This design comes from an exercise in tuning for small area and a short achievable clock period on the open sky130 flow, not from production work. In this exercise RTL edits were held to simulation tests only and were not proved equivalent to the original. Some runs may be left out. An edit can pass the tests and still lose a function that they never use. In runs 9 to 12 the design's own scripts or RTL, not TritonCTS, make the clock network. The clock port is modelled as an ideal driver, which makes a skipped or thinned clock tree look cheaper than it is; a real chip needs a root buffer or a tree.

===== flow/config.mk =====
export PLATFORM = sky130hd
export DESIGN_NAME = FIFO_DPRAM
export DESIGN_NICKNAME = FIFO_DPRAM
export VERILOG_FILES = /design/flow/design.v
export SDC_FILE = /design/flow/constraint.sdc
export NUM_CORES = 4
export LEC_CHECK = 0
export CAP_MARGIN = 20
export CORE_MARGIN = 2
export CORE_UTILIZATION = 35
export SLEW_MARGIN = 20

===== flow/run.sh =====
#!/bin/bash
# synth_recipe.tcl (not shown) runs the flow's synth.tcl, then flattens the netlist and writes it again
# the make line also repeats each setting of config.mk as NAME=value (left out here)
make -C /OpenROAD-flow-scripts/flow DESIGN_CONFIG=/design/flow/config.mk WORK_HOME=/design/flow/orfs CLKGATE_MAP_FILE= SYNTH_SCRIPT=/design/flow/synth_recipe.tcl finish

===== flow/design.v =====
`timescale 1ns / 1ps
module DualPortRAM #(
   parameter      DATA_W   = 16,
   parameter      ADDR_W   = 8,
   parameter      MEM_SIZE = 256
)(
   input  wire    clk,
   input  wire    rst,
   input  wire    i_wr_en,
   input  wire    i_rd_en,
   input  wire[ADDR_W-1:0] i_wr_addr,
   input  wire[ADDR_W-1:0] i_rd_addr,
   input  wire[DATA_W-1:0] i_data,
   output wire[DATA_W-1:0] o_data
);
(* ram_style = "auto" *) reg [DATA_W-1:0] memory [0:MEM_SIZE-1];
reg [ADDR_W-1:0] rd_addr_reg;
integer i;
assign o_data = memory[rd_addr_reg];
always @(posedge clk or negedge rst) begin
   if (!rst) begin
      for (i=0; i<MEM_SIZE; i=i+1) begin
         memory[i]      <= {DATA_W{1'b0}};
      end
   end
   else if (i_wr_en) begin
      memory[i_wr_addr] <= i_data;
   end
end
always @(posedge clk or negedge rst) begin
   if (!rst) begin
      rd_addr_reg <= {ADDR_W{1'b0}};
   end
   else if (i_rd_en) begin
      rd_addr_reg <= i_rd_addr;
   end
end
endmodule
`timescale 1ns / 1ps
module FIFO_DPRAM #(
   parameter      DATA_W      = 16,
   parameter      FIFO_DEPTH  = 64
)(
   input  wire    clk,
   input  wire    rst,
   input  wire    i_wr_en,
   input  wire    i_rd_en,
   output wire    o_empty,
   output wire    o_full,
   input  wire[DATA_W-1:0] i_data,
   output wire[DATA_W-1:0] o_data
);
localparam ADDR_W = $clog2(FIFO_DEPTH);
reg[ADDR_W-1:0] wr_ptr;
reg[ADDR_W-1:0] rd_ptr;
reg looped;
reg empty;
reg full;
wire wr_acc;
wire rd_acc;
wire wr_wrap;
wire rd_wrap;
wire looped_nxt;
wire[ADDR_W-1:0] wr_ptr_nxt;
wire[ADDR_W-1:0] rd_ptr_nxt;
assign o_empty = empty;
assign o_full  = full;
assign wr_acc  = i_wr_en && !full;
assign rd_acc  = i_rd_en && (!empty || wr_acc);
assign wr_wrap = wr_acc && (wr_ptr == FIFO_DEPTH -1);
assign rd_wrap = rd_acc && (rd_ptr == FIFO_DEPTH -1);
assign wr_ptr_nxt = !wr_acc ? wr_ptr :
                    (wr_ptr == FIFO_DEPTH -1) ? {ADDR_W{1'b0}} : wr_ptr +1'b1;
assign rd_ptr_nxt = !rd_acc ? rd_ptr :
                    (rd_ptr == FIFO_DEPTH -1) ? {ADDR_W{1'b0}} : rd_ptr +1'b1;
assign looped_nxt = looped ^ wr_wrap ^ rd_wrap;
always @(posedge clk or negedge rst) begin
   if (!rst) begin
      wr_ptr            <= {ADDR_W{1'b0}};
      rd_ptr            <= {ADDR_W{1'b0}};
      looped            <= 1'b0;
      full              <= 1'b0;
      empty             <= 1'b1;
   end
   else begin
      wr_ptr            <= wr_ptr_nxt;
      rd_ptr            <= rd_ptr_nxt;
      looped            <= looped_nxt;
      full              <= looped_nxt && (wr_ptr_nxt == rd_ptr_nxt);
      empty             <= !looped_nxt && (wr_ptr_nxt == rd_ptr_nxt);
   end
end
DualPortRAM #(
   .DATA_W(DATA_W),
   .ADDR_W(ADDR_W),
   .MEM_SIZE(FIFO_DEPTH))
DualPortRAM (
   .clk(clk),
   .rst(rst),
   .i_wr_en(wr_acc),
   .i_rd_en(i_rd_en),
   .i_wr_addr(wr_ptr),
   .i_rd_addr(rd_ptr),
   .i_data(i_data),
   .o_data(o_data)
);
endmodule

===== flow/constraint.sdc =====
create_clock -name core_clock -period 8.0 [get_ports {clk}]
set_input_delay 1.6000 -clock core_clock [delete_from_list [all_inputs] [get_ports {clk}]]
set_output_delay 1.6000 -clock core_clock [all_outputs]
set_load 0.01 [all_outputs]

Run 1, routing congestion map:
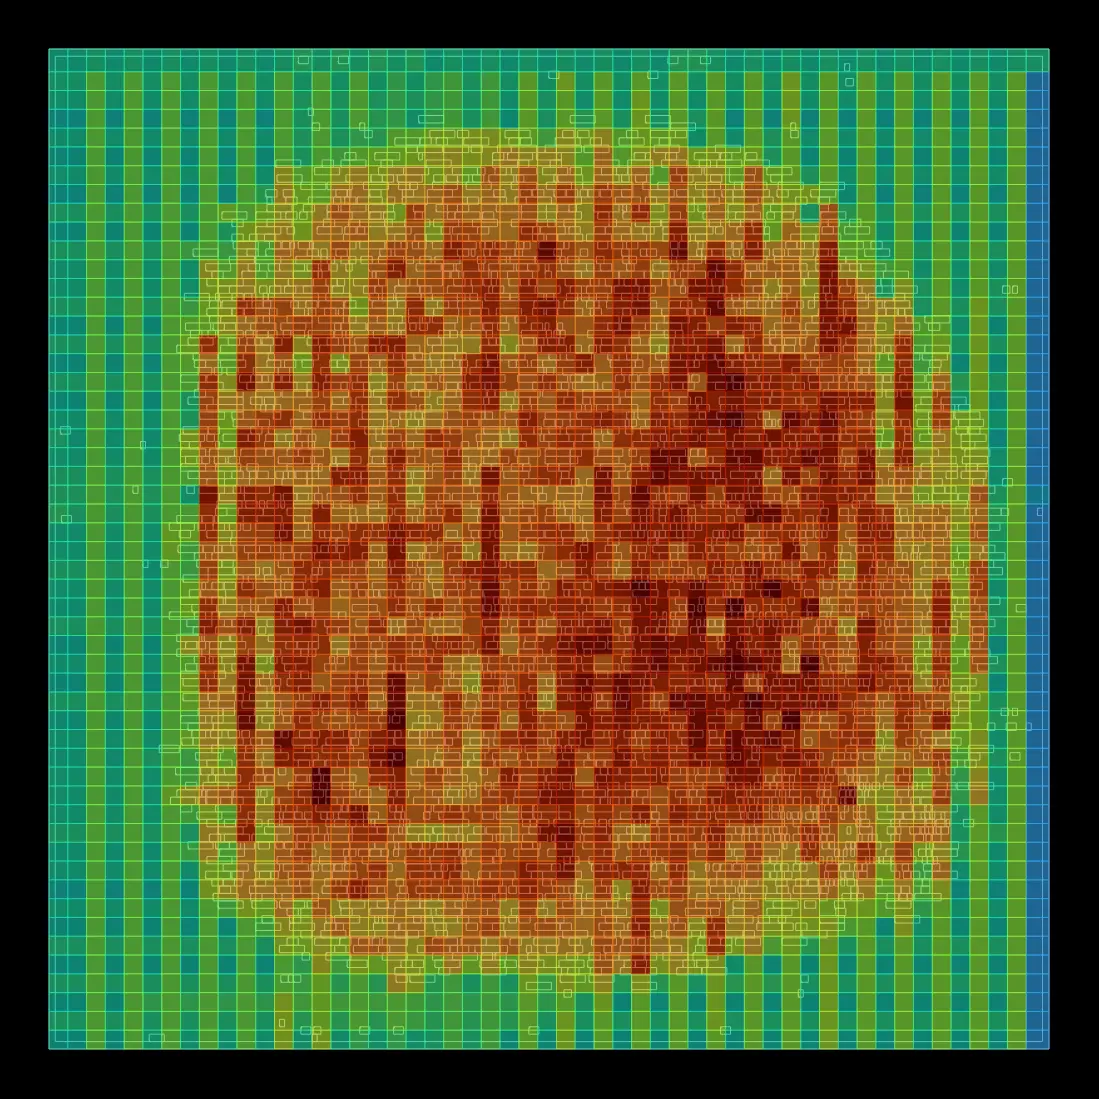
WL/cell: 37.7 microns
met2 global-route usage: 41.3%
fraction of the core area covered by cells at the end of the flow: 40.4%
met3 usage: 9.27%
total routing usage reported by global routing: 29.1%

Run 1, signal wires on met2:
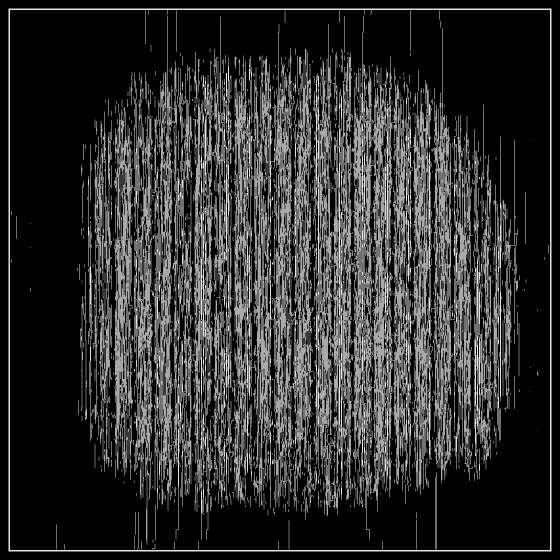
nets with wire on the layer: 3241
main direction: vertical
longest straight run: 102 microns
total wire length after detailed routing: 200000 microns
number of vias in the routed layout: 33.9k

==> metrics.log, run 1 <==
INFO  metric post_cts.resized_instances = 0
INFO  metric vias_per_cell = 6.39
INFO  metric tritoncts.num_buffers = 110
INFO  metric route.layer.met1.wl = approximately 78000 microns
INFO  metric coreArea = 131000 sq um
INFO  metric clock_cell_area_share = 7.21%
INFO  metric wl_met2 = approximately 84000 microns
INFO  metric least_setup_slack_across_all_paths_after_layout = 896 ps
INFO  metric netlist-cell-type-count = between 60 and 70
INFO  metric floorplan.die.height = 367 microns
INFO  metric post_cts_buffers = 0
INFO  metric finalInstanceArea = 52900 sq um
INFO  metric drc_errors = 0
INFO  metric post_dp_cell_area = 49100 sq um
INFO  metric cts-htree-levels = 3
INFO  metric post-route-period-util = 88.8%
INFO  metric synth_top_family_by_area = multiplexers
INFO  metric r2r_end = DualPortRAM.memory[25][1]
INFO  metric hpwl = 123000 microns
INFO  metric worst-path-max-fanout = 30
INFO  metric clock_tree.root_cell = clkbuf_16
INFO  metric largest_register_ff_count = 1024
INFO  metric setup_viol = 0
INFO  metric nMultiInputCombCells = 2086
INFO  metric rsz0062_at_grt = no
INFO  metric synthTopCellsByArea = dfrtp_1 57%, mux2_2 25%, a22oi_1 6.1%, clkbuf_1 1.9%, and3_1 1.1%
INFO  metric path_delay_family = simple AND/OR/NAND/NOR gates
INFO  metric growth_of_design_area_from_synthesis_to_finish = 14.7%
INFO  metric io_buffers = 37
INFO  metric antenna_violating_nets_post_route = 0
INFO  metric min_path_cells = 1
INFO  metric maxcap_violations = 0
INFO  metric max_slew.worst_pin.slew = ~1300 ps
INFO  metric clock_tree.buffer_depth = 3
INFO  metric yosys.area.top_type_share = 56.6%
INFO  metric cp_num_cells = 8
INFO  metric rrSetupSlack = 4100 ps
INFO  metric critPathKind = register to primary output
INFO  metric worstSetupEndpoint = o_data[15]
INFO  metric fin_nets = 3479
INFO  metric synth_sequential_area_ratio = 56.7%
INFO  metric num-nonclk-inverters = 7
INFO  metric post_synth_instance_area = 46200 sq um
INFO  metric critical_path_arrival = ~5500 ps
INFO  metric worst-path-buf-inv = 2
INFO  metric max-slew-margin-rel = 11.5%
INFO  metric timing.critical_path.slowest_stage_cell = dfrtp_1
INFO  metric horizontal_die_dimension = 367 microns
INFO  metric met3WireLength = 24100 microns
INFO  metric status = finished clean
INFO  metric global_route.peak_usage_layer = met2
INFO  metric grt_start_max_net_pins = around 160
Run 1, clock distribution:
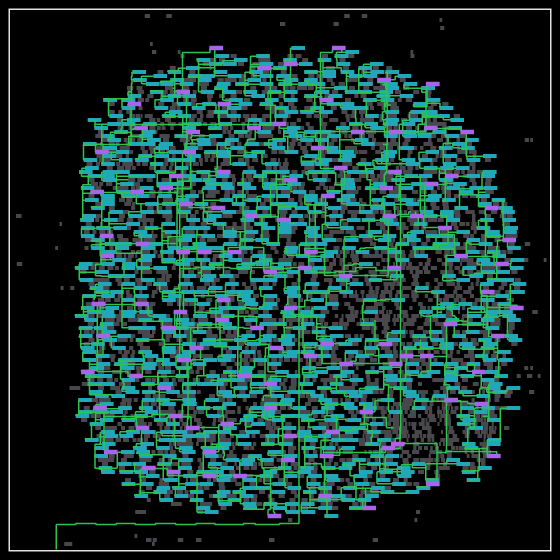
[flip-flops] cyan | count: 1045
[clock wires] green | length: 13300 microns
[clock-net drivers] purple | count: 110
routed clock nets: 111
clock skew: 14.0 ps
Clk Latency, worst-skew pair: 710 ps

Run 1, the whole layout, all layers:
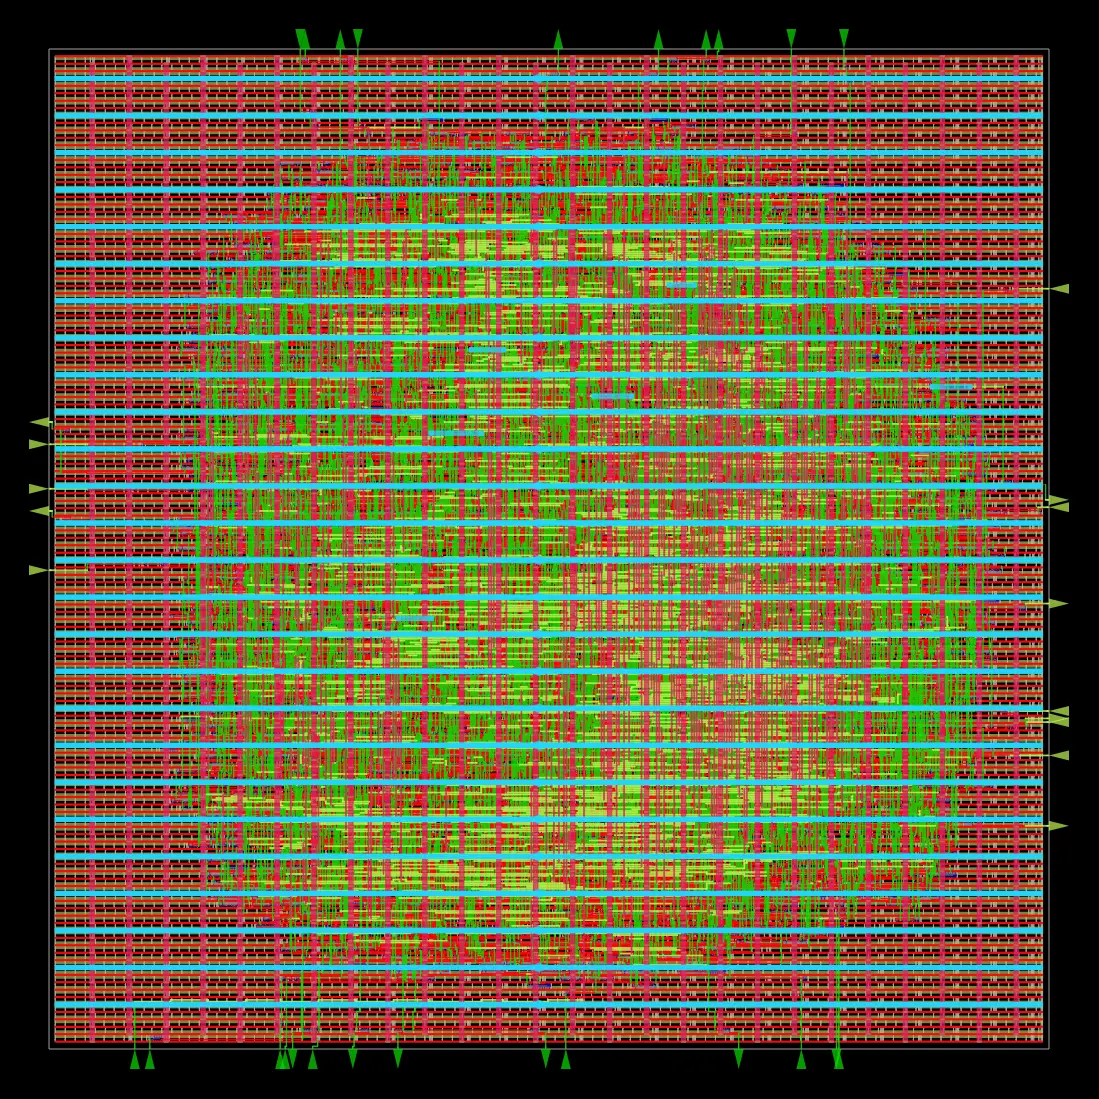

--- run 2 (diff from run 1) ---
==> flow/design.v (replaced) <==
`timescale 1ns / 1ps
module DualPortRAM #(
   parameter      DATA_W   = 16,
   parameter      ADDR_W   = 6,
   parameter      MEM_SIZE = 64
)(
   input  wire    clk,
   input  wire    i_wr_en,
   input  wire[ADDR_W-1:0] i_wr_addr,
   input  wire[ADDR_W-1:0] i_rd_addr,
   input  wire[DATA_W-1:0] i_data,
   output reg [DATA_W-1:0] o_data
);
reg [DATA_W*MEM_SIZE-1:0] memory;
genvar k;
generate
   for (k = 0; k < MEM_SIZE; k = k + 1) begin : g_word
      always @(posedge clk) begin
         if (i_wr_en && (i_wr_addr == k))
            memory[k*DATA_W +: DATA_W] <= i_data;
      end
   end
endgenerate
integer i;
always @(*) begin
   o_data = {DATA_W{1'b0}};
   for (i = 0; i < MEM_SIZE; i = i + 1)
      o_data = o_data | ({DATA_W{i_rd_addr == i}} & memory[i*DATA_W +: DATA_W]);
end
endmodule
`timescale 1ns / 1ps
module FIFO_DPRAM #(
   parameter      DATA_W      = 16,
   parameter      FIFO_DEPTH  = 64
)(
   input  wire    clk,
   input  wire    rst,
   input  wire    i_wr_en,
   input  wire    i_rd_en,
   output wire    o_empty,
   output wire    o_full,
   input  wire[DATA_W-1:0] i_data,
   output wire[DATA_W-1:0] o_data
);
localparam ADDR_W = $clog2(FIFO_DEPTH);
reg[ADDR_W-1:0] wr_ptr;
reg[ADDR_W-1:0] rd_ptr;
reg empty;
reg full;
reg[DATA_W-1:0] data_out;
wire[DATA_W-1:0] ram_data;
wire wr_acc;
wire rd_acc;
wire inc;
wire dec;
wire one;
wire almost_full;
assign o_empty = empty;
assign o_full  = full;
assign o_data  = data_out;
assign wr_acc  = i_wr_en && !full;
assign rd_acc  = i_rd_en && (!empty || i_wr_en);
assign inc     = wr_acc && !rd_acc;
assign dec     = rd_acc && !wr_acc;
assign one         = (wr_ptr == rd_ptr + 1'b1);
assign almost_full = (rd_ptr == wr_ptr + 1'b1);
always @(posedge clk or negedge rst) begin
   if (!rst) begin
      wr_ptr            <= {ADDR_W{1'b0}};
      rd_ptr            <= {ADDR_W{1'b0}};
      full              <= 1'b0;
      empty             <= 1'b1;
   end
   else begin
      if (wr_acc)
         wr_ptr         <= wr_ptr + 1'b1;
      if (rd_acc)
         rd_ptr         <= rd_ptr + 1'b1;
      if (inc)
         empty          <= 1'b0;
      else if (dec)
         empty          <= one;
      if (dec)
         full           <= 1'b0;
      else if (inc)
         full           <= almost_full;
   end
end
always @(posedge clk) begin
   data_out <= empty ? i_data : ram_data;
end
DualPortRAM #(
   .DATA_W(DATA_W),
   .ADDR_W(ADDR_W),
   .MEM_SIZE(FIFO_DEPTH))
DualPortRAM (
   .clk(clk),
   .i_wr_en(!full),
   .i_wr_addr(wr_ptr),
   .i_rd_addr(rd_ptr),
   .i_data(i_data),
   .o_data(ram_data)
);
endmodule
Run 2, the whole layout, all layers:
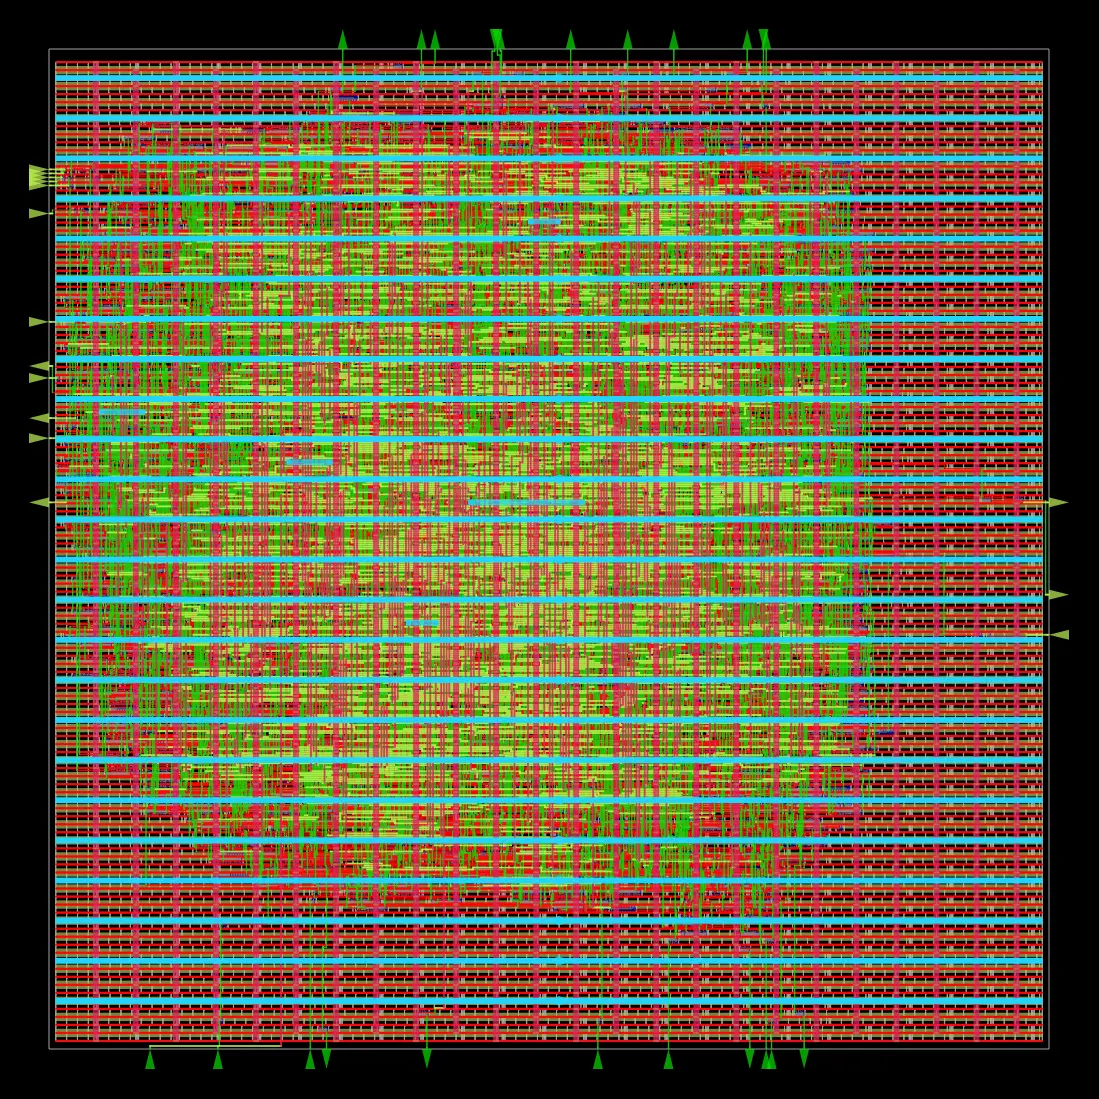
Die Span Y: 339 microns
fraction of the core area covered by cells at the end of the flow: 41.4%
num ports: 38
final cell count without fillers: 4026

Run 2, signal wires on met2:
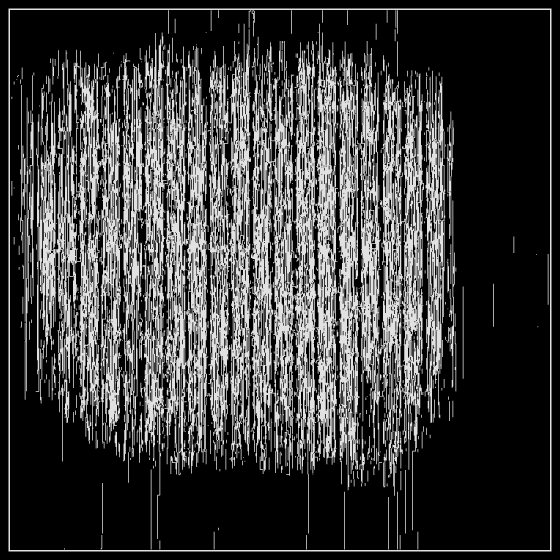
share of all routed wire: 42%
wire length on this layer: 70.3 mm
main direction: vertical
number of vias in the routed layout: 26.5k
met2 global-route usage: 41.1%
total wire length after detailed routing: 169000 microns

==> metrics.log, run 2 <==
INFO  metric fin_worst_skew = 28.5 ps (was 14.0 ps)
INFO  metric finalInstanceArea = 45900 sq um (was 52900 sq um)
INFO  metric clock_tree.buffer_depth = 3 (unchanged)
INFO  metric status = finished clean (unchanged)
INFO  metric nMultiInputCombCells = 1086 (was 2086)
INFO  metric max-slew-margin-rel = 14.4% (was 11.5%)
INFO  metric post_cts_buffers = 0 (unchanged)
INFO  metric path_delay_family = buffers and inverters (was simple AND/OR/NAND/NOR gates)
INFO  metric global_route.usage.total = 28.8% (was 29.1%)
INFO  metric post-route-period-util = 53.5% (was 88.8%)
INFO  metric fin_nets = 2468 (was 3479)
INFO  metric synth_top_family_by_area = compound AO/OA/AOI/OAI gates (was multiplexers)
INFO  metric growth_of_design_area_from_synthesis_to_finish = 16.9% (was 14.7%)
INFO  metric critPathKind = register to primary output (unchanged)
INFO  metric post_dp_cell_area = 42300 sq um (was 49100 sq um)
INFO  metric hpwl = 99800 microns (was 123000 microns)
INFO  metric yosys.area.top_type_share = 78.3% (was 56.6%)
INFO  metric rrSetupSlack = 3740 ps (was 4100 ps)
INFO  metric grt_start_max_net_pins = 66 (was 163)
INFO  metric largest_register_ff_count = 1024 (unchanged)
INFO  metric post_cts.resized_instances = 0 (unchanged)
INFO  metric clock_tree.root_cell = clkbuf_16 (unchanged)
INFO  metric synthTopCellsByArea = edfxtp_1 78%, a22oi_1 7.1%, nor2_1 1.4%, nand4_1 1.1%, and3_1 1.1% (was dfrtp_1 57%, mux2_2 25%, a22oi_1 6.1%, clkbuf_1 1.9%, and3_1 1.1%)
INFO  metric timing.critical_path.slowest_stage_cell = dfstp_2 (was dfrtp_1)
INFO  metric met3WireLength = 28500 microns (was 24100 microns)
Run 2, ports around the boundary:
Scale bar: 100 microns. Pins as bars across the die edge, other pins in grey.
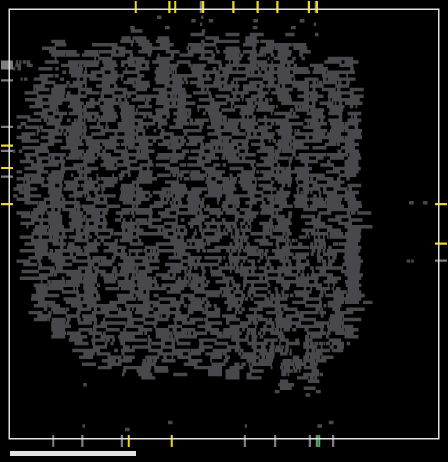

==> run 3: a larger rewrite; changed files in full <==
==> flow/design.v <==
`timescale 1ns / 1ps
module DualPortRAM #(
   parameter      DATA_W   = 16,
   parameter      ADDR_W   = 6,
   parameter      MEM_SIZE = 64
)(
   input  wire    clk,
   input  wire    i_wr_en,
   input  wire    i_rd_en,
   input  wire[ADDR_W-1:0] i_wr_addr,
   input  wire[ADDR_W-1:0] i_rd_addr,
   input  wire[DATA_W-1:0] i_data,
   input  wire[DATA_W-1:0] i_byp_data,
   output wire[DATA_W-1:0] o_data
);
localparam NGRP = MEM_SIZE / 3;
localparam NLEFT = MEM_SIZE - 3*NGRP;
wire [DATA_W*MEM_SIZE-1:0] memory;
wire [MEM_SIZE-1:0]        rd_sel;
wire [DATA_W*(NGRP+1)-1:0] grp_n;
genvar k, b;
generate
   for (k = 0; k < MEM_SIZE; k = k + 1) begin : g_word
      wire we = i_wr_en && (i_wr_addr == k);
      MemWord #(.DATA_W(DATA_W)) u_word (
         .clk(clk),
         .i_we(we),
         .i_keep(!we),
         .i_data(i_data),
         .o_data(memory[k*DATA_W +: DATA_W])
      );
      assign rd_sel[k] = i_rd_en && (i_rd_addr == k);
   end
   for (k = 0; k < NGRP; k = k + 1) begin : g_rd
      RdSel3 #(.DATA_W(DATA_W)) u_sel (
         .i_sel0(rd_sel[3*k]),
         .i_sel1(rd_sel[3*k+1]),
         .i_sel2(rd_sel[3*k+2]),
         .i_data0(memory[(3*k)*DATA_W +: DATA_W]),
         .i_data1(memory[(3*k+1)*DATA_W +: DATA_W]),
         .i_data2(memory[(3*k+2)*DATA_W +: DATA_W]),
         .o_data_n(grp_n[k*DATA_W +: DATA_W])
      );
   end
   if (NLEFT == 1) begin : g_last
      RdSel2 #(.DATA_W(DATA_W)) u_sel (
         .i_sel0(rd_sel[MEM_SIZE-1]),
         .i_sel1(!i_rd_en),
         .i_data0(memory[(MEM_SIZE-1)*DATA_W +: DATA_W]),
         .i_data1(i_byp_data),
         .o_data_n(grp_n[NGRP*DATA_W +: DATA_W])
      );
   end
   else begin : g_last
      RdSel3 #(.DATA_W(DATA_W)) u_sel (
         .i_sel0(rd_sel[MEM_SIZE-2]),
         .i_sel1(rd_sel[MEM_SIZE-1]),
         .i_sel2(!i_rd_en),
         .i_data0(memory[(MEM_SIZE-2)*DATA_W +: DATA_W]),
         .i_data1(memory[(MEM_SIZE-1)*DATA_W +: DATA_W]),
         .i_data2(i_byp_data),
         .o_data_n(grp_n[NGRP*DATA_W +: DATA_W])
      );
   end
   for (b = 0; b < DATA_W; b = b + 1) begin : g_or
      wire [NGRP:0] terms;
      for (k = 0; k <= NGRP; k = k + 1) begin : g_t
         assign terms[k] = grp_n[k*DATA_W + b];
      end
      assign o_data[b] = !(&terms);
   end
endgenerate
endmodule
module MemWord #(
   parameter      DATA_W   = 16
)(
   input  wire    clk,
   input  wire    i_we,
   input  wire    i_keep,
   input  wire[DATA_W-1:0] i_data,
   output reg [DATA_W-1:0] o_data
);
always @(posedge clk) begin
   o_data <= (i_data & {DATA_W{i_we}}) | (o_data & {DATA_W{i_keep}});
end
endmodule
module RdSel3 #(
   parameter      DATA_W   = 16
)(
   input  wire    i_sel0,
   input  wire    i_sel1,
   input  wire    i_sel2,
   input  wire[DATA_W-1:0] i_data0,
   input  wire[DATA_W-1:0] i_data1,
   input  wire[DATA_W-1:0] i_data2,
   output wire[DATA_W-1:0] o_data_n
);
assign o_data_n = ~((i_data0 & {DATA_W{i_sel0}}) |
                    (i_data1 & {DATA_W{i_sel1}}) |
                    (i_data2 & {DATA_W{i_sel2}}));
endmodule
module RdSel2 #(
   parameter      DATA_W   = 16
)(
   input  wire    i_sel0,
   input  wire    i_sel1,
   input  wire[DATA_W-1:0] i_data0,
   input  wire[DATA_W-1:0] i_data1,
   output wire[DATA_W-1:0] o_data_n
);
assign o_data_n = ~((i_data0 & {DATA_W{i_sel0}}) |
                    (i_data1 & {DATA_W{i_sel1}}));
endmodule
`timescale 1ns / 1ps
module FIFO_DPRAM #(
   parameter      DATA_W      = 16,
   parameter      FIFO_DEPTH  = 64
)(
   input  wire    clk,
   input  wire    rst,
   input  wire    i_wr_en,
   input  wire    i_rd_en,
   output wire    o_empty,
   output wire    o_full,
   input  wire[DATA_W-1:0] i_data,
   output wire[DATA_W-1:0] o_data
);
localparam ADDR_W = $clog2(FIFO_DEPTH);
reg[ADDR_W-1:0] wr_ptr;
reg[ADDR_W-1:0] rd_ptr;
reg empty;
reg full;
reg[DATA_W-1:0] data_out;
wire[DATA_W-1:0] ram_data;
wire wr_acc;
wire rd_acc;
wire inc;
wire dec;
wire one;
wire almost_full;
wire empty_nxt;
wire full_nxt;
assign o_data  = data_out;
assign wr_acc  = i_wr_en && !full;
assign rd_acc  = i_rd_en && (!empty || i_wr_en);
assign inc     = wr_acc && !rd_acc;
assign dec     = rd_acc && !wr_acc;
assign one         = (wr_ptr == rd_ptr + 1'b1);
assign almost_full = (rd_ptr == wr_ptr + 1'b1);
assign empty_nxt   = inc ? 1'b0 : dec ? one : empty;
assign full_nxt    = dec ? 1'b0 : inc ? almost_full : full;
always @(posedge clk or negedge rst) begin
   if (!rst) begin
      wr_ptr            <= {ADDR_W{1'b0}};
      rd_ptr            <= {ADDR_W{1'b0}};
      full              <= 1'b0;
      empty             <= 1'b1;
   end
   else begin
      if (wr_acc)
         wr_ptr         <= wr_ptr + 1'b1;
      if (rd_acc)
         rd_ptr         <= rd_ptr + 1'b1;
      empty             <= empty_nxt;
      full              <= full_nxt;
   end
end
FlagReg FlagReg (
   .clk(clk),
   .rst(rst),
   .i_empty(empty_nxt),
   .i_full(full_nxt),
   .o_empty(o_empty),
   .o_full(o_full)
);
always @(posedge clk) begin
   data_out <= ram_data;
end
DualPortRAM #(
   .DATA_W(DATA_W),
   .ADDR_W(ADDR_W),
   .MEM_SIZE(FIFO_DEPTH))
DualPortRAM (
   .clk(clk),
   .i_wr_en(!full),
   .i_rd_en(!empty),
   .i_wr_addr(wr_ptr),
   .i_rd_addr(rd_ptr),
   .i_data(i_data),
   .i_byp_data(i_data),
   .o_data(ram_data)
);
endmodule
module FlagReg (
   input  wire    clk,
   input  wire    rst,
   input  wire    i_empty,
   input  wire    i_full,
   output reg     o_empty,
   output reg     o_full
);
always @(posedge clk or negedge rst) begin
   if (!rst) begin
      o_empty           <= 1'b1;
      o_full            <= 1'b0;
   end
   else begin
      o_empty           <= i_empty;
      o_full            <= i_full;
   end
end
endmodule
==> flow/config.mk <==
export PLATFORM = sky130hd
export DESIGN_NAME = FIFO_DPRAM
export DESIGN_NICKNAME = FIFO_DPRAM
export VERILOG_FILES = /design/flow/design.v
export SDC_FILE = /design/flow/constraint.sdc
export NUM_CORES = 4
export LEC_CHECK = 0
export CAP_MARGIN = 20
export CORE_MARGIN = 2
export CORE_UTILIZATION = 35
export CTS_CLUSTER_SIZE = 30
export SLEW_MARGIN = 20
export SYNTH_HIERARCHICAL = 1
export SYNTH_MINIMUM_KEEP_SIZE = 0
Run 3, ports around the boundary:
Scale bar: 100 microns. Pins as bars across the die edge, other pins in grey.
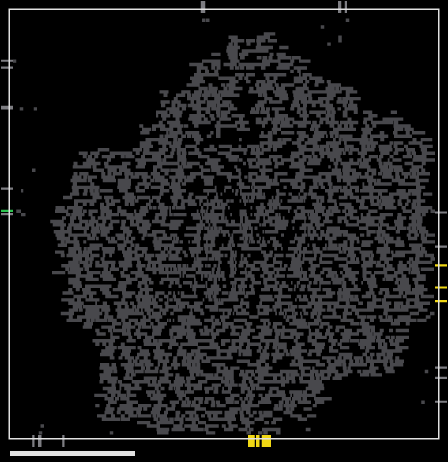
| port | colour | pins | direction | edge |
|---|---|---|---|---|
| o_data | yellow | 16 | output | 13 south, 3 east |
| i_rd_en | green | 1 | input | west |
all pins by edge: 17 south, 8 east, 7 west, 6 north

Run 3, sequential cells grouped by signal name:
Scale bar: 100 microns. Other sequential cells in the stronger grey, the rest of the logic in the fainter grey.
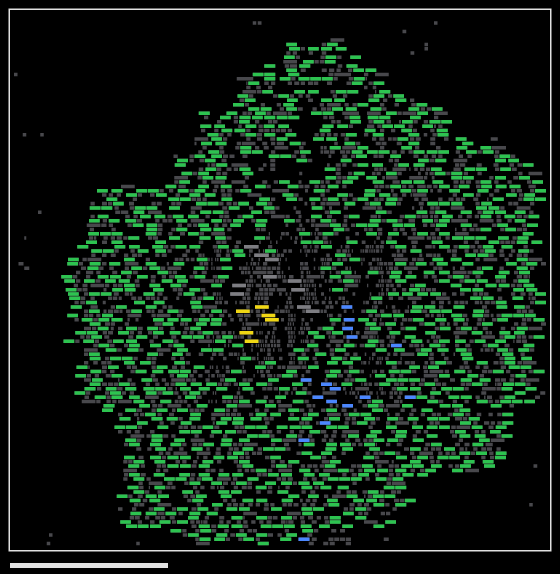
| signal | colour | flops |
|---|---|---|
| wr_ptr | yellow | 6 |
| data_out | blue | 16 |
| DualPortRAM.g_word.u_word.o_data | green | 1024 |
not coloured: 10

==> metrics.log, run 3 <==
INFO  metric status = finished clean (unchanged)
INFO  metric critical_path_arrival = 4770 ps (was 2680 ps)
INFO  metric clock_tree.root_cell = clkbuf_16 (unchanged)
INFO  metric io_buffers = 37 (unchanged)
INFO  metric tritoncts.num_buffers = 106 (was 107)
INFO  metric rrSetupSlack = 3760 ps (was 3740 ps)
INFO  metric routed_wire_length_per_instance = 28.9 microns (was 42.0 microns)
INFO  metric synthTopCellsByArea = dfxtp_1 52%, a22o_1 23%, buf_6 8.6%, a222oi_1 8.4%, nor2_1 1.3% (was edfxtp_1 78%, a22oi_1 7.1%, nor2_1 1.4%, nand4_1 1.1%, and3_1 1.1%)
INFO  metric global_route.peak_usage_layer = met1 (was met2)
INFO  metric finish.cell_count_without_fillers = 4761 (was 4026)
INFO  metric insertion_delay = 700 ps (was 710 ps)
INFO  metric r2r_end = data_out[6] (was data_out[9])
INFO  metric yosys.area.top_type_share = 52.3% (was 78.3%)
INFO  metric num-nonclk-inverters = 9 (was 20)
INFO  metric growth_of_design_area_from_synthesis_to_finish = 7.83% (was 16.9%)
INFO  metric clock_tree.buffer_depth = 3 (unchanged)
INFO  metric drt-total-wl = 138000 microns (was 169000 microns)
INFO  metric netlist-cell-type-count = 55 (was 64)
INFO  metric grt_start_max_net_pins = 66 (unchanged)
INFO  metric path_delay_family = simple AND/OR/NAND/NOR gates (was buffers and inverters)
INFO  metric synth_sequential_area_ratio = 53.3% (was 80.0%)
INFO  metric vias = 30.4k (was 26.5k)
INFO  metric coreArea = 113000 sq um (was 111000 sq um)
INFO  metric largest_register_ff_count = 1024 (unchanged)
INFO  metric worst-path-buf-inv = 2 (unchanged)
INFO  metric route.layer.met1.wl = 60000 microns (was 56200 microns)
INFO  metric min_path_cells = 1 (unchanged)
INFO  metric worst-path-max-fanout = 17 (was 22)
INFO  metric grt_use_met3 = 4.19% (was 11.3%)
INFO  metric antenna_violating_nets_post_route = 0 (unchanged)
INFO  metric fin_nets = 3200 (was 2468)
INFO  metric worstSetupEndpoint = data_out[6] (was o_empty)
Run 3, sequential cells coloured by instance or generate block:
Other sequential cells in the stronger grey, the rest of the logic in the fainter grey.
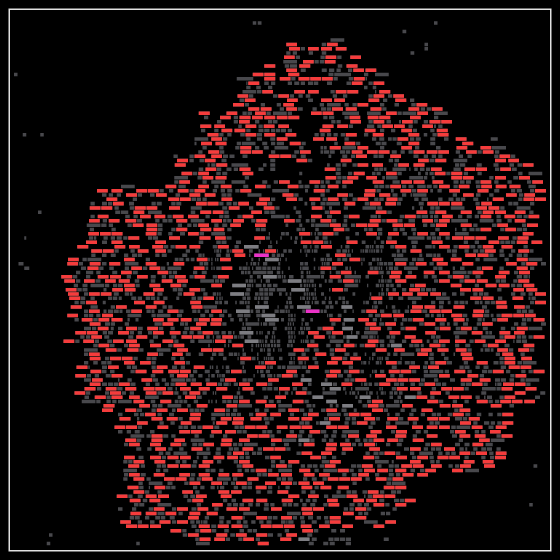

--- run 4 (diff from run 3) ---
--- a/flow/config.mk
+++ b/flow/config.mk
@@ -9,6 +9,7 @@
 export CORE_MARGIN = 2
 export CORE_UTILIZATION = 35
 export CTS_CLUSTER_SIZE = 30
+export SETUP_SLACK_MARGIN = 5
 export SLEW_MARGIN = 20
 export SYNTH_HIERARCHICAL = 1
 export SYNTH_MINIMUM_KEEP_SIZE = 0
Run 4, sequential cells coloured by instance or generate block:
Other sequential cells in the stronger grey, the rest of the logic in the fainter grey.
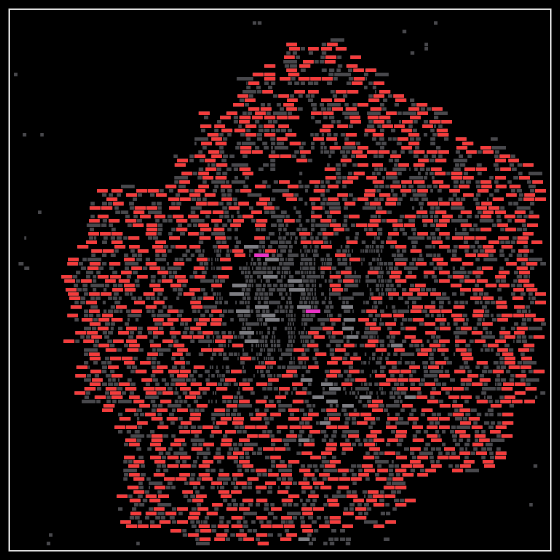
| scope | colour | flops |
|---|---|---|
| FlagReg | magenta | 2 |
| DualPortRAM | red | 1024 |
die area: 117000 sq um
final cell count without fillers: 4855
fraction of the core area covered by cells at the end of the flow: 39.2%

==> metrics.log, run 4 <==
INFO  metric max-slew-margin-rel = 23.5% (was 24.8%)
INFO  metric worst-path-buf-inv = 5 (was 2)
INFO  metric min_path_cells = 1 (unchanged)
INFO  metric post_cts_buffers = 49 (was 0)
INFO  metric global_route.usage.total = 22.9% (was 22.6%)
INFO  metric grt_use_met3 = 4.78% (was 4.19%)
INFO  metric growth_of_design_area_from_synthesis_to_finish = 11.0% (was 7.83%)
INFO  metric cts-htree-levels = 3 (unchanged)
INFO  metric post_dp_cell_area = 39400 sq um (unchanged)
INFO  metric num-nonclk-inverters = 9 (unchanged)
INFO  metric antenna_violating_nets_post_route = 0 (unchanged)
INFO  metric vias = 31.1k (was 30.4k)
INFO  metric status = finished clean (unchanged)
INFO  metric synth_sequential_area_ratio = 53.3% (unchanged)
INFO  metric post_synth_instance_area = 39800 sq um (unchanged)
INFO  metric tritoncts.num_buffers = 106 (unchanged)
INFO  metric drt-total-wl = 141000 microns (was 138000 microns)
INFO  metric nMultiInputCombCells = 1832 (was 1829)
INFO  metric worstSetupEndpoint = data_out[1] (was data_out[6])
INFO  metric vias_per_cell = 6.40 (was 6.39)
INFO  metric hpwl = 88700 microns (unchanged)
INFO  metric yosys.area.top_type_share = 52.3% (unchanged)
INFO  metric floorplan.die.height = 341 microns (unchanged)
INFO  metric clock_cell_area_share = 7.94% (was 8.17%)
INFO  metric max_slew.worst_pin.slew = 1140 ps (was 1120 ps)
INFO  metric met3WireLength = 13400 microns (was 13300 microns)
INFO  metric route.layer.met1.wl = 61600 microns (was 60000 microns)
INFO  metric routed_wire_length_per_instance = 29.0 microns (was 28.9 microns)
INFO  metric grt_start_max_net_pins = 66 (unchanged)
INFO  metric clock_tree.buffer_depth = 3 (unchanged)
INFO  metric critical_path_arrival = 3760 ps (was 4770 ps)
INFO  metric clock_tree.root_cell = clkbuf_16 (unchanged)
INFO  metric critPathKind = register to register (unchanged)
INFO  metric maxcap_violations = 0 (unchanged)
INFO  metric path_delay_family = simple AND/OR/NAND/NOR gates (unchanged)
INFO  metric netlist-cell-type-count = 55 (unchanged)
INFO  metric post_cts.resized_instances = 106 (was 0)
INFO  metric post-route-period-util = 40.1% (was 53.0%)
INFO  metric use_met2 = 33.1% (was 32.7%)
INFO  metric synthTopCellsByArea = dfxtp_1 52%, a22o_1 23%, buf_6 8.6%, a222oi_1 8.4%, nor2_1 1.3% (unchanged)
INFO  metric finalInstanceArea = 44200 sq um (was 43000 sq um)
Run 4, clock distribution:
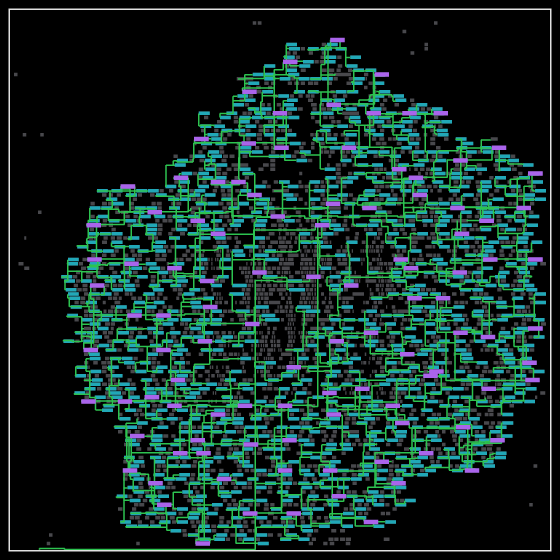
[clock-net drivers] purple | count: 106
[flip-flops] cyan | count: 1056
[clock wires] green | length: 12700 microns
routed clock nets: 107
clock skew: 31.5 ps

Run 4, sequential cells grouped by signal name:
Scale bar: 100 microns. Other sequential cells in the stronger grey, the rest of the logic in the fainter grey.
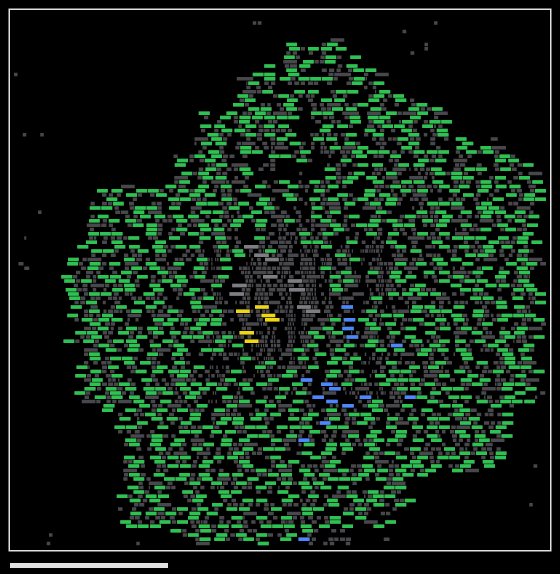

## Run 5: files that changed since run 4, shown whole
==> flow/design.v <==
`timescale 1ns / 1ps
module DualPortRAM #(
   parameter      DATA_W   = 16,
   parameter      LO_N     = 8,
   parameter      HI_N     = 8
)(
   input  wire    clk,
   input  wire    i_wr_en,
   input  wire    i_rd_en,
   input  wire[LO_N-1:0] i_wr_lo,
   input  wire[HI_N-1:0] i_wr_hi,
   input  wire[LO_N-1:0] i_rd_lo,
   input  wire[HI_N-1:0] i_rd_hi,
   input  wire[DATA_W-1:0] i_data,
   input  wire[DATA_W-1:0] i_byp_data,
   output wire[DATA_W-1:0] o_data
);
localparam MEM_SIZE = LO_N * HI_N;
localparam NGRP = MEM_SIZE / 3;
localparam NLEFT = MEM_SIZE - 3*NGRP;
wire [DATA_W*MEM_SIZE-1:0] memory;
wire [MEM_SIZE-1:0]        rd_sel;
wire [DATA_W*(NGRP+1)-1:0] grp_n;
genvar k, b;
generate
   for (k = 0; k < MEM_SIZE; k = k + 1) begin : g_word
      wire we = i_wr_en && i_wr_hi[k / LO_N] && i_wr_lo[k % LO_N];
      MemWord #(.DATA_W(DATA_W)) u_word (
         .clk(clk),
         .i_we(we),
         .i_keep(!we),
         .i_data(i_data),
         .o_data(memory[k*DATA_W +: DATA_W])
      );
      assign rd_sel[k] = i_rd_en && i_rd_hi[k / LO_N] && i_rd_lo[k % LO_N];
   end
   for (k = 0; k < NGRP; k = k + 1) begin : g_rd
      RdSel3 #(.DATA_W(DATA_W)) u_sel (
         .i_sel0(rd_sel[3*k]),
         .i_sel1(rd_sel[3*k+1]),
         .i_sel2(rd_sel[3*k+2]),
         .i_data0(memory[(3*k)*DATA_W +: DATA_W]),
         .i_data1(memory[(3*k+1)*DATA_W +: DATA_W]),
         .i_data2(memory[(3*k+2)*DATA_W +: DATA_W]),
         .o_data_n(grp_n[k*DATA_W +: DATA_W])
      );
   end
   if (NLEFT == 1) begin : g_last
      RdSel2 #(.DATA_W(DATA_W)) u_sel (
         .i_sel0(rd_sel[MEM_SIZE-1]),
         .i_sel1(!i_rd_en),
         .i_data0(memory[(MEM_SIZE-1)*DATA_W +: DATA_W]),
         .i_data1(i_byp_data),
         .o_data_n(grp_n[NGRP*DATA_W +: DATA_W])
      );
   end
   else begin : g_last
      RdSel3 #(.DATA_W(DATA_W)) u_sel (
         .i_sel0(rd_sel[MEM_SIZE-2]),
         .i_sel1(rd_sel[MEM_SIZE-1]),
         .i_sel2(!i_rd_en),
         .i_data0(memory[(MEM_SIZE-2)*DATA_W +: DATA_W]),
         .i_data1(memory[(MEM_SIZE-1)*DATA_W +: DATA_W]),
         .i_data2(i_byp_data),
         .o_data_n(grp_n[NGRP*DATA_W +: DATA_W])
      );
   end
   for (b = 0; b < DATA_W; b = b + 1) begin : g_or
      wire [NGRP:0] terms;
      for (k = 0; k <= NGRP; k = k + 1) begin : g_t
         assign terms[k] = grp_n[k*DATA_W + b];
      end
      assign o_data[b] = !(&terms);
   end
endgenerate
endmodule
module MemWord #(
   parameter      DATA_W   = 16
)(
   input  wire    clk,
   input  wire    i_we,
   input  wire    i_keep,
   input  wire[DATA_W-1:0] i_data,
   output reg [DATA_W-1:0] o_data
);
always @(posedge clk) begin
   o_data <= (i_data & {DATA_W{i_we}}) | (o_data & {DATA_W{i_keep}});
end
endmodule
module RdSel3 #(
   parameter      DATA_W   = 16
)(
   input  wire    i_sel0,
   input  wire    i_sel1,
   input  wire    i_sel2,
   input  wire[DATA_W-1:0] i_data0,
   input  wire[DATA_W-1:0] i_data1,
   input  wire[DATA_W-1:0] i_data2,
   output wire[DATA_W-1:0] o_data_n
);
assign o_data_n = ~((i_data0 & {DATA_W{i_sel0}}) |
                    (i_data1 & {DATA_W{i_sel1}}) |
                    (i_data2 & {DATA_W{i_sel2}}));
endmodule
module RdSel2 #(
   parameter      DATA_W   = 16
)(
   input  wire    i_sel0,
   input  wire    i_sel1,
   input  wire[DATA_W-1:0] i_data0,
   input  wire[DATA_W-1:0] i_data1,
   output wire[DATA_W-1:0] o_data_n
);
assign o_data_n = ~((i_data0 & {DATA_W{i_sel0}}) |
                    (i_data1 & {DATA_W{i_sel1}}));
endmodule
`timescale 1ns / 1ps
module FIFO_DPRAM #(
   parameter      DATA_W      = 16,
   parameter      FIFO_DEPTH  = 64
)(
   input  wire    clk,
   input  wire    rst,
   input  wire    i_wr_en,
   input  wire    i_rd_en,
   output wire    o_empty,
   output wire    o_full,
   input  wire[DATA_W-1:0] i_data,
   output wire[DATA_W-1:0] o_data
);
localparam LO_N = 8;
localparam HI_N = FIFO_DEPTH / LO_N;
reg [LO_N-1:0] wr_lo;
reg [HI_N-1:0] wr_hi;
reg [LO_N-1:0] rd_lo;
reg [HI_N-1:0] rd_hi;
reg not_empty;
reg full;
reg[DATA_W-1:0] data_out;
wire[DATA_W-1:0] ram_data;
wire wr_acc;
wire rd_acc;
wire inc;
wire dec;
wire one;
wire almost_full;
wire not_empty_nxt;
wire full_nxt;
assign wr_acc  = i_wr_en && !full;
assign rd_acc  = i_rd_en && (not_empty || i_wr_en);
assign inc     = wr_acc && !rd_acc;
assign dec     = rd_acc && !wr_acc;
function [LO_N-1:0] rot_lo(input [LO_N-1:0] v);
   rot_lo = {v[LO_N-2:0], v[LO_N-1]};
endfunction
function [HI_N-1:0] rot_hi(input [HI_N-1:0] v);
   rot_hi = {v[HI_N-2:0], v[HI_N-1]};
endfunction
assign one         = (|(wr_lo & rot_lo(rd_lo))) &&
                     (rd_lo[LO_N-1] ? |(wr_hi & rot_hi(rd_hi)) : |(wr_hi & rd_hi));
assign almost_full = (|(rd_lo & rot_lo(wr_lo))) &&
                     (wr_lo[LO_N-1] ? |(rd_hi & rot_hi(wr_hi)) : |(rd_hi & wr_hi));
assign not_empty_nxt = inc ? 1'b1 : dec ? !one : not_empty;
assign full_nxt      = dec ? 1'b0 : inc ? almost_full : full;
always @(posedge clk or negedge rst) begin
   if (!rst) begin
      wr_lo             <= {{(LO_N-1){1'b0}}, 1'b1};
      wr_hi             <= {{(HI_N-1){1'b0}}, 1'b1};
      rd_lo             <= {{(LO_N-1){1'b0}}, 1'b1};
      rd_hi             <= {{(HI_N-1){1'b0}}, 1'b1};
      not_empty         <= 1'b0;
      full              <= 1'b0;
   end
   else begin
      if (wr_acc)
         wr_lo          <= rot_lo(wr_lo);
      if (wr_acc && wr_lo[LO_N-1])
         wr_hi          <= rot_hi(wr_hi);
      if (rd_acc)
         rd_lo          <= rot_lo(rd_lo);
      if (rd_acc && rd_lo[LO_N-1])
         rd_hi          <= rot_hi(rd_hi);
      not_empty         <= not_empty_nxt;
      full              <= full_nxt;
   end
end
FlagReg FlagReg (
   .clk(clk),
   .rst(rst),
   .i_not_empty(not_empty_nxt),
   .i_full(full_nxt),
   .o_empty(o_empty),
   .o_full(o_full)
);
always @(posedge clk) begin
   data_out <= ram_data;
end
assign o_data = data_out;
DualPortRAM #(
   .DATA_W(DATA_W),
   .LO_N(LO_N),
   .HI_N(HI_N))
DualPortRAM (
   .clk(clk),
   .i_wr_en(!full),
   .i_rd_en(not_empty),
   .i_wr_lo(wr_lo),
   .i_wr_hi(wr_hi),
   .i_rd_lo(rd_lo),
   .i_rd_hi(rd_hi),
   .i_data(i_data),
   .i_byp_data(i_data),
   .o_data(ram_data)
);
endmodule
module FlagReg (
   input  wire    clk,
   input  wire    rst,
   input  wire    i_not_empty,
   input  wire    i_full,
   output wire    o_empty,
   output wire    o_full
);
reg not_empty;
reg full;
always @(posedge clk or negedge rst) begin
   if (!rst) begin
      not_empty         <= 1'b0;
      full              <= 1'b0;
   end
   else begin
      not_empty         <= i_not_empty;
      full              <= i_full;
   end
end
assign o_empty = !not_empty;
assign o_full  = full;
endmodule
Run 5, sequential cells grouped by signal name:
Scale bar: 100 microns. Other sequential cells in the stronger grey, the rest of the logic in the fainter grey.
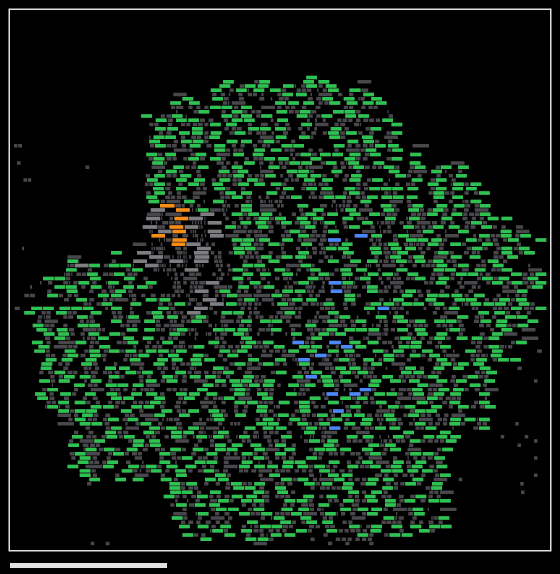
| signal | colour | flops |
|---|---|---|
| rd_hi | orange | 8 |
| DualPortRAM.g_word.u_word.o_data | green | 1024 |
| data_out | blue | 16 |
not coloured: 28

==> metrics.log, run 5 <==
INFO  metric max_slew.worst_pin.slew = 1240 ps (was 1140 ps)
INFO  metric layout.core_utilization = 37.6% (was 39.2%)
INFO  metric met3WireLength = 13200 microns (was 13400 microns)
INFO  metric nMultiInputCombCells = 1724 (was 1832)
INFO  metric timing.critical_path.slowest_stage_cell = dfrtp_1 (was a222oi_1)
INFO  metric status = finished clean (unchanged)
INFO  metric worst-path-buf-inv = 0 (was 5)
INFO  metric vias_per_cell = 6.46 (was 6.40)
INFO  metric antenna_violating_nets_post_route = 0 (unchanged)
INFO  metric num-nonclk-inverters = 68 (was 9)
INFO  metric route.layer.met1.wl = 58700 microns (was 61600 microns)
INFO  metric finalInstanceArea = 42900 sq um (was 44200 sq um)
INFO  metric post-route-period-util = 38.3% (was 40.1%)
INFO  metric rrSetupSlack = 4930 ps (was 4790 ps)
INFO  metric vias = 30.1k (was 31.1k)
INFO  metric critical_path_arrival = 3590 ps (was 3760 ps)
INFO  metric post_cts_buffers = 0 (was 49)
INFO  metric worst-path-max-fanout = 16 (was 7)
INFO  metric min_path_cells = 1 (unchanged)
INFO  metric die_area = 118000 sq um (was 117000 sq um)
INFO  metric clock_cell_area_share = 8.49% (was 7.94%)
INFO  metric netlist-cell-type-count = 35 (was 55)
INFO  metric least_setup_slack_across_all_paths_after_layout = 4930 ps (was 4790 ps)
INFO  metric post_synth_instance_area = 40300 sq um (was 39800 sq um)
INFO  metric insertion_delay = 690 ps (was 710 ps)
INFO  metric tritoncts.num_buffers = 105 (was 106)
INFO  metric fin_worst_skew = 28.3 ps (was 31.5 ps)
INFO  metric post_dp_cell_area = 39100 sq um (was 39400 sq um)
INFO  metric use_met2 = 30.6% (was 33.1%)
INFO  metric global_route.usage.total = 21.7% (was 22.9%)
INFO  metric grt_start_max_net_pins = 66 (unchanged)
INFO  metric boundaryPins = 38 (unchanged)
INFO  metric path_delay_family = simple AND/OR/NAND/NOR gates (unchanged)
INFO  metric largest_register_ff_count = 1024 (unchanged)
INFO  metric yosys.area.top_type_share = 51.6% (was 52.3%)
INFO  metric r2r_end = data_out[1] (unchanged)
INFO  metric setup_viol = 0 (unchanged)
INFO  metric clock_tree.buffer_depth = 3 (unchanged)
INFO  metric horizontal_die_dimension = 343 microns (was 341 microns)
INFO  metric synth_sequential_area_ratio = 53.9% (was 53.3%)
INFO  metric drt-total-wl = 134000 microns (was 141000 microns)
INFO  metric cts-htree-levels = 3 (unchanged)
INFO  metric critPathKind = register to register (unchanged)
INFO  metric drc_errors = 0 (unchanged)
Run 5, routing congestion map:
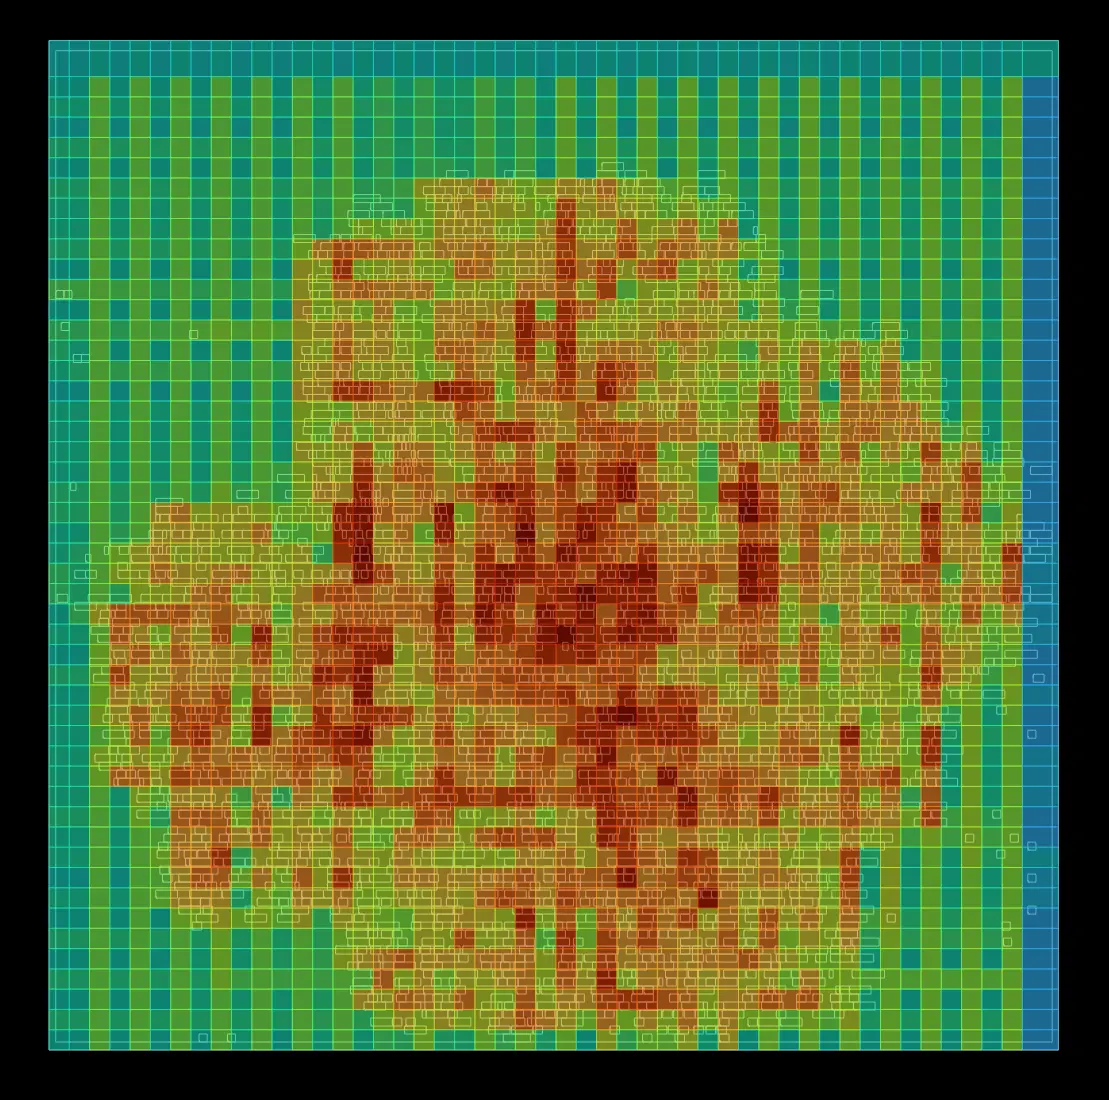
WL/cell: 28.7 microns
gr busiest metal: met1

Run 5, the whole layout, all layers:
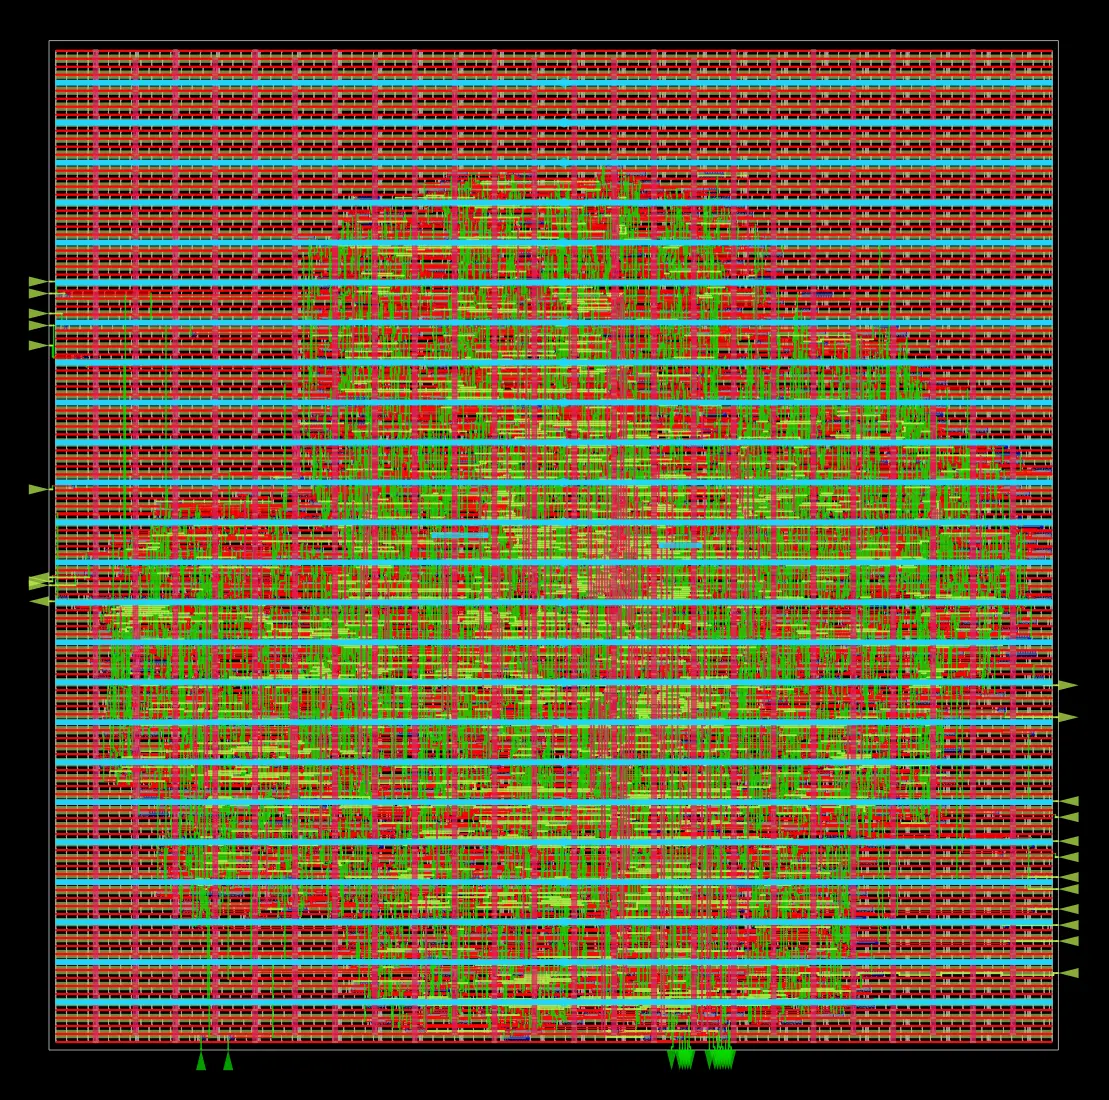

--- run 6 (diff from run 5) ---
--- a/flow/config.mk
+++ b/flow/config.mk
@@ -7,8 +7,10 @@
 export LEC_CHECK = 0
 export CAP_MARGIN = 20
 export CORE_MARGIN = 2
-export CORE_UTILIZATION = 35
-export CTS_CLUSTER_SIZE = 30
+export CORE_UTILIZATION = 55
+export CTS_BUF_LIST = sky130_fd_sc_hd__clkbuf_16
+export CTS_CLUSTER_DIAMETER = 60
+export CTS_CLUSTER_SIZE = 28
 export SETUP_SLACK_MARGIN = 5
 export SLEW_MARGIN = 20
 export SYNTH_HIERARCHICAL = 1
Run 6, the whole layout, all layers:
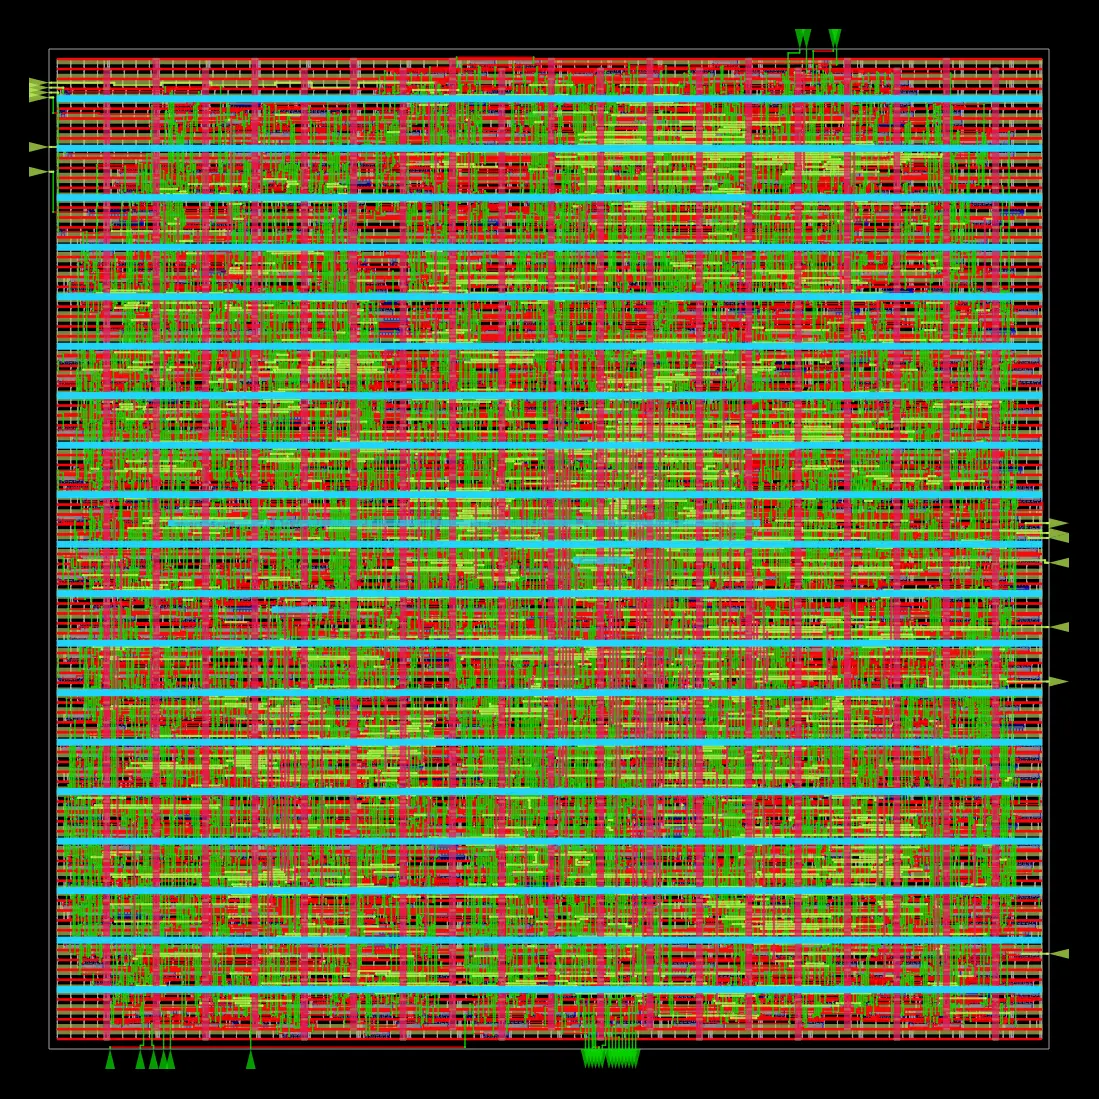
horizontal die dimension: 275 microns
final instance area: 41400 sq um
total wire length after detailed routing: 134000 microns

==> metrics.log, run 6 <==
INFO  metric status = finished clean (unchanged)
INFO  metric clock_tree.root_cell = clkbuf_16 (unchanged)
INFO  metric cts-htree-levels = 3 (unchanged)
INFO  metric coreArea = 72800 sq um (was 114000 sq um)
INFO  metric boundaryPins = 38 (unchanged)
INFO  metric least_setup_slack_across_all_paths_after_layout = 4780 ps (was 4930 ps)
INFO  metric synthTopCellsByArea = dfxtp_1 52%, a22o_1 22%, buf_6 8.9%, a222oi_1 8.4%, dfrtp_1 2.0% (unchanged)
INFO  metric post_synth_instance_area = 40300 sq um (unchanged)
INFO  metric post-route-period-util = 40.2% (was 38.3%)
INFO  metric worstSetupEndpoint = data_out[9] (was data_out[1])
INFO  metric timing.critical_path.slowest_stage_cell = a222oi_1 (was dfrtp_1)
INFO  metric antenna_violating_nets_post_route = 0 (unchanged)
INFO  metric global_route.usage.total = 34.3% (was 21.7%)
INFO  metric fin_worst_skew = 31.2 ps (was 28.3 ps)
INFO  metric met3WireLength = 12900 microns (was 13200 microns)
INFO  metric rrSetupSlack = 4780 ps (was 4930 ps)
INFO  metric nMultiInputCombCells = 1725 (was 1724)
INFO  metric rsz0062_at_grt = yes (was no)
INFO  metric fin_nets = 3085 (was 3077)
INFO  metric synth_sequential_area_ratio = 53.9% (unchanged)
INFO  metric route.layer.met1.wl = 55900 microns (was 58700 microns)
INFO  metric routed_wire_length_per_instance = 32.8 microns (was 28.7 microns)
INFO  metric worst-path-max-fanout = 16 (unchanged)
INFO  metric path_delay_family = simple AND/OR/NAND/NOR gates (unchanged)
INFO  metric grt_start_max_net_pins = 66 (unchanged)
INFO  metric io_buffers = 37 (unchanged)
INFO  metric vias_per_cell = 7.49 (was 6.46)
INFO  metric clock_tree.buffer_depth = 3 (unchanged)
INFO  metric post_dp_cell_area = 38600 sq um (was 39100 sq um)
INFO  metric max_slew.worst_pin.slew = 1150 ps (was 1240 ps)
Run 6, sequential cells coloured by instance or generate block:
Other sequential cells in the stronger grey, the rest of the logic in the fainter grey.
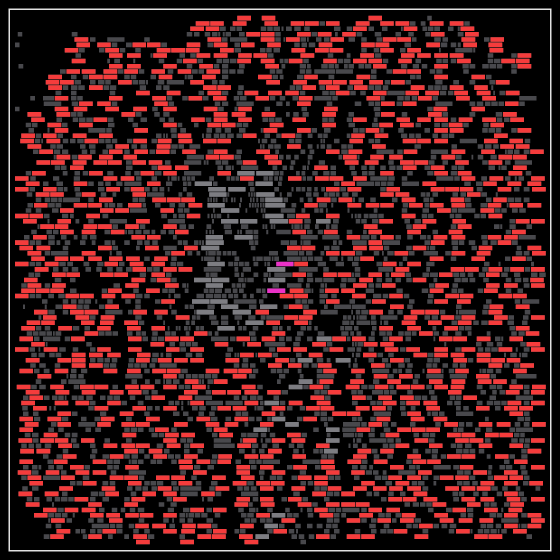
| scope | colour | flops |
|---|---|---|
| DualPortRAM | red | 1024 |
| FlagReg | magenta | 2 |
final cell count without fillers: 4077
die area: 75500 sq um
fraction of the core area covered by cells at the end of the flow: 56.9%

Run 6, ports around the boundary:
Scale bar: 100 microns. Pins as bars across the die edge, other pins in grey.
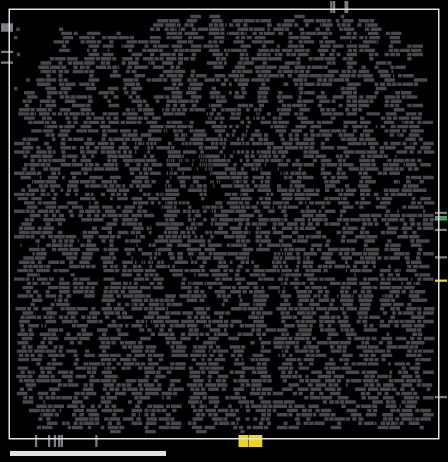

--- run 7 (diff from run 6) ---
==> flow/flow/run.sh (new file) <==
#!/bin/bash
# Layout flow: the standard ORFS flow (standard.sh), with a tighter
# setup-repair target and a clock tree of larger sink clusters.
set -euo pipefail
bash standard.sh \
  SETUP_SLACK_MARGIN=5.3 \
  "CTS_ARGS=-sink_clustering_enable -repair_clock_nets -buf_list sky130_fd_sc_hd__clkbuf_16 -sink_clustering_size 24 -sink_clustering_max_diameter 70" \
  finish > orfs_flow.log 2>&1
==> flow/standard.sh (new file) <==
#!/bin/bash
# synth_recipe.tcl (not shown) runs the flow's synth.tcl, then flattens the netlist and writes it again
# the make line also repeats each setting of config.mk as NAME=value (left out here)
make -C /OpenROAD-flow-scripts/flow DESIGN_CONFIG=/design/flow/config.mk WORK_HOME=/design/flow/orfs CLKGATE_MAP_FILE= SYNTH_SCRIPT=/design/flow/synth_recipe.tcl "${@:-finish}"
--- a/flow/config.mk
+++ b/flow/config.mk
@@ -8,10 +8,6 @@
 export CAP_MARGIN = 20
 export CORE_MARGIN = 2
 export CORE_UTILIZATION = 55
-export CTS_BUF_LIST = sky130_fd_sc_hd__clkbuf_16
-export CTS_CLUSTER_DIAMETER = 60
-export CTS_CLUSTER_SIZE = 28
-export SETUP_SLACK_MARGIN = 5
 export SLEW_MARGIN = 20
 export SYNTH_HIERARCHICAL = 1
 export SYNTH_MINIMUM_KEEP_SIZE = 0
removed: flow/run.sh
Run 7, ports around the boundary:
Scale bar: 100 microns. Pins as bars across the die edge, other pins in grey.
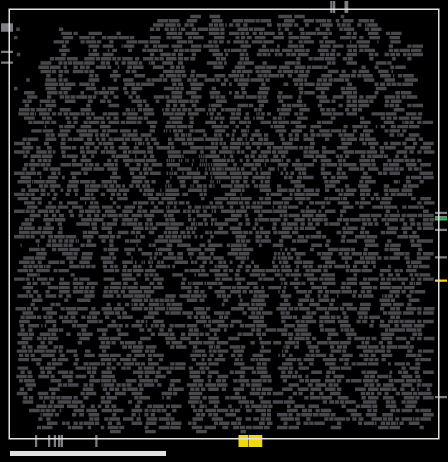
| port | colour | pins | direction | edge |
|---|---|---|---|---|
| o_data | yellow | 16 | output | 15 south, 1 east |
| i_rd_en | green | 1 | input | east |

Run 7, sequential cells grouped by signal name:
Scale bar: 100 microns. Other sequential cells in the stronger grey, the rest of the logic in the fainter grey.
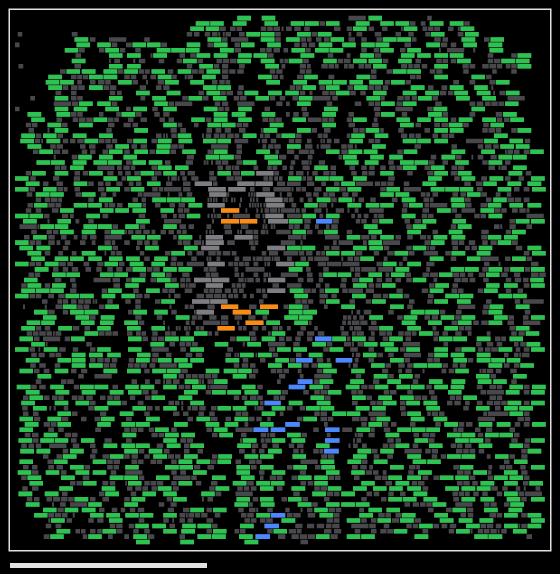
| signal | colour | flops | where |
|---|---|---|---|
| data_out | blue | 16 | south |
| DualPortRAM.g_word.u_word.o_data | green | 1024 | widely spread |
| rd_hi | orange | 8 | centre |

==> metrics.log, run 7 <==
INFO  metric synth_sequential_area_ratio = 53.9% (unchanged)
INFO  metric use_met2 = 51.7% (was 51.9%)
INFO  metric routed_wire_length_per_instance = 33.0 microns (was 32.8 microns)
INFO  metric growth_of_design_area_from_synthesis_to_finish = 2.83% (was 2.75%)
INFO  metric fin_worst_skew = 46.4 ps (was 31.2 ps)
INFO  metric largest_register_ff_count = 1024 (unchanged)
INFO  metric insertion_delay = 680 ps (was 640 ps)
INFO  metric min_path_cells = 1 (unchanged)
INFO  metric grt_use_met3 = 5.96% (was 6.15%)
INFO  metric io_buffers = 37 (unchanged)
INFO  metric route.layer.met1.wl = 55900 microns (about the same)
INFO  metric maxcap_violations = 0 (unchanged)
INFO  metric status = finished clean (unchanged)
INFO  metric tritoncts.num_buffers = 54 (was 68)
INFO  metric global_route.usage.total = 34.3% (about the same)
INFO  metric cts-htree-levels = 2 (was 3)
INFO  metric boundaryPins = 38 (unchanged)
INFO  metric worstSetupEndpoint = data_out[13] (was data_out[9])
INFO  metric wl_met2 = 59000 microns (was 59100 microns)
INFO  metric layout.core_utilization = 56.9% (about the same)
INFO  metric fin_nets = 3121 (was 3085)
INFO  metric r2r_end = data_out[13] (was data_out[9])
INFO  metric clock_tree.root_cell = clkbuf_16 (unchanged)
INFO  metric clock_tree.buffer_depth = 3 (unchanged)
INFO  metric floorplan.die.height = 275 microns (unchanged)
INFO  metric netlist-cell-type-count = 35 (unchanged)
INFO  metric vias_per_cell = 7.50 (was 7.49)
INFO  metric finalInstanceArea = 41500 sq um (was 41400 sq um)
INFO  metric rrSetupSlack = 5020 ps (was 4780 ps)
INFO  metric finish.cell_count_without_fillers = 4087 (was 4077)
INFO  metric die_area = 75500 sq um (unchanged)
Run 7, clock distribution:
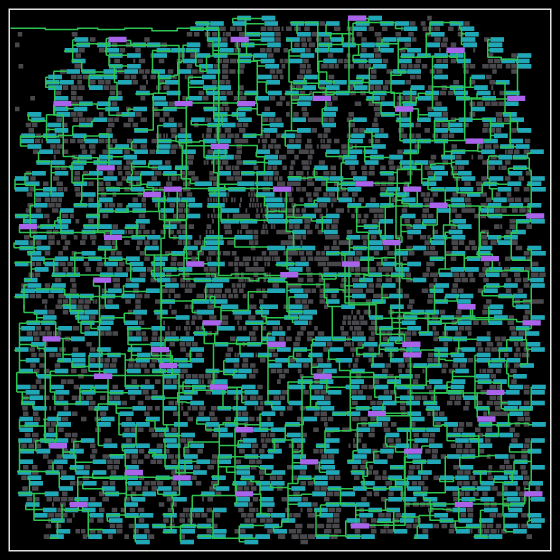

--- run 8 (diff from run 7) ---
==> flow/flow/run.sh (replaced) <==
#!/bin/bash
# Layout flow: the standard ORFS flow (standard.sh), with a tighter
# setup-repair target and a clock tree of larger sink clusters.
set -euo pipefail
bash standard.sh \
  SETUP_SLACK_MARGIN=5.45 \
  "CTS_ARGS=-sink_clustering_enable -repair_clock_nets -buf_list sky130_fd_sc_hd__clkbuf_16 -sink_clustering_size 24 -sink_clustering_max_diameter 70" \
  finish > orfs_flow.log 2>&1
Run 8, clock distribution:
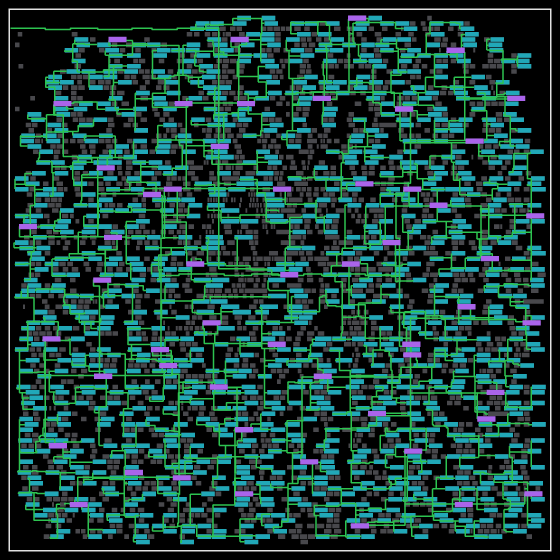
[clock-net drivers] purple | count: 54
[flip-flops] cyan | count: 1076
[clock wires] green | length: 11100 microns
routed clock nets: 55
Clk Latency, worst-skew pair: 680 ps

==> metrics.log, run 8 <==
INFO  metric status = finished clean (unchanged)
INFO  metric worstSetupEndpoint = data_out[13] (unchanged)
INFO  metric die_area = 75500 sq um (unchanged)
INFO  metric path_delay_family = simple AND/OR/NAND/NOR gates (unchanged)
INFO  metric io_buffers = 37 (unchanged)
INFO  metric antenna_violating_nets_post_route = 0 (unchanged)
INFO  metric post_cts_buffers = 39 (was 28)
INFO  metric r2r_end = data_out[13] (unchanged)
INFO  metric maxcap_violations = 0 (unchanged)
INFO  metric growth_of_design_area_from_synthesis_to_finish = 3.06% (was 2.83%)
INFO  metric clock_cell_area_share = 3.82% (was 3.83%)
INFO  metric fin_nets = 3109 (was 3121)
INFO  metric boundaryPins = 38 (unchanged)
INFO  metric least_setup_slack_across_all_paths_after_layout = 4970 ps (was 5020 ps)
INFO  metric post-route-period-util = 37.8% (was 37.3%)
INFO  metric setup_viol = 0 (unchanged)
INFO  metric fin_worst_skew = 43.2 ps (was 46.4 ps)
INFO  metric post_synth_instance_area = 40300 sq um (unchanged)
INFO  metric grt_use_met3 = 6.54% (was 5.96%)
INFO  metric floorplan.die.height = 275 microns (unchanged)
INFO  metric horizontal_die_dimension = 275 microns (unchanged)
INFO  metric global_route.peak_usage_layer = met2 (unchanged)
INFO  metric grt_start_max_net_pins = 66 (unchanged)
INFO  metric cts-htree-levels = 2 (unchanged)
INFO  metric route.layer.met1.wl = 55800 microns (was 55900 microns)
INFO  metric num-nonclk-inverters = 68 (unchanged)
INFO  metric max_slew.worst_pin.slew = 1150 ps (was 1140 ps)
INFO  metric synthTopCellsByArea = dfxtp_1 52%, a22o_1 22%, buf_6 8.9%, a222oi_1 8.4%, dfrtp_1 2.0% (unchanged)
Run 8, routing congestion map:
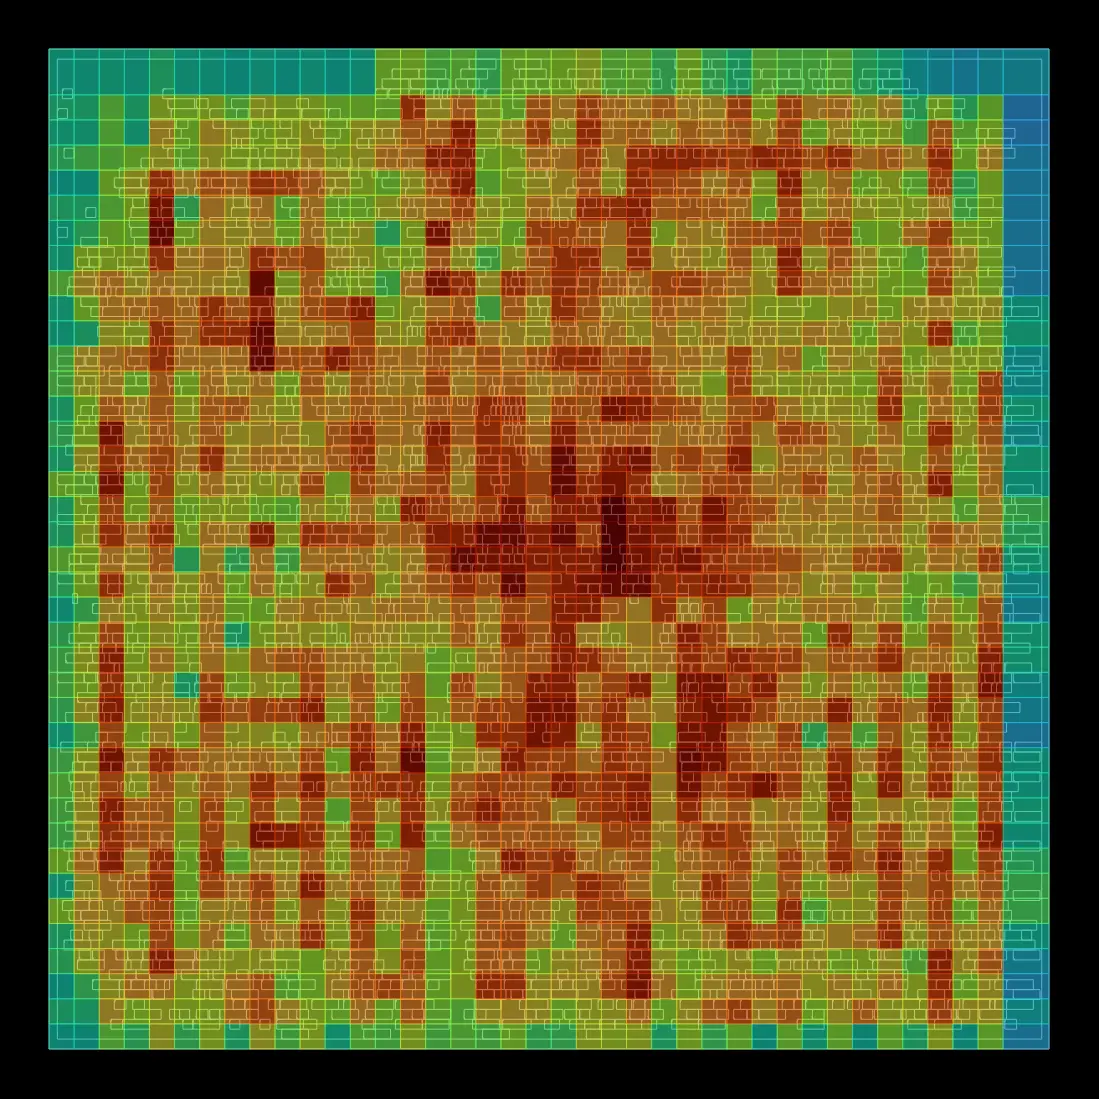
met1 track demand over resource in global routing: 49.0%
fraction of the core area covered by cells at the end of the flow: 57.1%
total routing usage reported by global routing: 34.5%
WL/cell: 33.2 microns

Run 8, sequential cells coloured by instance or generate block:
Other sequential cells in the stronger grey, the rest of the logic in the fainter grey.
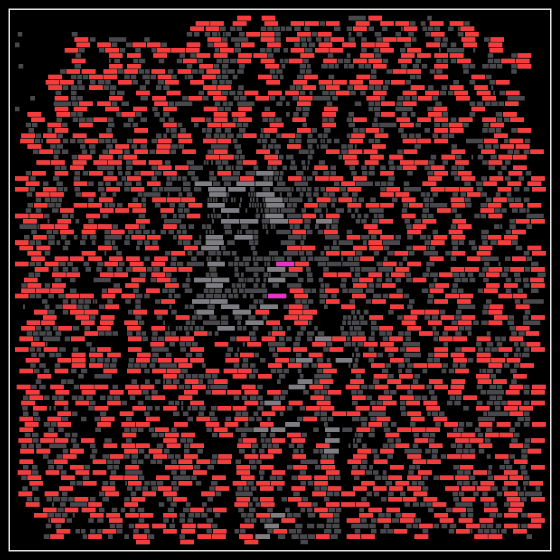

--- run 9 (diff from run 8) ---
==> flow/flow/run.sh (replaced) <==
#!/bin/bash
# Layout flow: the standard ORFS flow (standard.sh), with a tighter
# setup-repair target and a two-level clock tree built by flow/cts.tcl in
# place of TritonCTS.
set -euo pipefail
bash standard.sh \
  SETUP_SLACK_MARGIN=5.45 \
  PRE_CTS_TCL="$PWD/flow/cts.tcl" \
  finish > orfs_flow.log 2>&1
==> flow/flow/cts.tcl (new file) <==
# Clock tree for this design, built in place of TritonCTS (sourced as
# PRE_CTS_TCL, it replaces the clock_tree_synthesis command that cts.tcl
# calls next). Two buffer levels: the clock port drives NROOT root buffers,
# each root drives the leaf buffers of its part of the die, and each leaf
# drives a compact cluster of about LEAF_N flip-flops. The tree is built the
# same way for every flip-flop; no register is given extra or less delay.

set ::my_cts_leaf_n  [expr {[info exists ::env(FLOW_CTS_LEAF_N)] ? $::env(FLOW_CTS_LEAF_N) : 24}]
set ::my_cts_nroot   [expr {[info exists ::env(FLOW_CTS_NROOT)] ? $::env(FLOW_CTS_NROOT) : 4}]
set ::my_cts_buf     sky130_fd_sc_hd__clkbuf_16

proc my_center {inst} {
  set bb [$inst getBBox]
  return [list [expr {([$bb xMin] + [$bb xMax]) / 2}] [expr {([$bb yMin] + [$bb yMax]) / 2}]]
}

# split items ({x y obj} lists) into groups of about size n: strips along y,
# then runs along x within each strip
proc my_split {items n} {
  set total [llength $items]
  set ngroups [expr {max(1, int(round(double($total) / $n)))}]
  set nstrips [expr {max(1, int(round(sqrt($ngroups))))}]
  set by_y [lsort -real -index 1 $items]
  set groups {}
  set start 0
  set left_groups $ngroups
  for {set s 0} {$s < $nstrips} {incr s} {
    set strips_left [expr {$nstrips - $s}]
    set g_here [expr {int(round(double($left_groups) / $strips_left))}]
    set items_left [expr {$total - $start}]
    set cnt [expr {($s == $nstrips - 1) ? $items_left : int(round(double($items_left) * $g_here / $left_groups))}]
    set strip [lsort -real -index 0 [lrange $by_y $start [expr {$start + $cnt - 1}]]]
    # serpentine is not needed: groups of one strip are runs along x
    set sstart 0
    for {set g 0} {$g < $g_here} {incr g} {
      set gl [expr {$g_here - $g}]
      set c [expr {($g == $g_here - 1) ? ($cnt - $sstart) : int(round(double($cnt - $sstart) / $gl))}]
      lappend groups [lrange $strip $sstart [expr {$sstart + $c - 1}]]
      incr sstart $c
    }
    incr start $cnt
    incr left_groups [expr {-$g_here}]
  }
  return $groups
}

proc my_centroid {group} {
  set sx 0.0; set sy 0.0
  foreach it $group { set sx [expr {$sx + [lindex $it 0]}]; set sy [expr {$sy + [lindex $it 1]}] }
  set n [llength $group]
  return [list [expr {int($sx / $n)}] [expr {int($sy / $n)}]]
}

proc my_make_buf {block master name x y} {
  set inst [odb::dbInst_create $block $master $name]
  set w [[$inst getMaster] getWidth]
  set h [[$inst getMaster] getHeight]
  $inst setLocation [expr {$x - $w / 2}] [expr {$y - $h / 2}]
  $inst setPlacementStatus PLACED
  return $inst
}

proc my_make_net {block name} {
  set net [odb::dbNet_create $block $name]
  $net setSigType CLOCK
  return $net
}

rename clock_tree_synthesis orfs_clock_tree_synthesis
proc clock_tree_synthesis {args} {
  set block [ord::get_db_block]
  set master [[ord::get_db] findMaster $::my_cts_buf]
  set clk_net [[$block findBTerm clk] getNet]
  set sinks {}
  foreach it [$clk_net getITerms] {
    lassign [my_center [$it getInst]] x y
    lappend sinks [list $x $y $it]
  }
  puts "my_cts: [llength $sinks] sinks"
  set leaves {}
  set i 0
  foreach group [my_split $sinks $::my_cts_leaf_n] {
    lassign [my_centroid $group] x y
    set buf [my_make_buf $block $master "clkbuf_leaf_$i" $x $y]
    set net [my_make_net $block "clknet_leaf_$i"]
    [$buf findITerm X] connect $net
    foreach s $group {
      set it [lindex $s 2]
      $it disconnect
      $it connect $net
    }
    lappend leaves [list $x $y $buf]
    incr i
  }
  puts "my_cts: $i leaf buffers"
  set nroot $::my_cts_nroot
  set per [expr {double([llength $leaves]) / $nroot}]
  set j 0
  foreach group [my_split $leaves $per] {
    lassign [my_centroid $group] x y
    set buf [my_make_buf $block $master "clkbuf_root_$j" $x $y]
    set net [my_make_net $block "clknet_root_$j"]
    [$buf findITerm X] connect $net
    [$buf findITerm A] connect $clk_net
    foreach s $group { [[lindex $s 2] findITerm A] connect $net }
    puts "my_cts: root $j drives [llength $group] leaves"
    incr j
  }
  set_propagated_clock [all_clocks]
}
Run 9, sequential cells coloured by instance or generate block:
Other sequential cells in the stronger grey, the rest of the logic in the fainter grey.
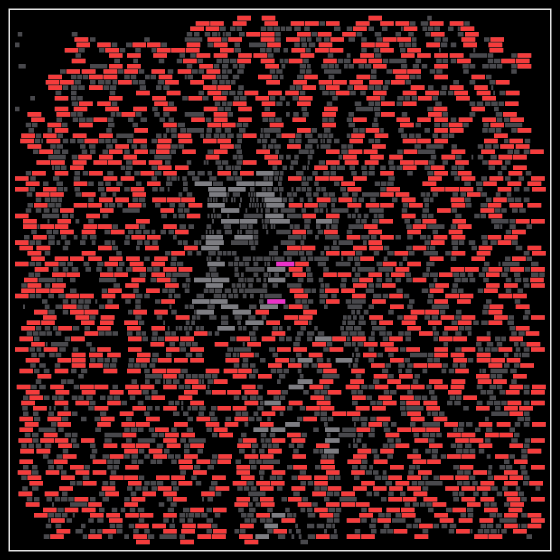
| scope | colour | flops |
|---|---|---|
| FlagReg | magenta | 2 |
| DualPortRAM | red | 1024 |
fraction of the core area covered by cells at the end of the flow: 56.3%
final cell count without fillers: 4033

Run 9, ports around the boundary:
Scale bar: 100 microns. Pins as bars across the die edge, other pins in grey.
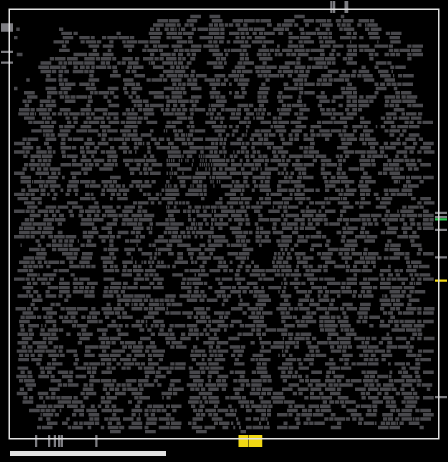
| port | colour | pins | direction | edge |
|---|---|---|---|---|
| i_rd_en | green | 1 | input | east |
| o_data | yellow | 16 | output | 15 south, 1 east |
all pins by edge: 21 south, 7 east, 6 west, 4 north
Die Span Y: 275 microns
number of I/O port buffers: 37

==> metrics.log, run 9 <==
INFO  metric max_slew.worst_pin.slew = 1160 ps (was 1150 ps)
INFO  metric synthTopCellsByArea = dfxtp_1 52%, a22o_1 22%, buf_6 8.9%, a222oi_1 8.4%, dfrtp_1 2.0% (unchanged)
INFO  metric post_dp_cell_area = 38600 sq um (unchanged)
INFO  metric routed_wire_length_per_instance = 33.1 microns (was 33.2 microns)
INFO  metric grt_use_met3 = 4.75% (was 6.54%)
INFO  metric hpwl = 81900 microns (unchanged)
INFO  metric post_cts.resized_instances = 217 (was 234)
INFO  metric synth_sequential_area_ratio = 53.9% (unchanged)
INFO  metric wl_met2 = 58900 microns (was 59000 microns)
INFO  metric netlist-cell-type-count = 35 (unchanged)
INFO  metric boundaryPins = 38 (unchanged)
INFO  metric worst-path-max-fanout = 17 (was 19)
INFO  metric yosys.area.top_type_share = 51.6% (unchanged)
INFO  metric least_setup_slack_across_all_paths_after_layout = 5040 ps (was 4970 ps)
INFO  metric growth_of_design_area_from_synthesis_to_finish = 1.65% (was 3.06%)
INFO  metric global_route.usage.met1 = 48.7% (was 49.0%)
INFO  metric rrSetupSlack = 5040 ps (was 4970 ps)
INFO  metric coreArea = 72800 sq um (unchanged)
INFO  metric max-slew-margin-rel = 22.9% (was 23.6%)
INFO  metric global_route.peak_usage_layer = met2 (unchanged)
INFO  metric finalInstanceArea = 41000 sq um (was 41600 sq um)
INFO  metric post-route-period-util = 37.0% (was 37.8%)
INFO  metric status = finished clean (unchanged)
INFO  metric post_cts_buffers = 37 (was 39)
Run 9, the whole layout, all layers:
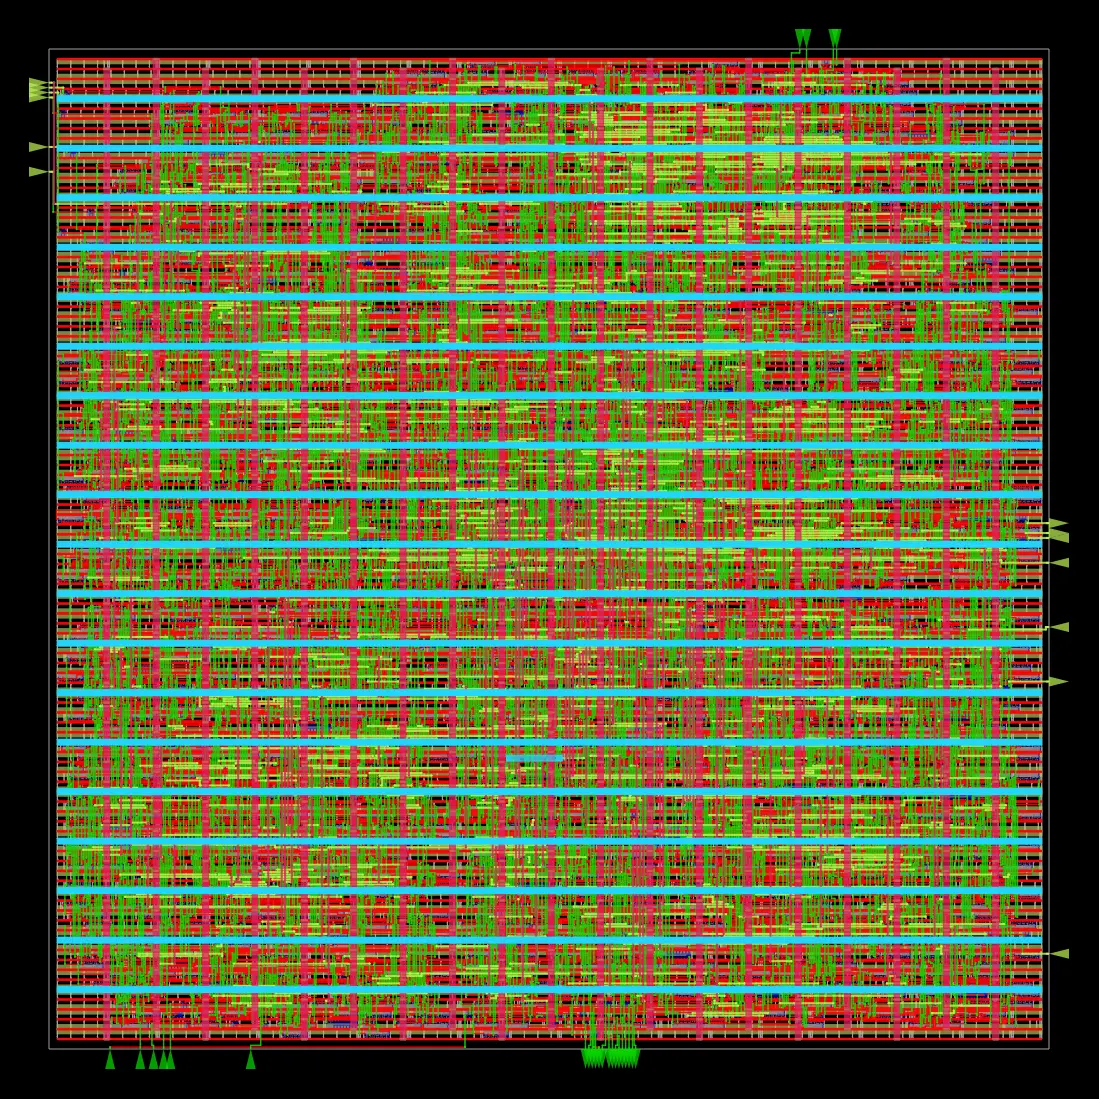

--- run 10 (diff from run 9) ---
--- a/flow/design.v
+++ b/flow/design.v
@@ -10,7 +10,7 @@
    input  wire[LO_N-1:0] i_wr_lo,
    input  wire[HI_N-1:0] i_wr_hi,
    input  wire[LO_N-1:0] i_rd_lo,
-   input  wire[HI_N-1:0] i_rd_hi,
+   input  wire[HI_N-1:0] i_rd_row,
    input  wire[DATA_W-1:0] i_data,
    input  wire[DATA_W-1:0] i_byp_data,
    output wire[DATA_W-1:0] o_data
@@ -32,7 +32,7 @@
          .i_data(i_data),
          .o_data(memory[k*DATA_W +: DATA_W])
       );
-      assign rd_sel[k] = i_rd_en && i_rd_hi[k / LO_N] && i_rd_lo[k % LO_N];
+      assign rd_sel[k] = i_rd_row[k / LO_N] && i_rd_lo[k % LO_N];
    end
    for (k = 0; k < NGRP; k = k + 1) begin : g_rd
       RdSel3 #(.DATA_W(DATA_W)) u_sel (
@@ -65,14 +65,64 @@
          .o_data_n(grp_n[NGRP*DATA_W +: DATA_W])
       );
    end
-   for (b = 0; b < DATA_W; b = b + 1) begin : g_or
-      wire [NGRP:0] terms;
-      for (k = 0; k <= NGRP; k = k + 1) begin : g_t
-         assign terms[k] = grp_n[k*DATA_W + b];
-      end
-      assign o_data[b] = !(&terms);
-   end
 endgenerate
+localparam NT  = NGRP + 1;
+localparam NL1 = (NT + 3) / 4;
+localparam NL2 = (NL1 + 1) / 2;
+wire [DATA_W*NL1-1:0] l1;
+wire [DATA_W*NL2-1:0] l2_n;
+generate
+   for (k = 0; k < NL1; k = k + 1) begin : g_l1
+      localparam N = (NT - 4*k) >= 4 ? 4 : (NT - 4*k);
+      wire [DATA_W*4-1:0] in;
+      for (b = 0; b < 4; b = b + 1) begin : g_in
+         if (b < N) begin : g_used
+            assign in[b*DATA_W +: DATA_W] = grp_n[(4*k+b)*DATA_W +: DATA_W];
+         end
+         else begin : g_pad
+            assign in[b*DATA_W +: DATA_W] = {DATA_W{1'b1}};
+         end
+      end
+      if (N == 4) begin : g_n4
+         Nand4 #(.DATA_W(DATA_W)) u_nand (
+            .i_a(in[0 +: DATA_W]), .i_b(in[DATA_W +: DATA_W]),
+            .i_c(in[2*DATA_W +: DATA_W]), .i_d(in[3*DATA_W +: DATA_W]),
+            .o_y(l1[k*DATA_W +: DATA_W]));
+      end
+      else if (N == 3) begin : g_n3
+         Nand3 #(.DATA_W(DATA_W)) u_nand (
+            .i_a(in[0 +: DATA_W]), .i_b(in[DATA_W +: DATA_W]),
+            .i_c(in[2*DATA_W +: DATA_W]),
+            .o_y(l1[k*DATA_W +: DATA_W]));
+      end
+      else if (N == 2) begin : g_n2
+         Nand2 #(.DATA_W(DATA_W)) u_nand (
+            .i_a(in[0 +: DATA_W]), .i_b(in[DATA_W +: DATA_W]),
+            .o_y(l1[k*DATA_W +: DATA_W]));
+      end
+      else begin : g_n1
+         assign l1[k*DATA_W +: DATA_W] = ~in[0 +: DATA_W];
+      end
+   end
+   for (k = 0; k < NL2; k = k + 1) begin : g_l2
+      if (2*k+1 < NL1) begin : g_nor2
+         Nor2 #(.DATA_W(DATA_W)) u_nor (
+            .i_a(l1[(2*k)*DATA_W +: DATA_W]), .i_b(l1[(2*k+1)*DATA_W +: DATA_W]),
+            .o_y(l2_n[k*DATA_W +: DATA_W]));
+      end
+      else begin : g_inv
+         assign l2_n[k*DATA_W +: DATA_W] = ~l1[(2*k)*DATA_W +: DATA_W];
+      end
+   end
+endgenerate
+integer i;
+reg [DATA_W-1:0] l3;
+always @(*) begin
+   l3 = {DATA_W{1'b1}};
+   for (i = 0; i < NL2; i = i + 1)
+      l3 = l3 & l2_n[i*DATA_W +: DATA_W];
+end
+assign o_data = ~l3;
 endmodule
 module MemWord #(
    parameter      DATA_W   = 16
@@ -113,6 +163,45 @@
 );
 assign o_data_n = ~((i_data0 & {DATA_W{i_sel0}}) |
                     (i_data1 & {DATA_W{i_sel1}}));
+endmodule
+module Nand4 #(
+   parameter      DATA_W   = 16
+)(
+   input  wire[DATA_W-1:0] i_a,
+   input  wire[DATA_W-1:0] i_b,
+   input  wire[DATA_W-1:0] i_c,
+   input  wire[DATA_W-1:0] i_d,
+   output wire[DATA_W-1:0] o_y
+);
+assign o_y = ~(i_a & i_b & i_c & i_d);
+endmodule
+module Nand3 #(
+   parameter      DATA_W   = 16
+)(
+   input  wire[DATA_W-1:0] i_a,
+   input  wire[DATA_W-1:0] i_b,
+   input  wire[DATA_W-1:0] i_c,
+   output wire[DATA_W-1:0] o_y
+);
+assign o_y = ~(i_a & i_b & i_c);
+endmodule
+module Nand2 #(
+   parameter      DATA_W   = 16
+)(
+   input  wire[DATA_W-1:0] i_a,
+   input  wire[DATA_W-1:0] i_b,
+   output wire[DATA_W-1:0] o_y
+);
+assign o_y = ~(i_a & i_b);
+endmodule
+module Nor2 #(
+   parameter      DATA_W   = 16
+)(
+   input  wire[DATA_W-1:0] i_a,
+   input  wire[DATA_W-1:0] i_b,
+   output wire[DATA_W-1:0] o_y
+);
+assign o_y = ~(i_a | i_b);
 endmodule
 `timescale 1ns / 1ps
 module FIFO_DPRAM #(
@@ -134,6 +223,9 @@
 reg [HI_N-1:0] wr_hi;
 reg [LO_N-1:0] rd_lo;
 reg [HI_N-1:0] rd_hi;
+reg [HI_N-1:0] rd_row;
+wire[LO_N-1:0] rd_lo_nxt;
+wire[HI_N-1:0] rd_hi_nxt;
 reg not_empty;
 reg full;
 reg[DATA_W-1:0] data_out;
@@ -161,6 +253,8 @@
 assign almost_full = (|(rd_lo & rot_lo(wr_lo))) &&
                      (wr_lo[LO_N-1] ? |(rd_hi & rot_hi(wr_hi)) : |(rd_hi & wr_hi));
 assign not_empty_nxt = inc ? 1'b1 : dec ? !one : not_empty;
+assign rd_lo_nxt     = rd_acc ? rot_lo(rd_lo) : rd_lo;
+assign rd_hi_nxt     = (rd_acc && rd_lo[LO_N-1]) ? rot_hi(rd_hi) : rd_hi;
 assign full_nxt      = dec ? 1'b0 : inc ? almost_full : full;
 always @(posedge clk or negedge rst) begin
    if (!rst) begin
@@ -168,6 +262,7 @@
       wr_hi             <= {{(HI_N-1){1'b0}}, 1'b1};
       rd_lo             <= {{(LO_N-1){1'b0}}, 1'b1};
       rd_hi             <= {{(HI_N-1){1'b0}}, 1'b1};
+      rd_row            <= {HI_N{1'b0}};
       not_empty         <= 1'b0;
       full              <= 1'b0;
    end
@@ -176,10 +271,9 @@
          wr_lo          <= rot_lo(wr_lo);
       if (wr_acc && wr_lo[LO_N-1])
          wr_hi          <= rot_hi(wr_hi);
-      if (rd_acc)
-         rd_lo          <= rot_lo(rd_lo);
-      if (rd_acc && rd_lo[LO_N-1])
-         rd_hi          <= rot_hi(rd_hi);
+      rd_lo             <= rd_lo_nxt;
+      rd_hi             <= rd_hi_nxt;
+      rd_row            <= not_empty_nxt ? rd_hi_nxt : {HI_N{1'b0}};
       not_empty         <= not_empty_nxt;
       full              <= full_nxt;
    end
@@ -207,7 +301,7 @@
    .i_wr_lo(wr_lo),
    .i_wr_hi(wr_hi),
    .i_rd_lo(rd_lo),
-   .i_rd_hi(rd_hi),
+   .i_rd_row(rd_row),
    .i_data(i_data),
    .i_byp_data(i_data),
    .o_data(ram_data)
Run 10, the whole layout, all layers:
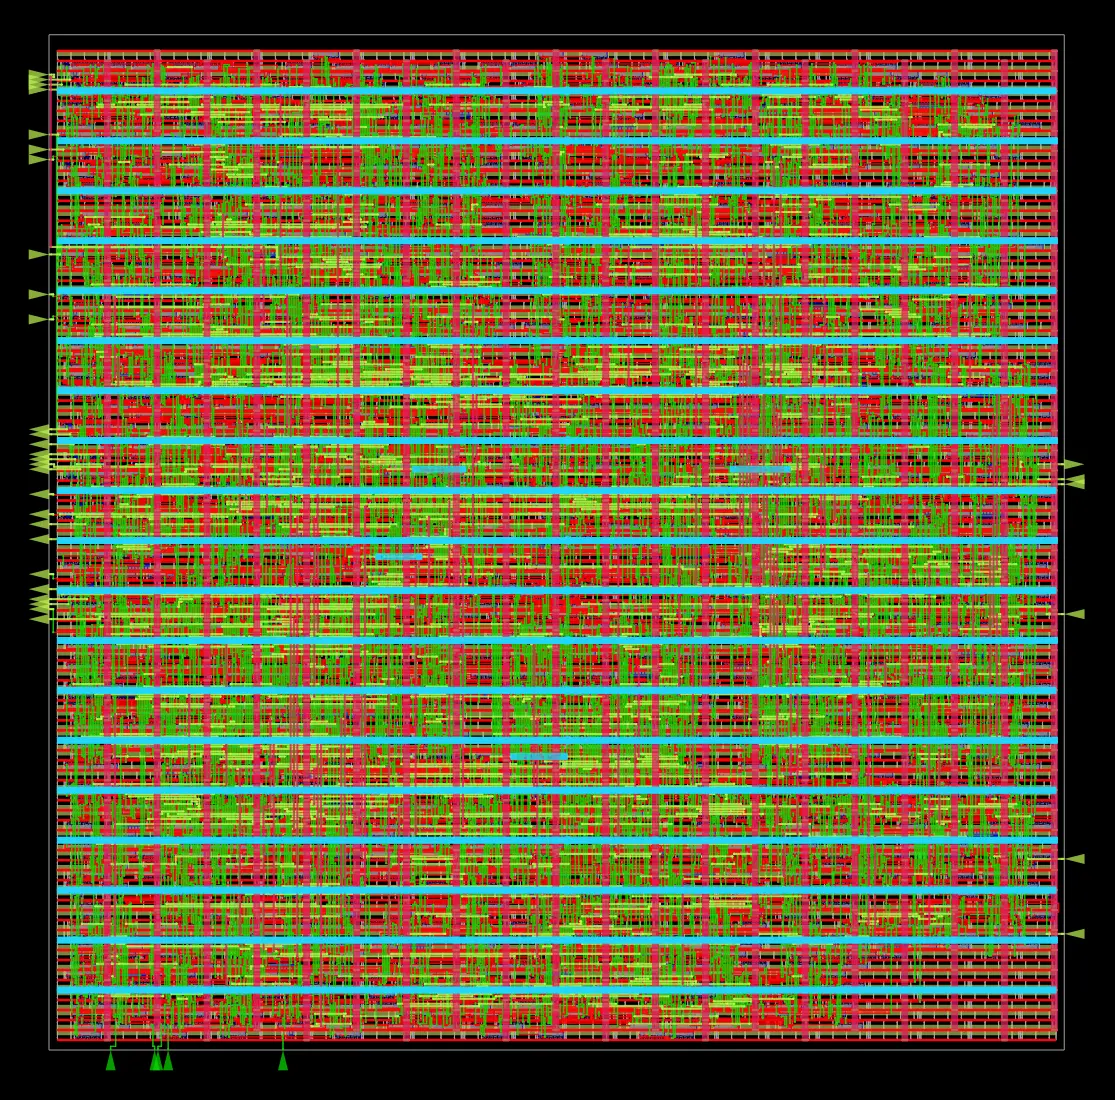
total wire length after detailed routing: 130000 microns
final instance area: 40500 sq um

Run 10, clock distribution:
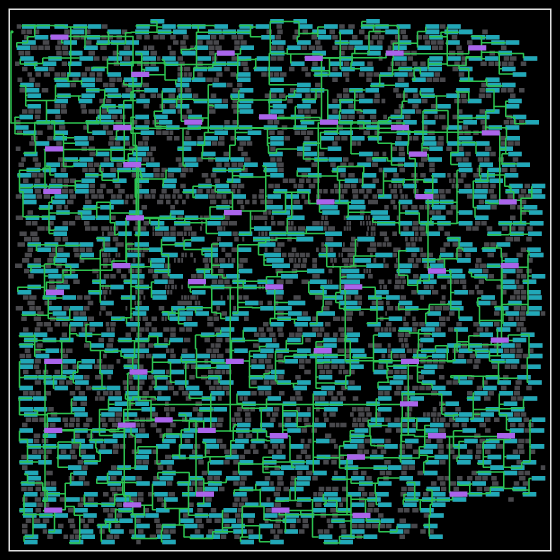
[flip-flops] cyan | count: 1084
[clock-net drivers] purple | count: 49
[clock wires] green | length: 10700 microns
routed clock nets: 50

==> metrics.log, run 10 <==
INFO  metric status = finished clean (unchanged)
INFO  metric critical_path_arrival = 3030 ps (was 3290 ps)
INFO  metric cp_num_cells = 2 (was 8)
INFO  metric setup_viol = 0 (unchanged)
INFO  metric met3WireLength = 13900 microns (was 13300 microns)
INFO  metric least_setup_slack_across_all_paths_after_layout = 5300 ps (was 5040 ps)
INFO  metric post-route-period-util = 33.8% (was 37.0%)
INFO  metric synth_sequential_area_ratio = 53.7% (was 53.9%)
INFO  metric min_path_cells = 1 (unchanged)
INFO  metric use_met2 = 47.3% (was 51.6%)
INFO  metric boundaryPins = 38 (unchanged)
INFO  metric timing.critical_path.slowest_stage_cell = dfrtp_1 (was a222oi_1)
INFO  metric routed_wire_length_per_instance = 32.6 microns (was 33.1 microns)
INFO  metric coreArea = 73200 sq um (was 72800 sq um)
INFO  metric hpwl = 76600 microns (was 81900 microns)
INFO  metric rsz0062_at_grt = yes (unchanged)
INFO  metric worst-path-max-fanout = 20 (was 17)
INFO  metric finish.cell_count_without_fillers = 3985 (was 4033)
INFO  metric post_cts_buffers = 6 (was 37)
INFO  metric vias_per_cell = 7.57 (was 7.53)
INFO  metric synthTopCellsByArea = dfxtp_1 51%, a22o_1 22%, buf_6 8.4%, a222oi_1 8.3%, dfrtp_1 2.5% (was dfxtp_1 52%, a22o_1 22%, buf_6 8.9%, a222oi_1 8.4%, dfrtp_1 2.0%)
INFO  metric max_slew.worst_pin.slew = 1370 ps (was 1160 ps)
INFO  metric insertion_delay = 450 ps (was 440 ps)
INFO  metric global_route.usage.total = 32.0% (was 33.7%)
INFO  metric post_dp_cell_area = 38700 sq um (was 38600 sq um)
INFO  metric route.layer.met1.wl = 55800 microns (was 55000 microns)
INFO  metric max-slew-margin-rel = 8.45% (was 22.9%)
INFO  metric fin_worst_skew = 25.5 ps (was 18.7 ps)
INFO  metric maxcap_violations = 0 (unchanged)
INFO  metric synth_top_family_by_area = compound AO/OA/AOI/OAI gates (unchanged)
INFO  metric critPathKind = register to register (unchanged)
INFO  metric horizontal_die_dimension = 276 microns (was 275 microns)
Run 10, sequential cells grouped by signal name:
Scale bar: 100 microns. Other sequential cells in the stronger grey, the rest of the logic in the fainter grey.
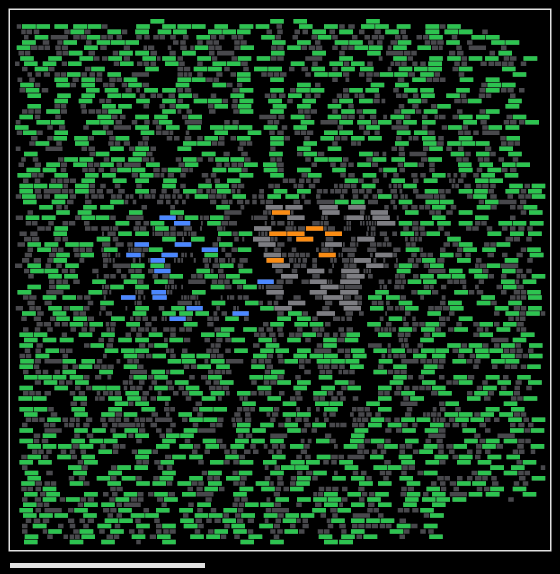

--- run 11 (diff from run 10) ---
--- a/flow/config.mk
+++ b/flow/config.mk
@@ -7,7 +7,7 @@
 export LEC_CHECK = 0
 export CAP_MARGIN = 20
 export CORE_MARGIN = 2
-export CORE_UTILIZATION = 55
-export SLEW_MARGIN = 20
+export CORE_UTILIZATION = 65
+export SLEW_MARGIN = 50
 export SYNTH_HIERARCHICAL = 1
 export SYNTH_MINIMUM_KEEP_SIZE = 0
Run 11, sequential cells grouped by signal name:
Scale bar: 100 microns. Other sequential cells in the stronger grey, the rest of the logic in the fainter grey.
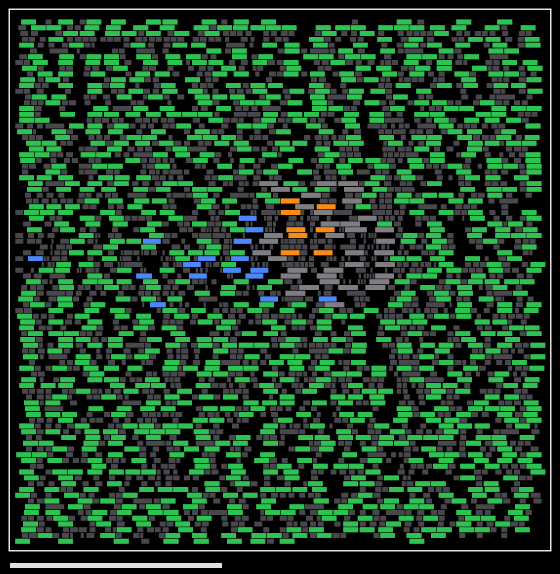
| signal | colour | flops | where |
|---|---|---|---|
| DualPortRAM.g_word.u_word.o_data | green | 1024 | widely spread |
| data_out | blue | 16 | centre |
| rd_hi | orange | 8 | centre |
not coloured: 36
Sequential Area: 22000 sq um
register fraction of the total cell area: 54.1%
fraction of the core area covered by cells at the end of the flow: 65.7%

Run 11, ports around the boundary:
Scale bar: 100 microns. Pins as bars across the die edge, other pins in grey.
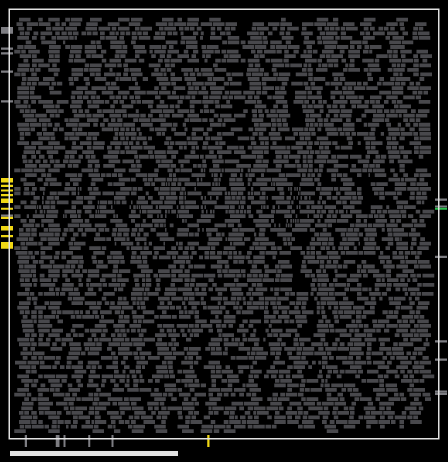
| port | colour | pins | direction | edge |
|---|---|---|---|---|
| o_data | yellow | 16 | output | 15 west, 1 south |
| i_rd_en | green | 1 | input | east |
all pins by edge: 23 west, 8 east, 7 south

==> metrics.log, run 11 <==
INFO  metric status = finished clean (unchanged)
INFO  metric drc_errors = 0 (unchanged)
INFO  metric worstSetupEndpoint = o_empty (was DualPortRAM.g_word[42].u_word.o_data[2])
INFO  metric insertion_delay = 450 ps (about the same)
INFO  metric vias_per_cell = 7.86 (was 7.57)
INFO  metric largest_register_ff_count = 1024 (unchanged)
INFO  metric route.layer.met1.wl = 50500 microns (was 55800 microns)
INFO  metric worst-path-buf-inv = 2 (was 0)
INFO  metric rsz0062_at_grt = yes (unchanged)
INFO  metric rrSetupSlack = 5380 ps (was 5300 ps)
INFO  metric global_route.usage.met1 = 52.5% (was 47.4%)
INFO  metric synthTopCellsByArea = dfxtp_1 51%, a22o_1 22%, buf_6 8.4%, a222oi_1 8.3%, dfrtp_1 2.5% (unchanged)
INFO  metric synth_top_family_by_area = compound AO/OA/AOI/OAI gates (unchanged)
INFO  metric nMultiInputCombCells = 1832 (unchanged)
INFO  metric r2r_end = data_out[3] (was DualPortRAM.g_word[42].u_word.o_data[2])
INFO  metric netlist-cell-type-count = 31 (unchanged)
INFO  metric least_setup_slack_across_all_paths_after_layout = 5330 ps (was 5300 ps)
INFO  metric cp_num_cells = 2 (unchanged)
INFO  metric max_slew.worst_pin.slew = 867 ps (was 1370 ps)
INFO  metric critical_path_arrival = 1070 ps (was 3030 ps)
INFO  metric path_delay_family = flip-flops (unchanged)
INFO  metric boundaryPins = 38 (unchanged)
INFO  metric vias = 30.5k (was 30.2k)
INFO  metric post_cts.resized_instances = 134 (was 172)
INFO  metric finalInstanceArea = 40700 sq um (was 40500 sq um)
INFO  metric drt-total-wl = 125000 microns (was 130000 microns)
INFO  metric post_dp_cell_area = 38700 sq um (about the same)
INFO  metric grt_use_met3 = 5.48% (was 6.55%)
INFO  metric floorplan.die.height = 255 microns (was 276 microns)
INFO  metric fin_nets = 3058 (was 3048)
INFO  metric synth_sequential_area_ratio = 53.7% (unchanged)
INFO  metric critPathKind = register to primary output (was register to register)
Run 11, sequential cells coloured by instance or generate block:
Other sequential cells in the stronger grey, the rest of the logic in the fainter grey.
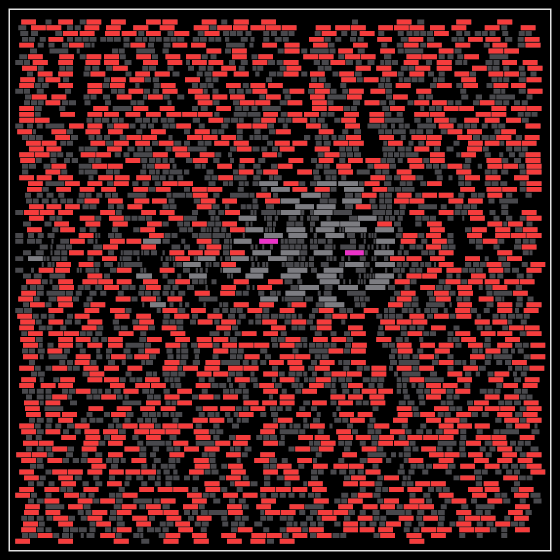

--- run 12 (diff from run 11) ---
--- a/flow/config.mk
+++ b/flow/config.mk
@@ -7,7 +7,7 @@
 export LEC_CHECK = 0
 export CAP_MARGIN = 20
 export CORE_MARGIN = 2
-export CORE_UTILIZATION = 65
+export CORE_UTILIZATION = 75
 export SLEW_MARGIN = 50
 export SYNTH_HIERARCHICAL = 1
 export SYNTH_MINIMUM_KEEP_SIZE = 0
Run 12, sequential cells coloured by instance or generate block:
Other sequential cells in the stronger grey, the rest of the logic in the fainter grey.
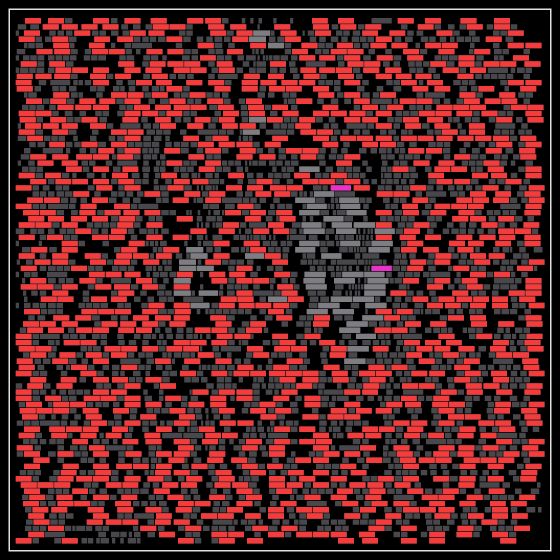
| scope | colour | flops |
|---|---|---|
| FlagReg | magenta | 2 |
| DualPortRAM | red | 1024 |
not coloured: 58

==> metrics.log, run 12 <==
INFO  metric setup_viol = 0 (unchanged)
INFO  metric synthTopCellsByArea = dfxtp_1 51%, a22o_1 22%, buf_6 8.4%, a222oi_1 8.3%, dfrtp_1 2.5% (unchanged)
INFO  metric floorplan.die.height = 237 microns (was 255 microns)
INFO  metric max_slew.worst_pin.slew = 777 ps (was 867 ps)
INFO  metric nMultiInputCombCells = 1832 (unchanged)
INFO  metric rsz0062_at_grt = yes (unchanged)
INFO  metric post-route-period-util = 33.5% (was 33.3%)
INFO  metric netlist-cell-type-count = 31 (unchanged)
INFO  metric critical_path_arrival = 2980 ps (was 1070 ps)
INFO  metric yosys.area.top_type_share = 51.0% (unchanged)
INFO  metric synth_top_family_by_area = compound AO/OA/AOI/OAI gates (unchanged)
INFO  metric horizontal_die_dimension = 237 microns (was 255 microns)
INFO  metric synth_sequential_area_ratio = 53.7% (unchanged)
INFO  metric post_dp_cell_area = 38600 sq um (was 38700 sq um)
INFO  metric io_buffers = 37 (unchanged)
INFO  metric num-nonclk-inverters = 5 (unchanged)
INFO  metric grt_start_max_net_pins = 73 (was 96)
INFO  metric boundaryPins = 38 (unchanged)
INFO  metric critPathKind = register to register (was register to primary output)
INFO  metric worst-path-buf-inv = 0 (was 2)
INFO  metric coreArea = 53800 sq um (was 61900 sq um)
INFO  metric global_route.usage.total = 40.3% (was 36.9%)
INFO  metric largest_register_ff_count = 1024 (unchanged)
INFO  metric maxcap_violations = 0 (unchanged)
INFO  metric status = finished clean (unchanged)
INFO  metric fin_nets = 3060 (was 3058)
INFO  metric route.layer.met1.wl = 45600 microns (was 50500 microns)
INFO  metric seqAreaFraction = 54.7% (was 54.1%)
INFO  metric fin_worst_skew = 42.7 ps (was 18.7 ps)
INFO  metric met3WireLength = 13400 microns (was 12800 microns)
INFO  metric post_cts_buffers = 4 (was 5)
INFO  metric cp_num_cells = 5 (was 2)
INFO  metric post_cts.resized_instances = 161 (was 134)
INFO  metric post_synth_instance_area = 40800 sq um (unchanged)
INFO  metric die_area = 56300 sq um (was 64800 sq um)
INFO  metric growth_of_design_area_from_synthesis_to_finish = -1.46% (was -0.285%)
INFO  metric vias_per_cell = 8.21 (was 7.86)
INFO  metric drc_errors = 0 (unchanged)
INFO  metric hpwl = 70800 microns (was 73900 microns)
INFO  metric drt-total-wl = 119000 microns (was 125000 microns)
INFO  metric worstSetupEndpoint = data_out[3] (was o_empty)
INFO  metric min_path_cells = 1 (unchanged)
INFO  metric finalInstanceArea = 40200 sq um (was 40700 sq um)
INFO  metric wl_met2 = 52400 microns (was 55400 microns)
Run 12, routing congestion map:
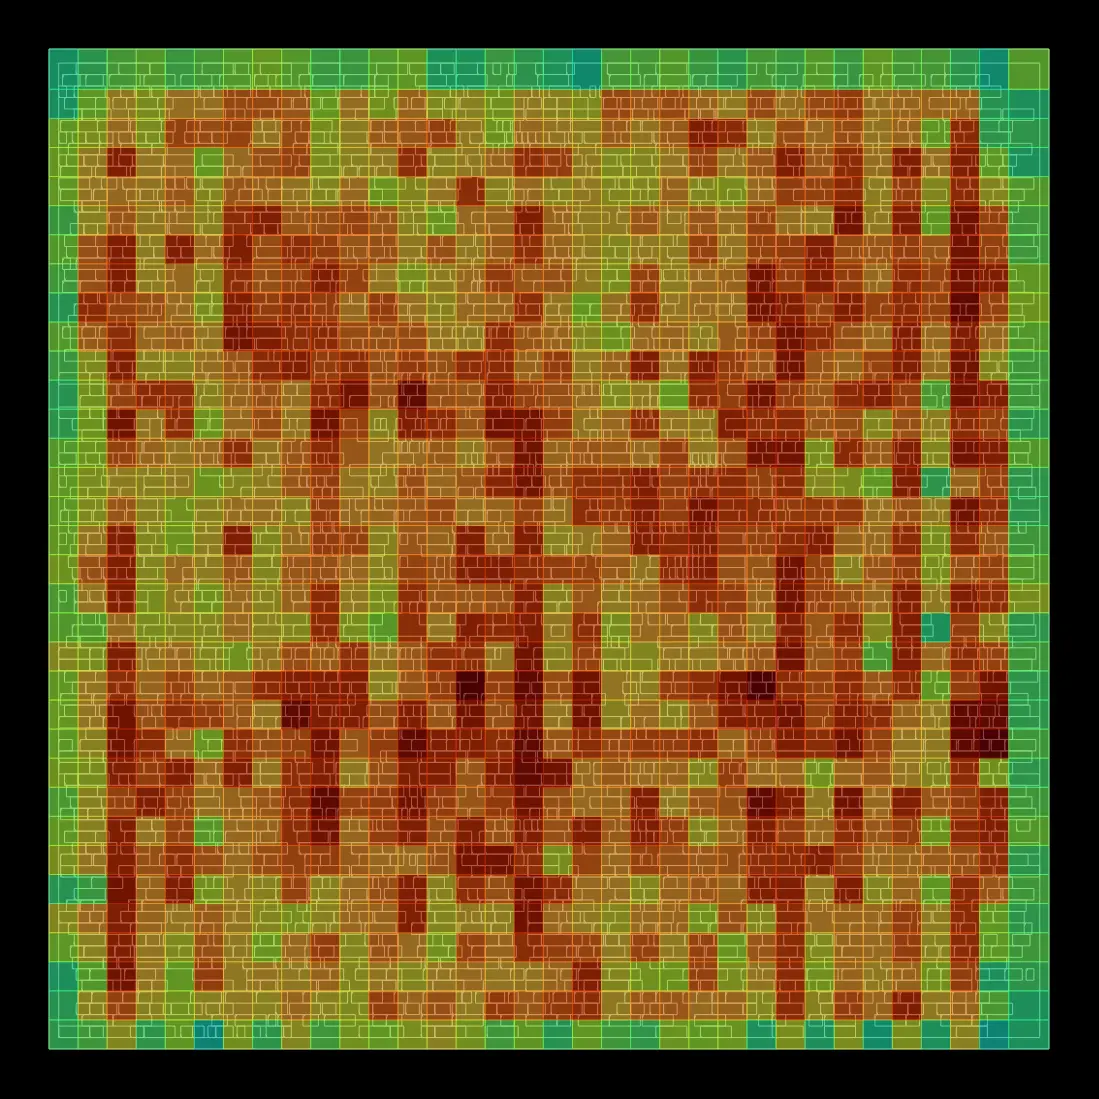
fraction of the core area covered by cells at the end of the flow: 74.7%
met2 global-route usage: 61.2%
gr busiest metal: met2
WL/cell: 32.0 microns
met1 track demand over resource in global routing: 55.3%

## port drivers added, routing unchanged
No port has a modelled driver above. Below, the same layouts with a new extraction and two added sets of constraints.
Step 1 assumes that a clkbuf_16 drives the clock port and a buf_2 every other input.
Step 2 moves the port delays by t, midway between the first and last clock arrival at a register: inputs arrive t later, outputs are due t later. That takes back most of the time a late clock gives input paths.
Slacks: ideal / step 1 / step 2; pairs: ideal / step 1.
| run | t (ns) | slack for setup (ns) | hold WS [ns] | latest minus earliest clock arrival (ns) | worst register clock-pin slew, ns |
|---|---|---|---|---|---|
| run 1 | 0.784 | 0.896 / 0.817 / 1.600 | 0.500 / 0.500 / 0.500 | 0.019 / 0.019 | 0.07 / 0.07 |
| run 2 | 0.762 | 3.721 / 3.648 / 3.739 | 0.603 / 0.603 / 0.603 | 0.031 / 0.031 | 0.07 / 0.07 |
| run 3 | 0.762 | 3.759 / 3.759 / 3.759 | 0.467 / 0.467 / 0.467 | 0.032 / 0.032 | 0.07 / 0.07 |
| run 4 | 0.769 | 4.790 / 4.790 / 4.468 | 0.468 / 0.468 / 0.468 | 0.032 / 0.032 | 0.07 / 0.07 |
| run 5 | 0.750 | 4.933 / 4.933 / 4.541 | 0.470 / 0.470 / 0.470 | 0.030 / 0.031 | 0.07 / 0.07 |
| run 6 | 0.693 | 4.784 / 4.784 / 4.460 | 0.475 / 0.475 / 0.475 | 0.036 / 0.036 | 0.09 / 0.09 |
| run 7 | 0.726 | 5.016 / 5.016 / 4.614 | 0.477 / 0.477 / 0.477 | 0.047 / 0.048 | 0.10 / 0.10 |
| run 8 | 0.722 | 4.973 / 4.973 / 4.607 | 0.478 / 0.478 / 0.478 | 0.043 / 0.043 | 0.10 / 0.10 |
| run 9 | 0.581 | 5.036 / 5.036 / 4.684 | 0.478 / 0.478 / 0.478 | 0.021 / 0.021 | 0.10 / 0.10 |
| run 10 | 0.577 | 5.299 / 5.175 / 4.977 | 0.477 / 0.477 / 0.477 | 0.028 / 0.028 | 0.10 / 0.10 |
| run 11 | 0.577 | 5.334 / 5.190 / 4.949 | 0.476 / 0.476 / 0.476 | 0.027 / 0.027 | 0.10 / 0.10 |
| run 12 | 0.579 | 5.320 / 5.223 / 5.029 | 0.476 / 0.476 / 0.476 | 0.046 / 0.046 | 0.10 / 0.10 |
After both steps setup and hold are still met in every run listed. For run 7, which loses most, drivers alone change the setup slack by 0.000 ns; drivers and shift together by -0.402 ns.
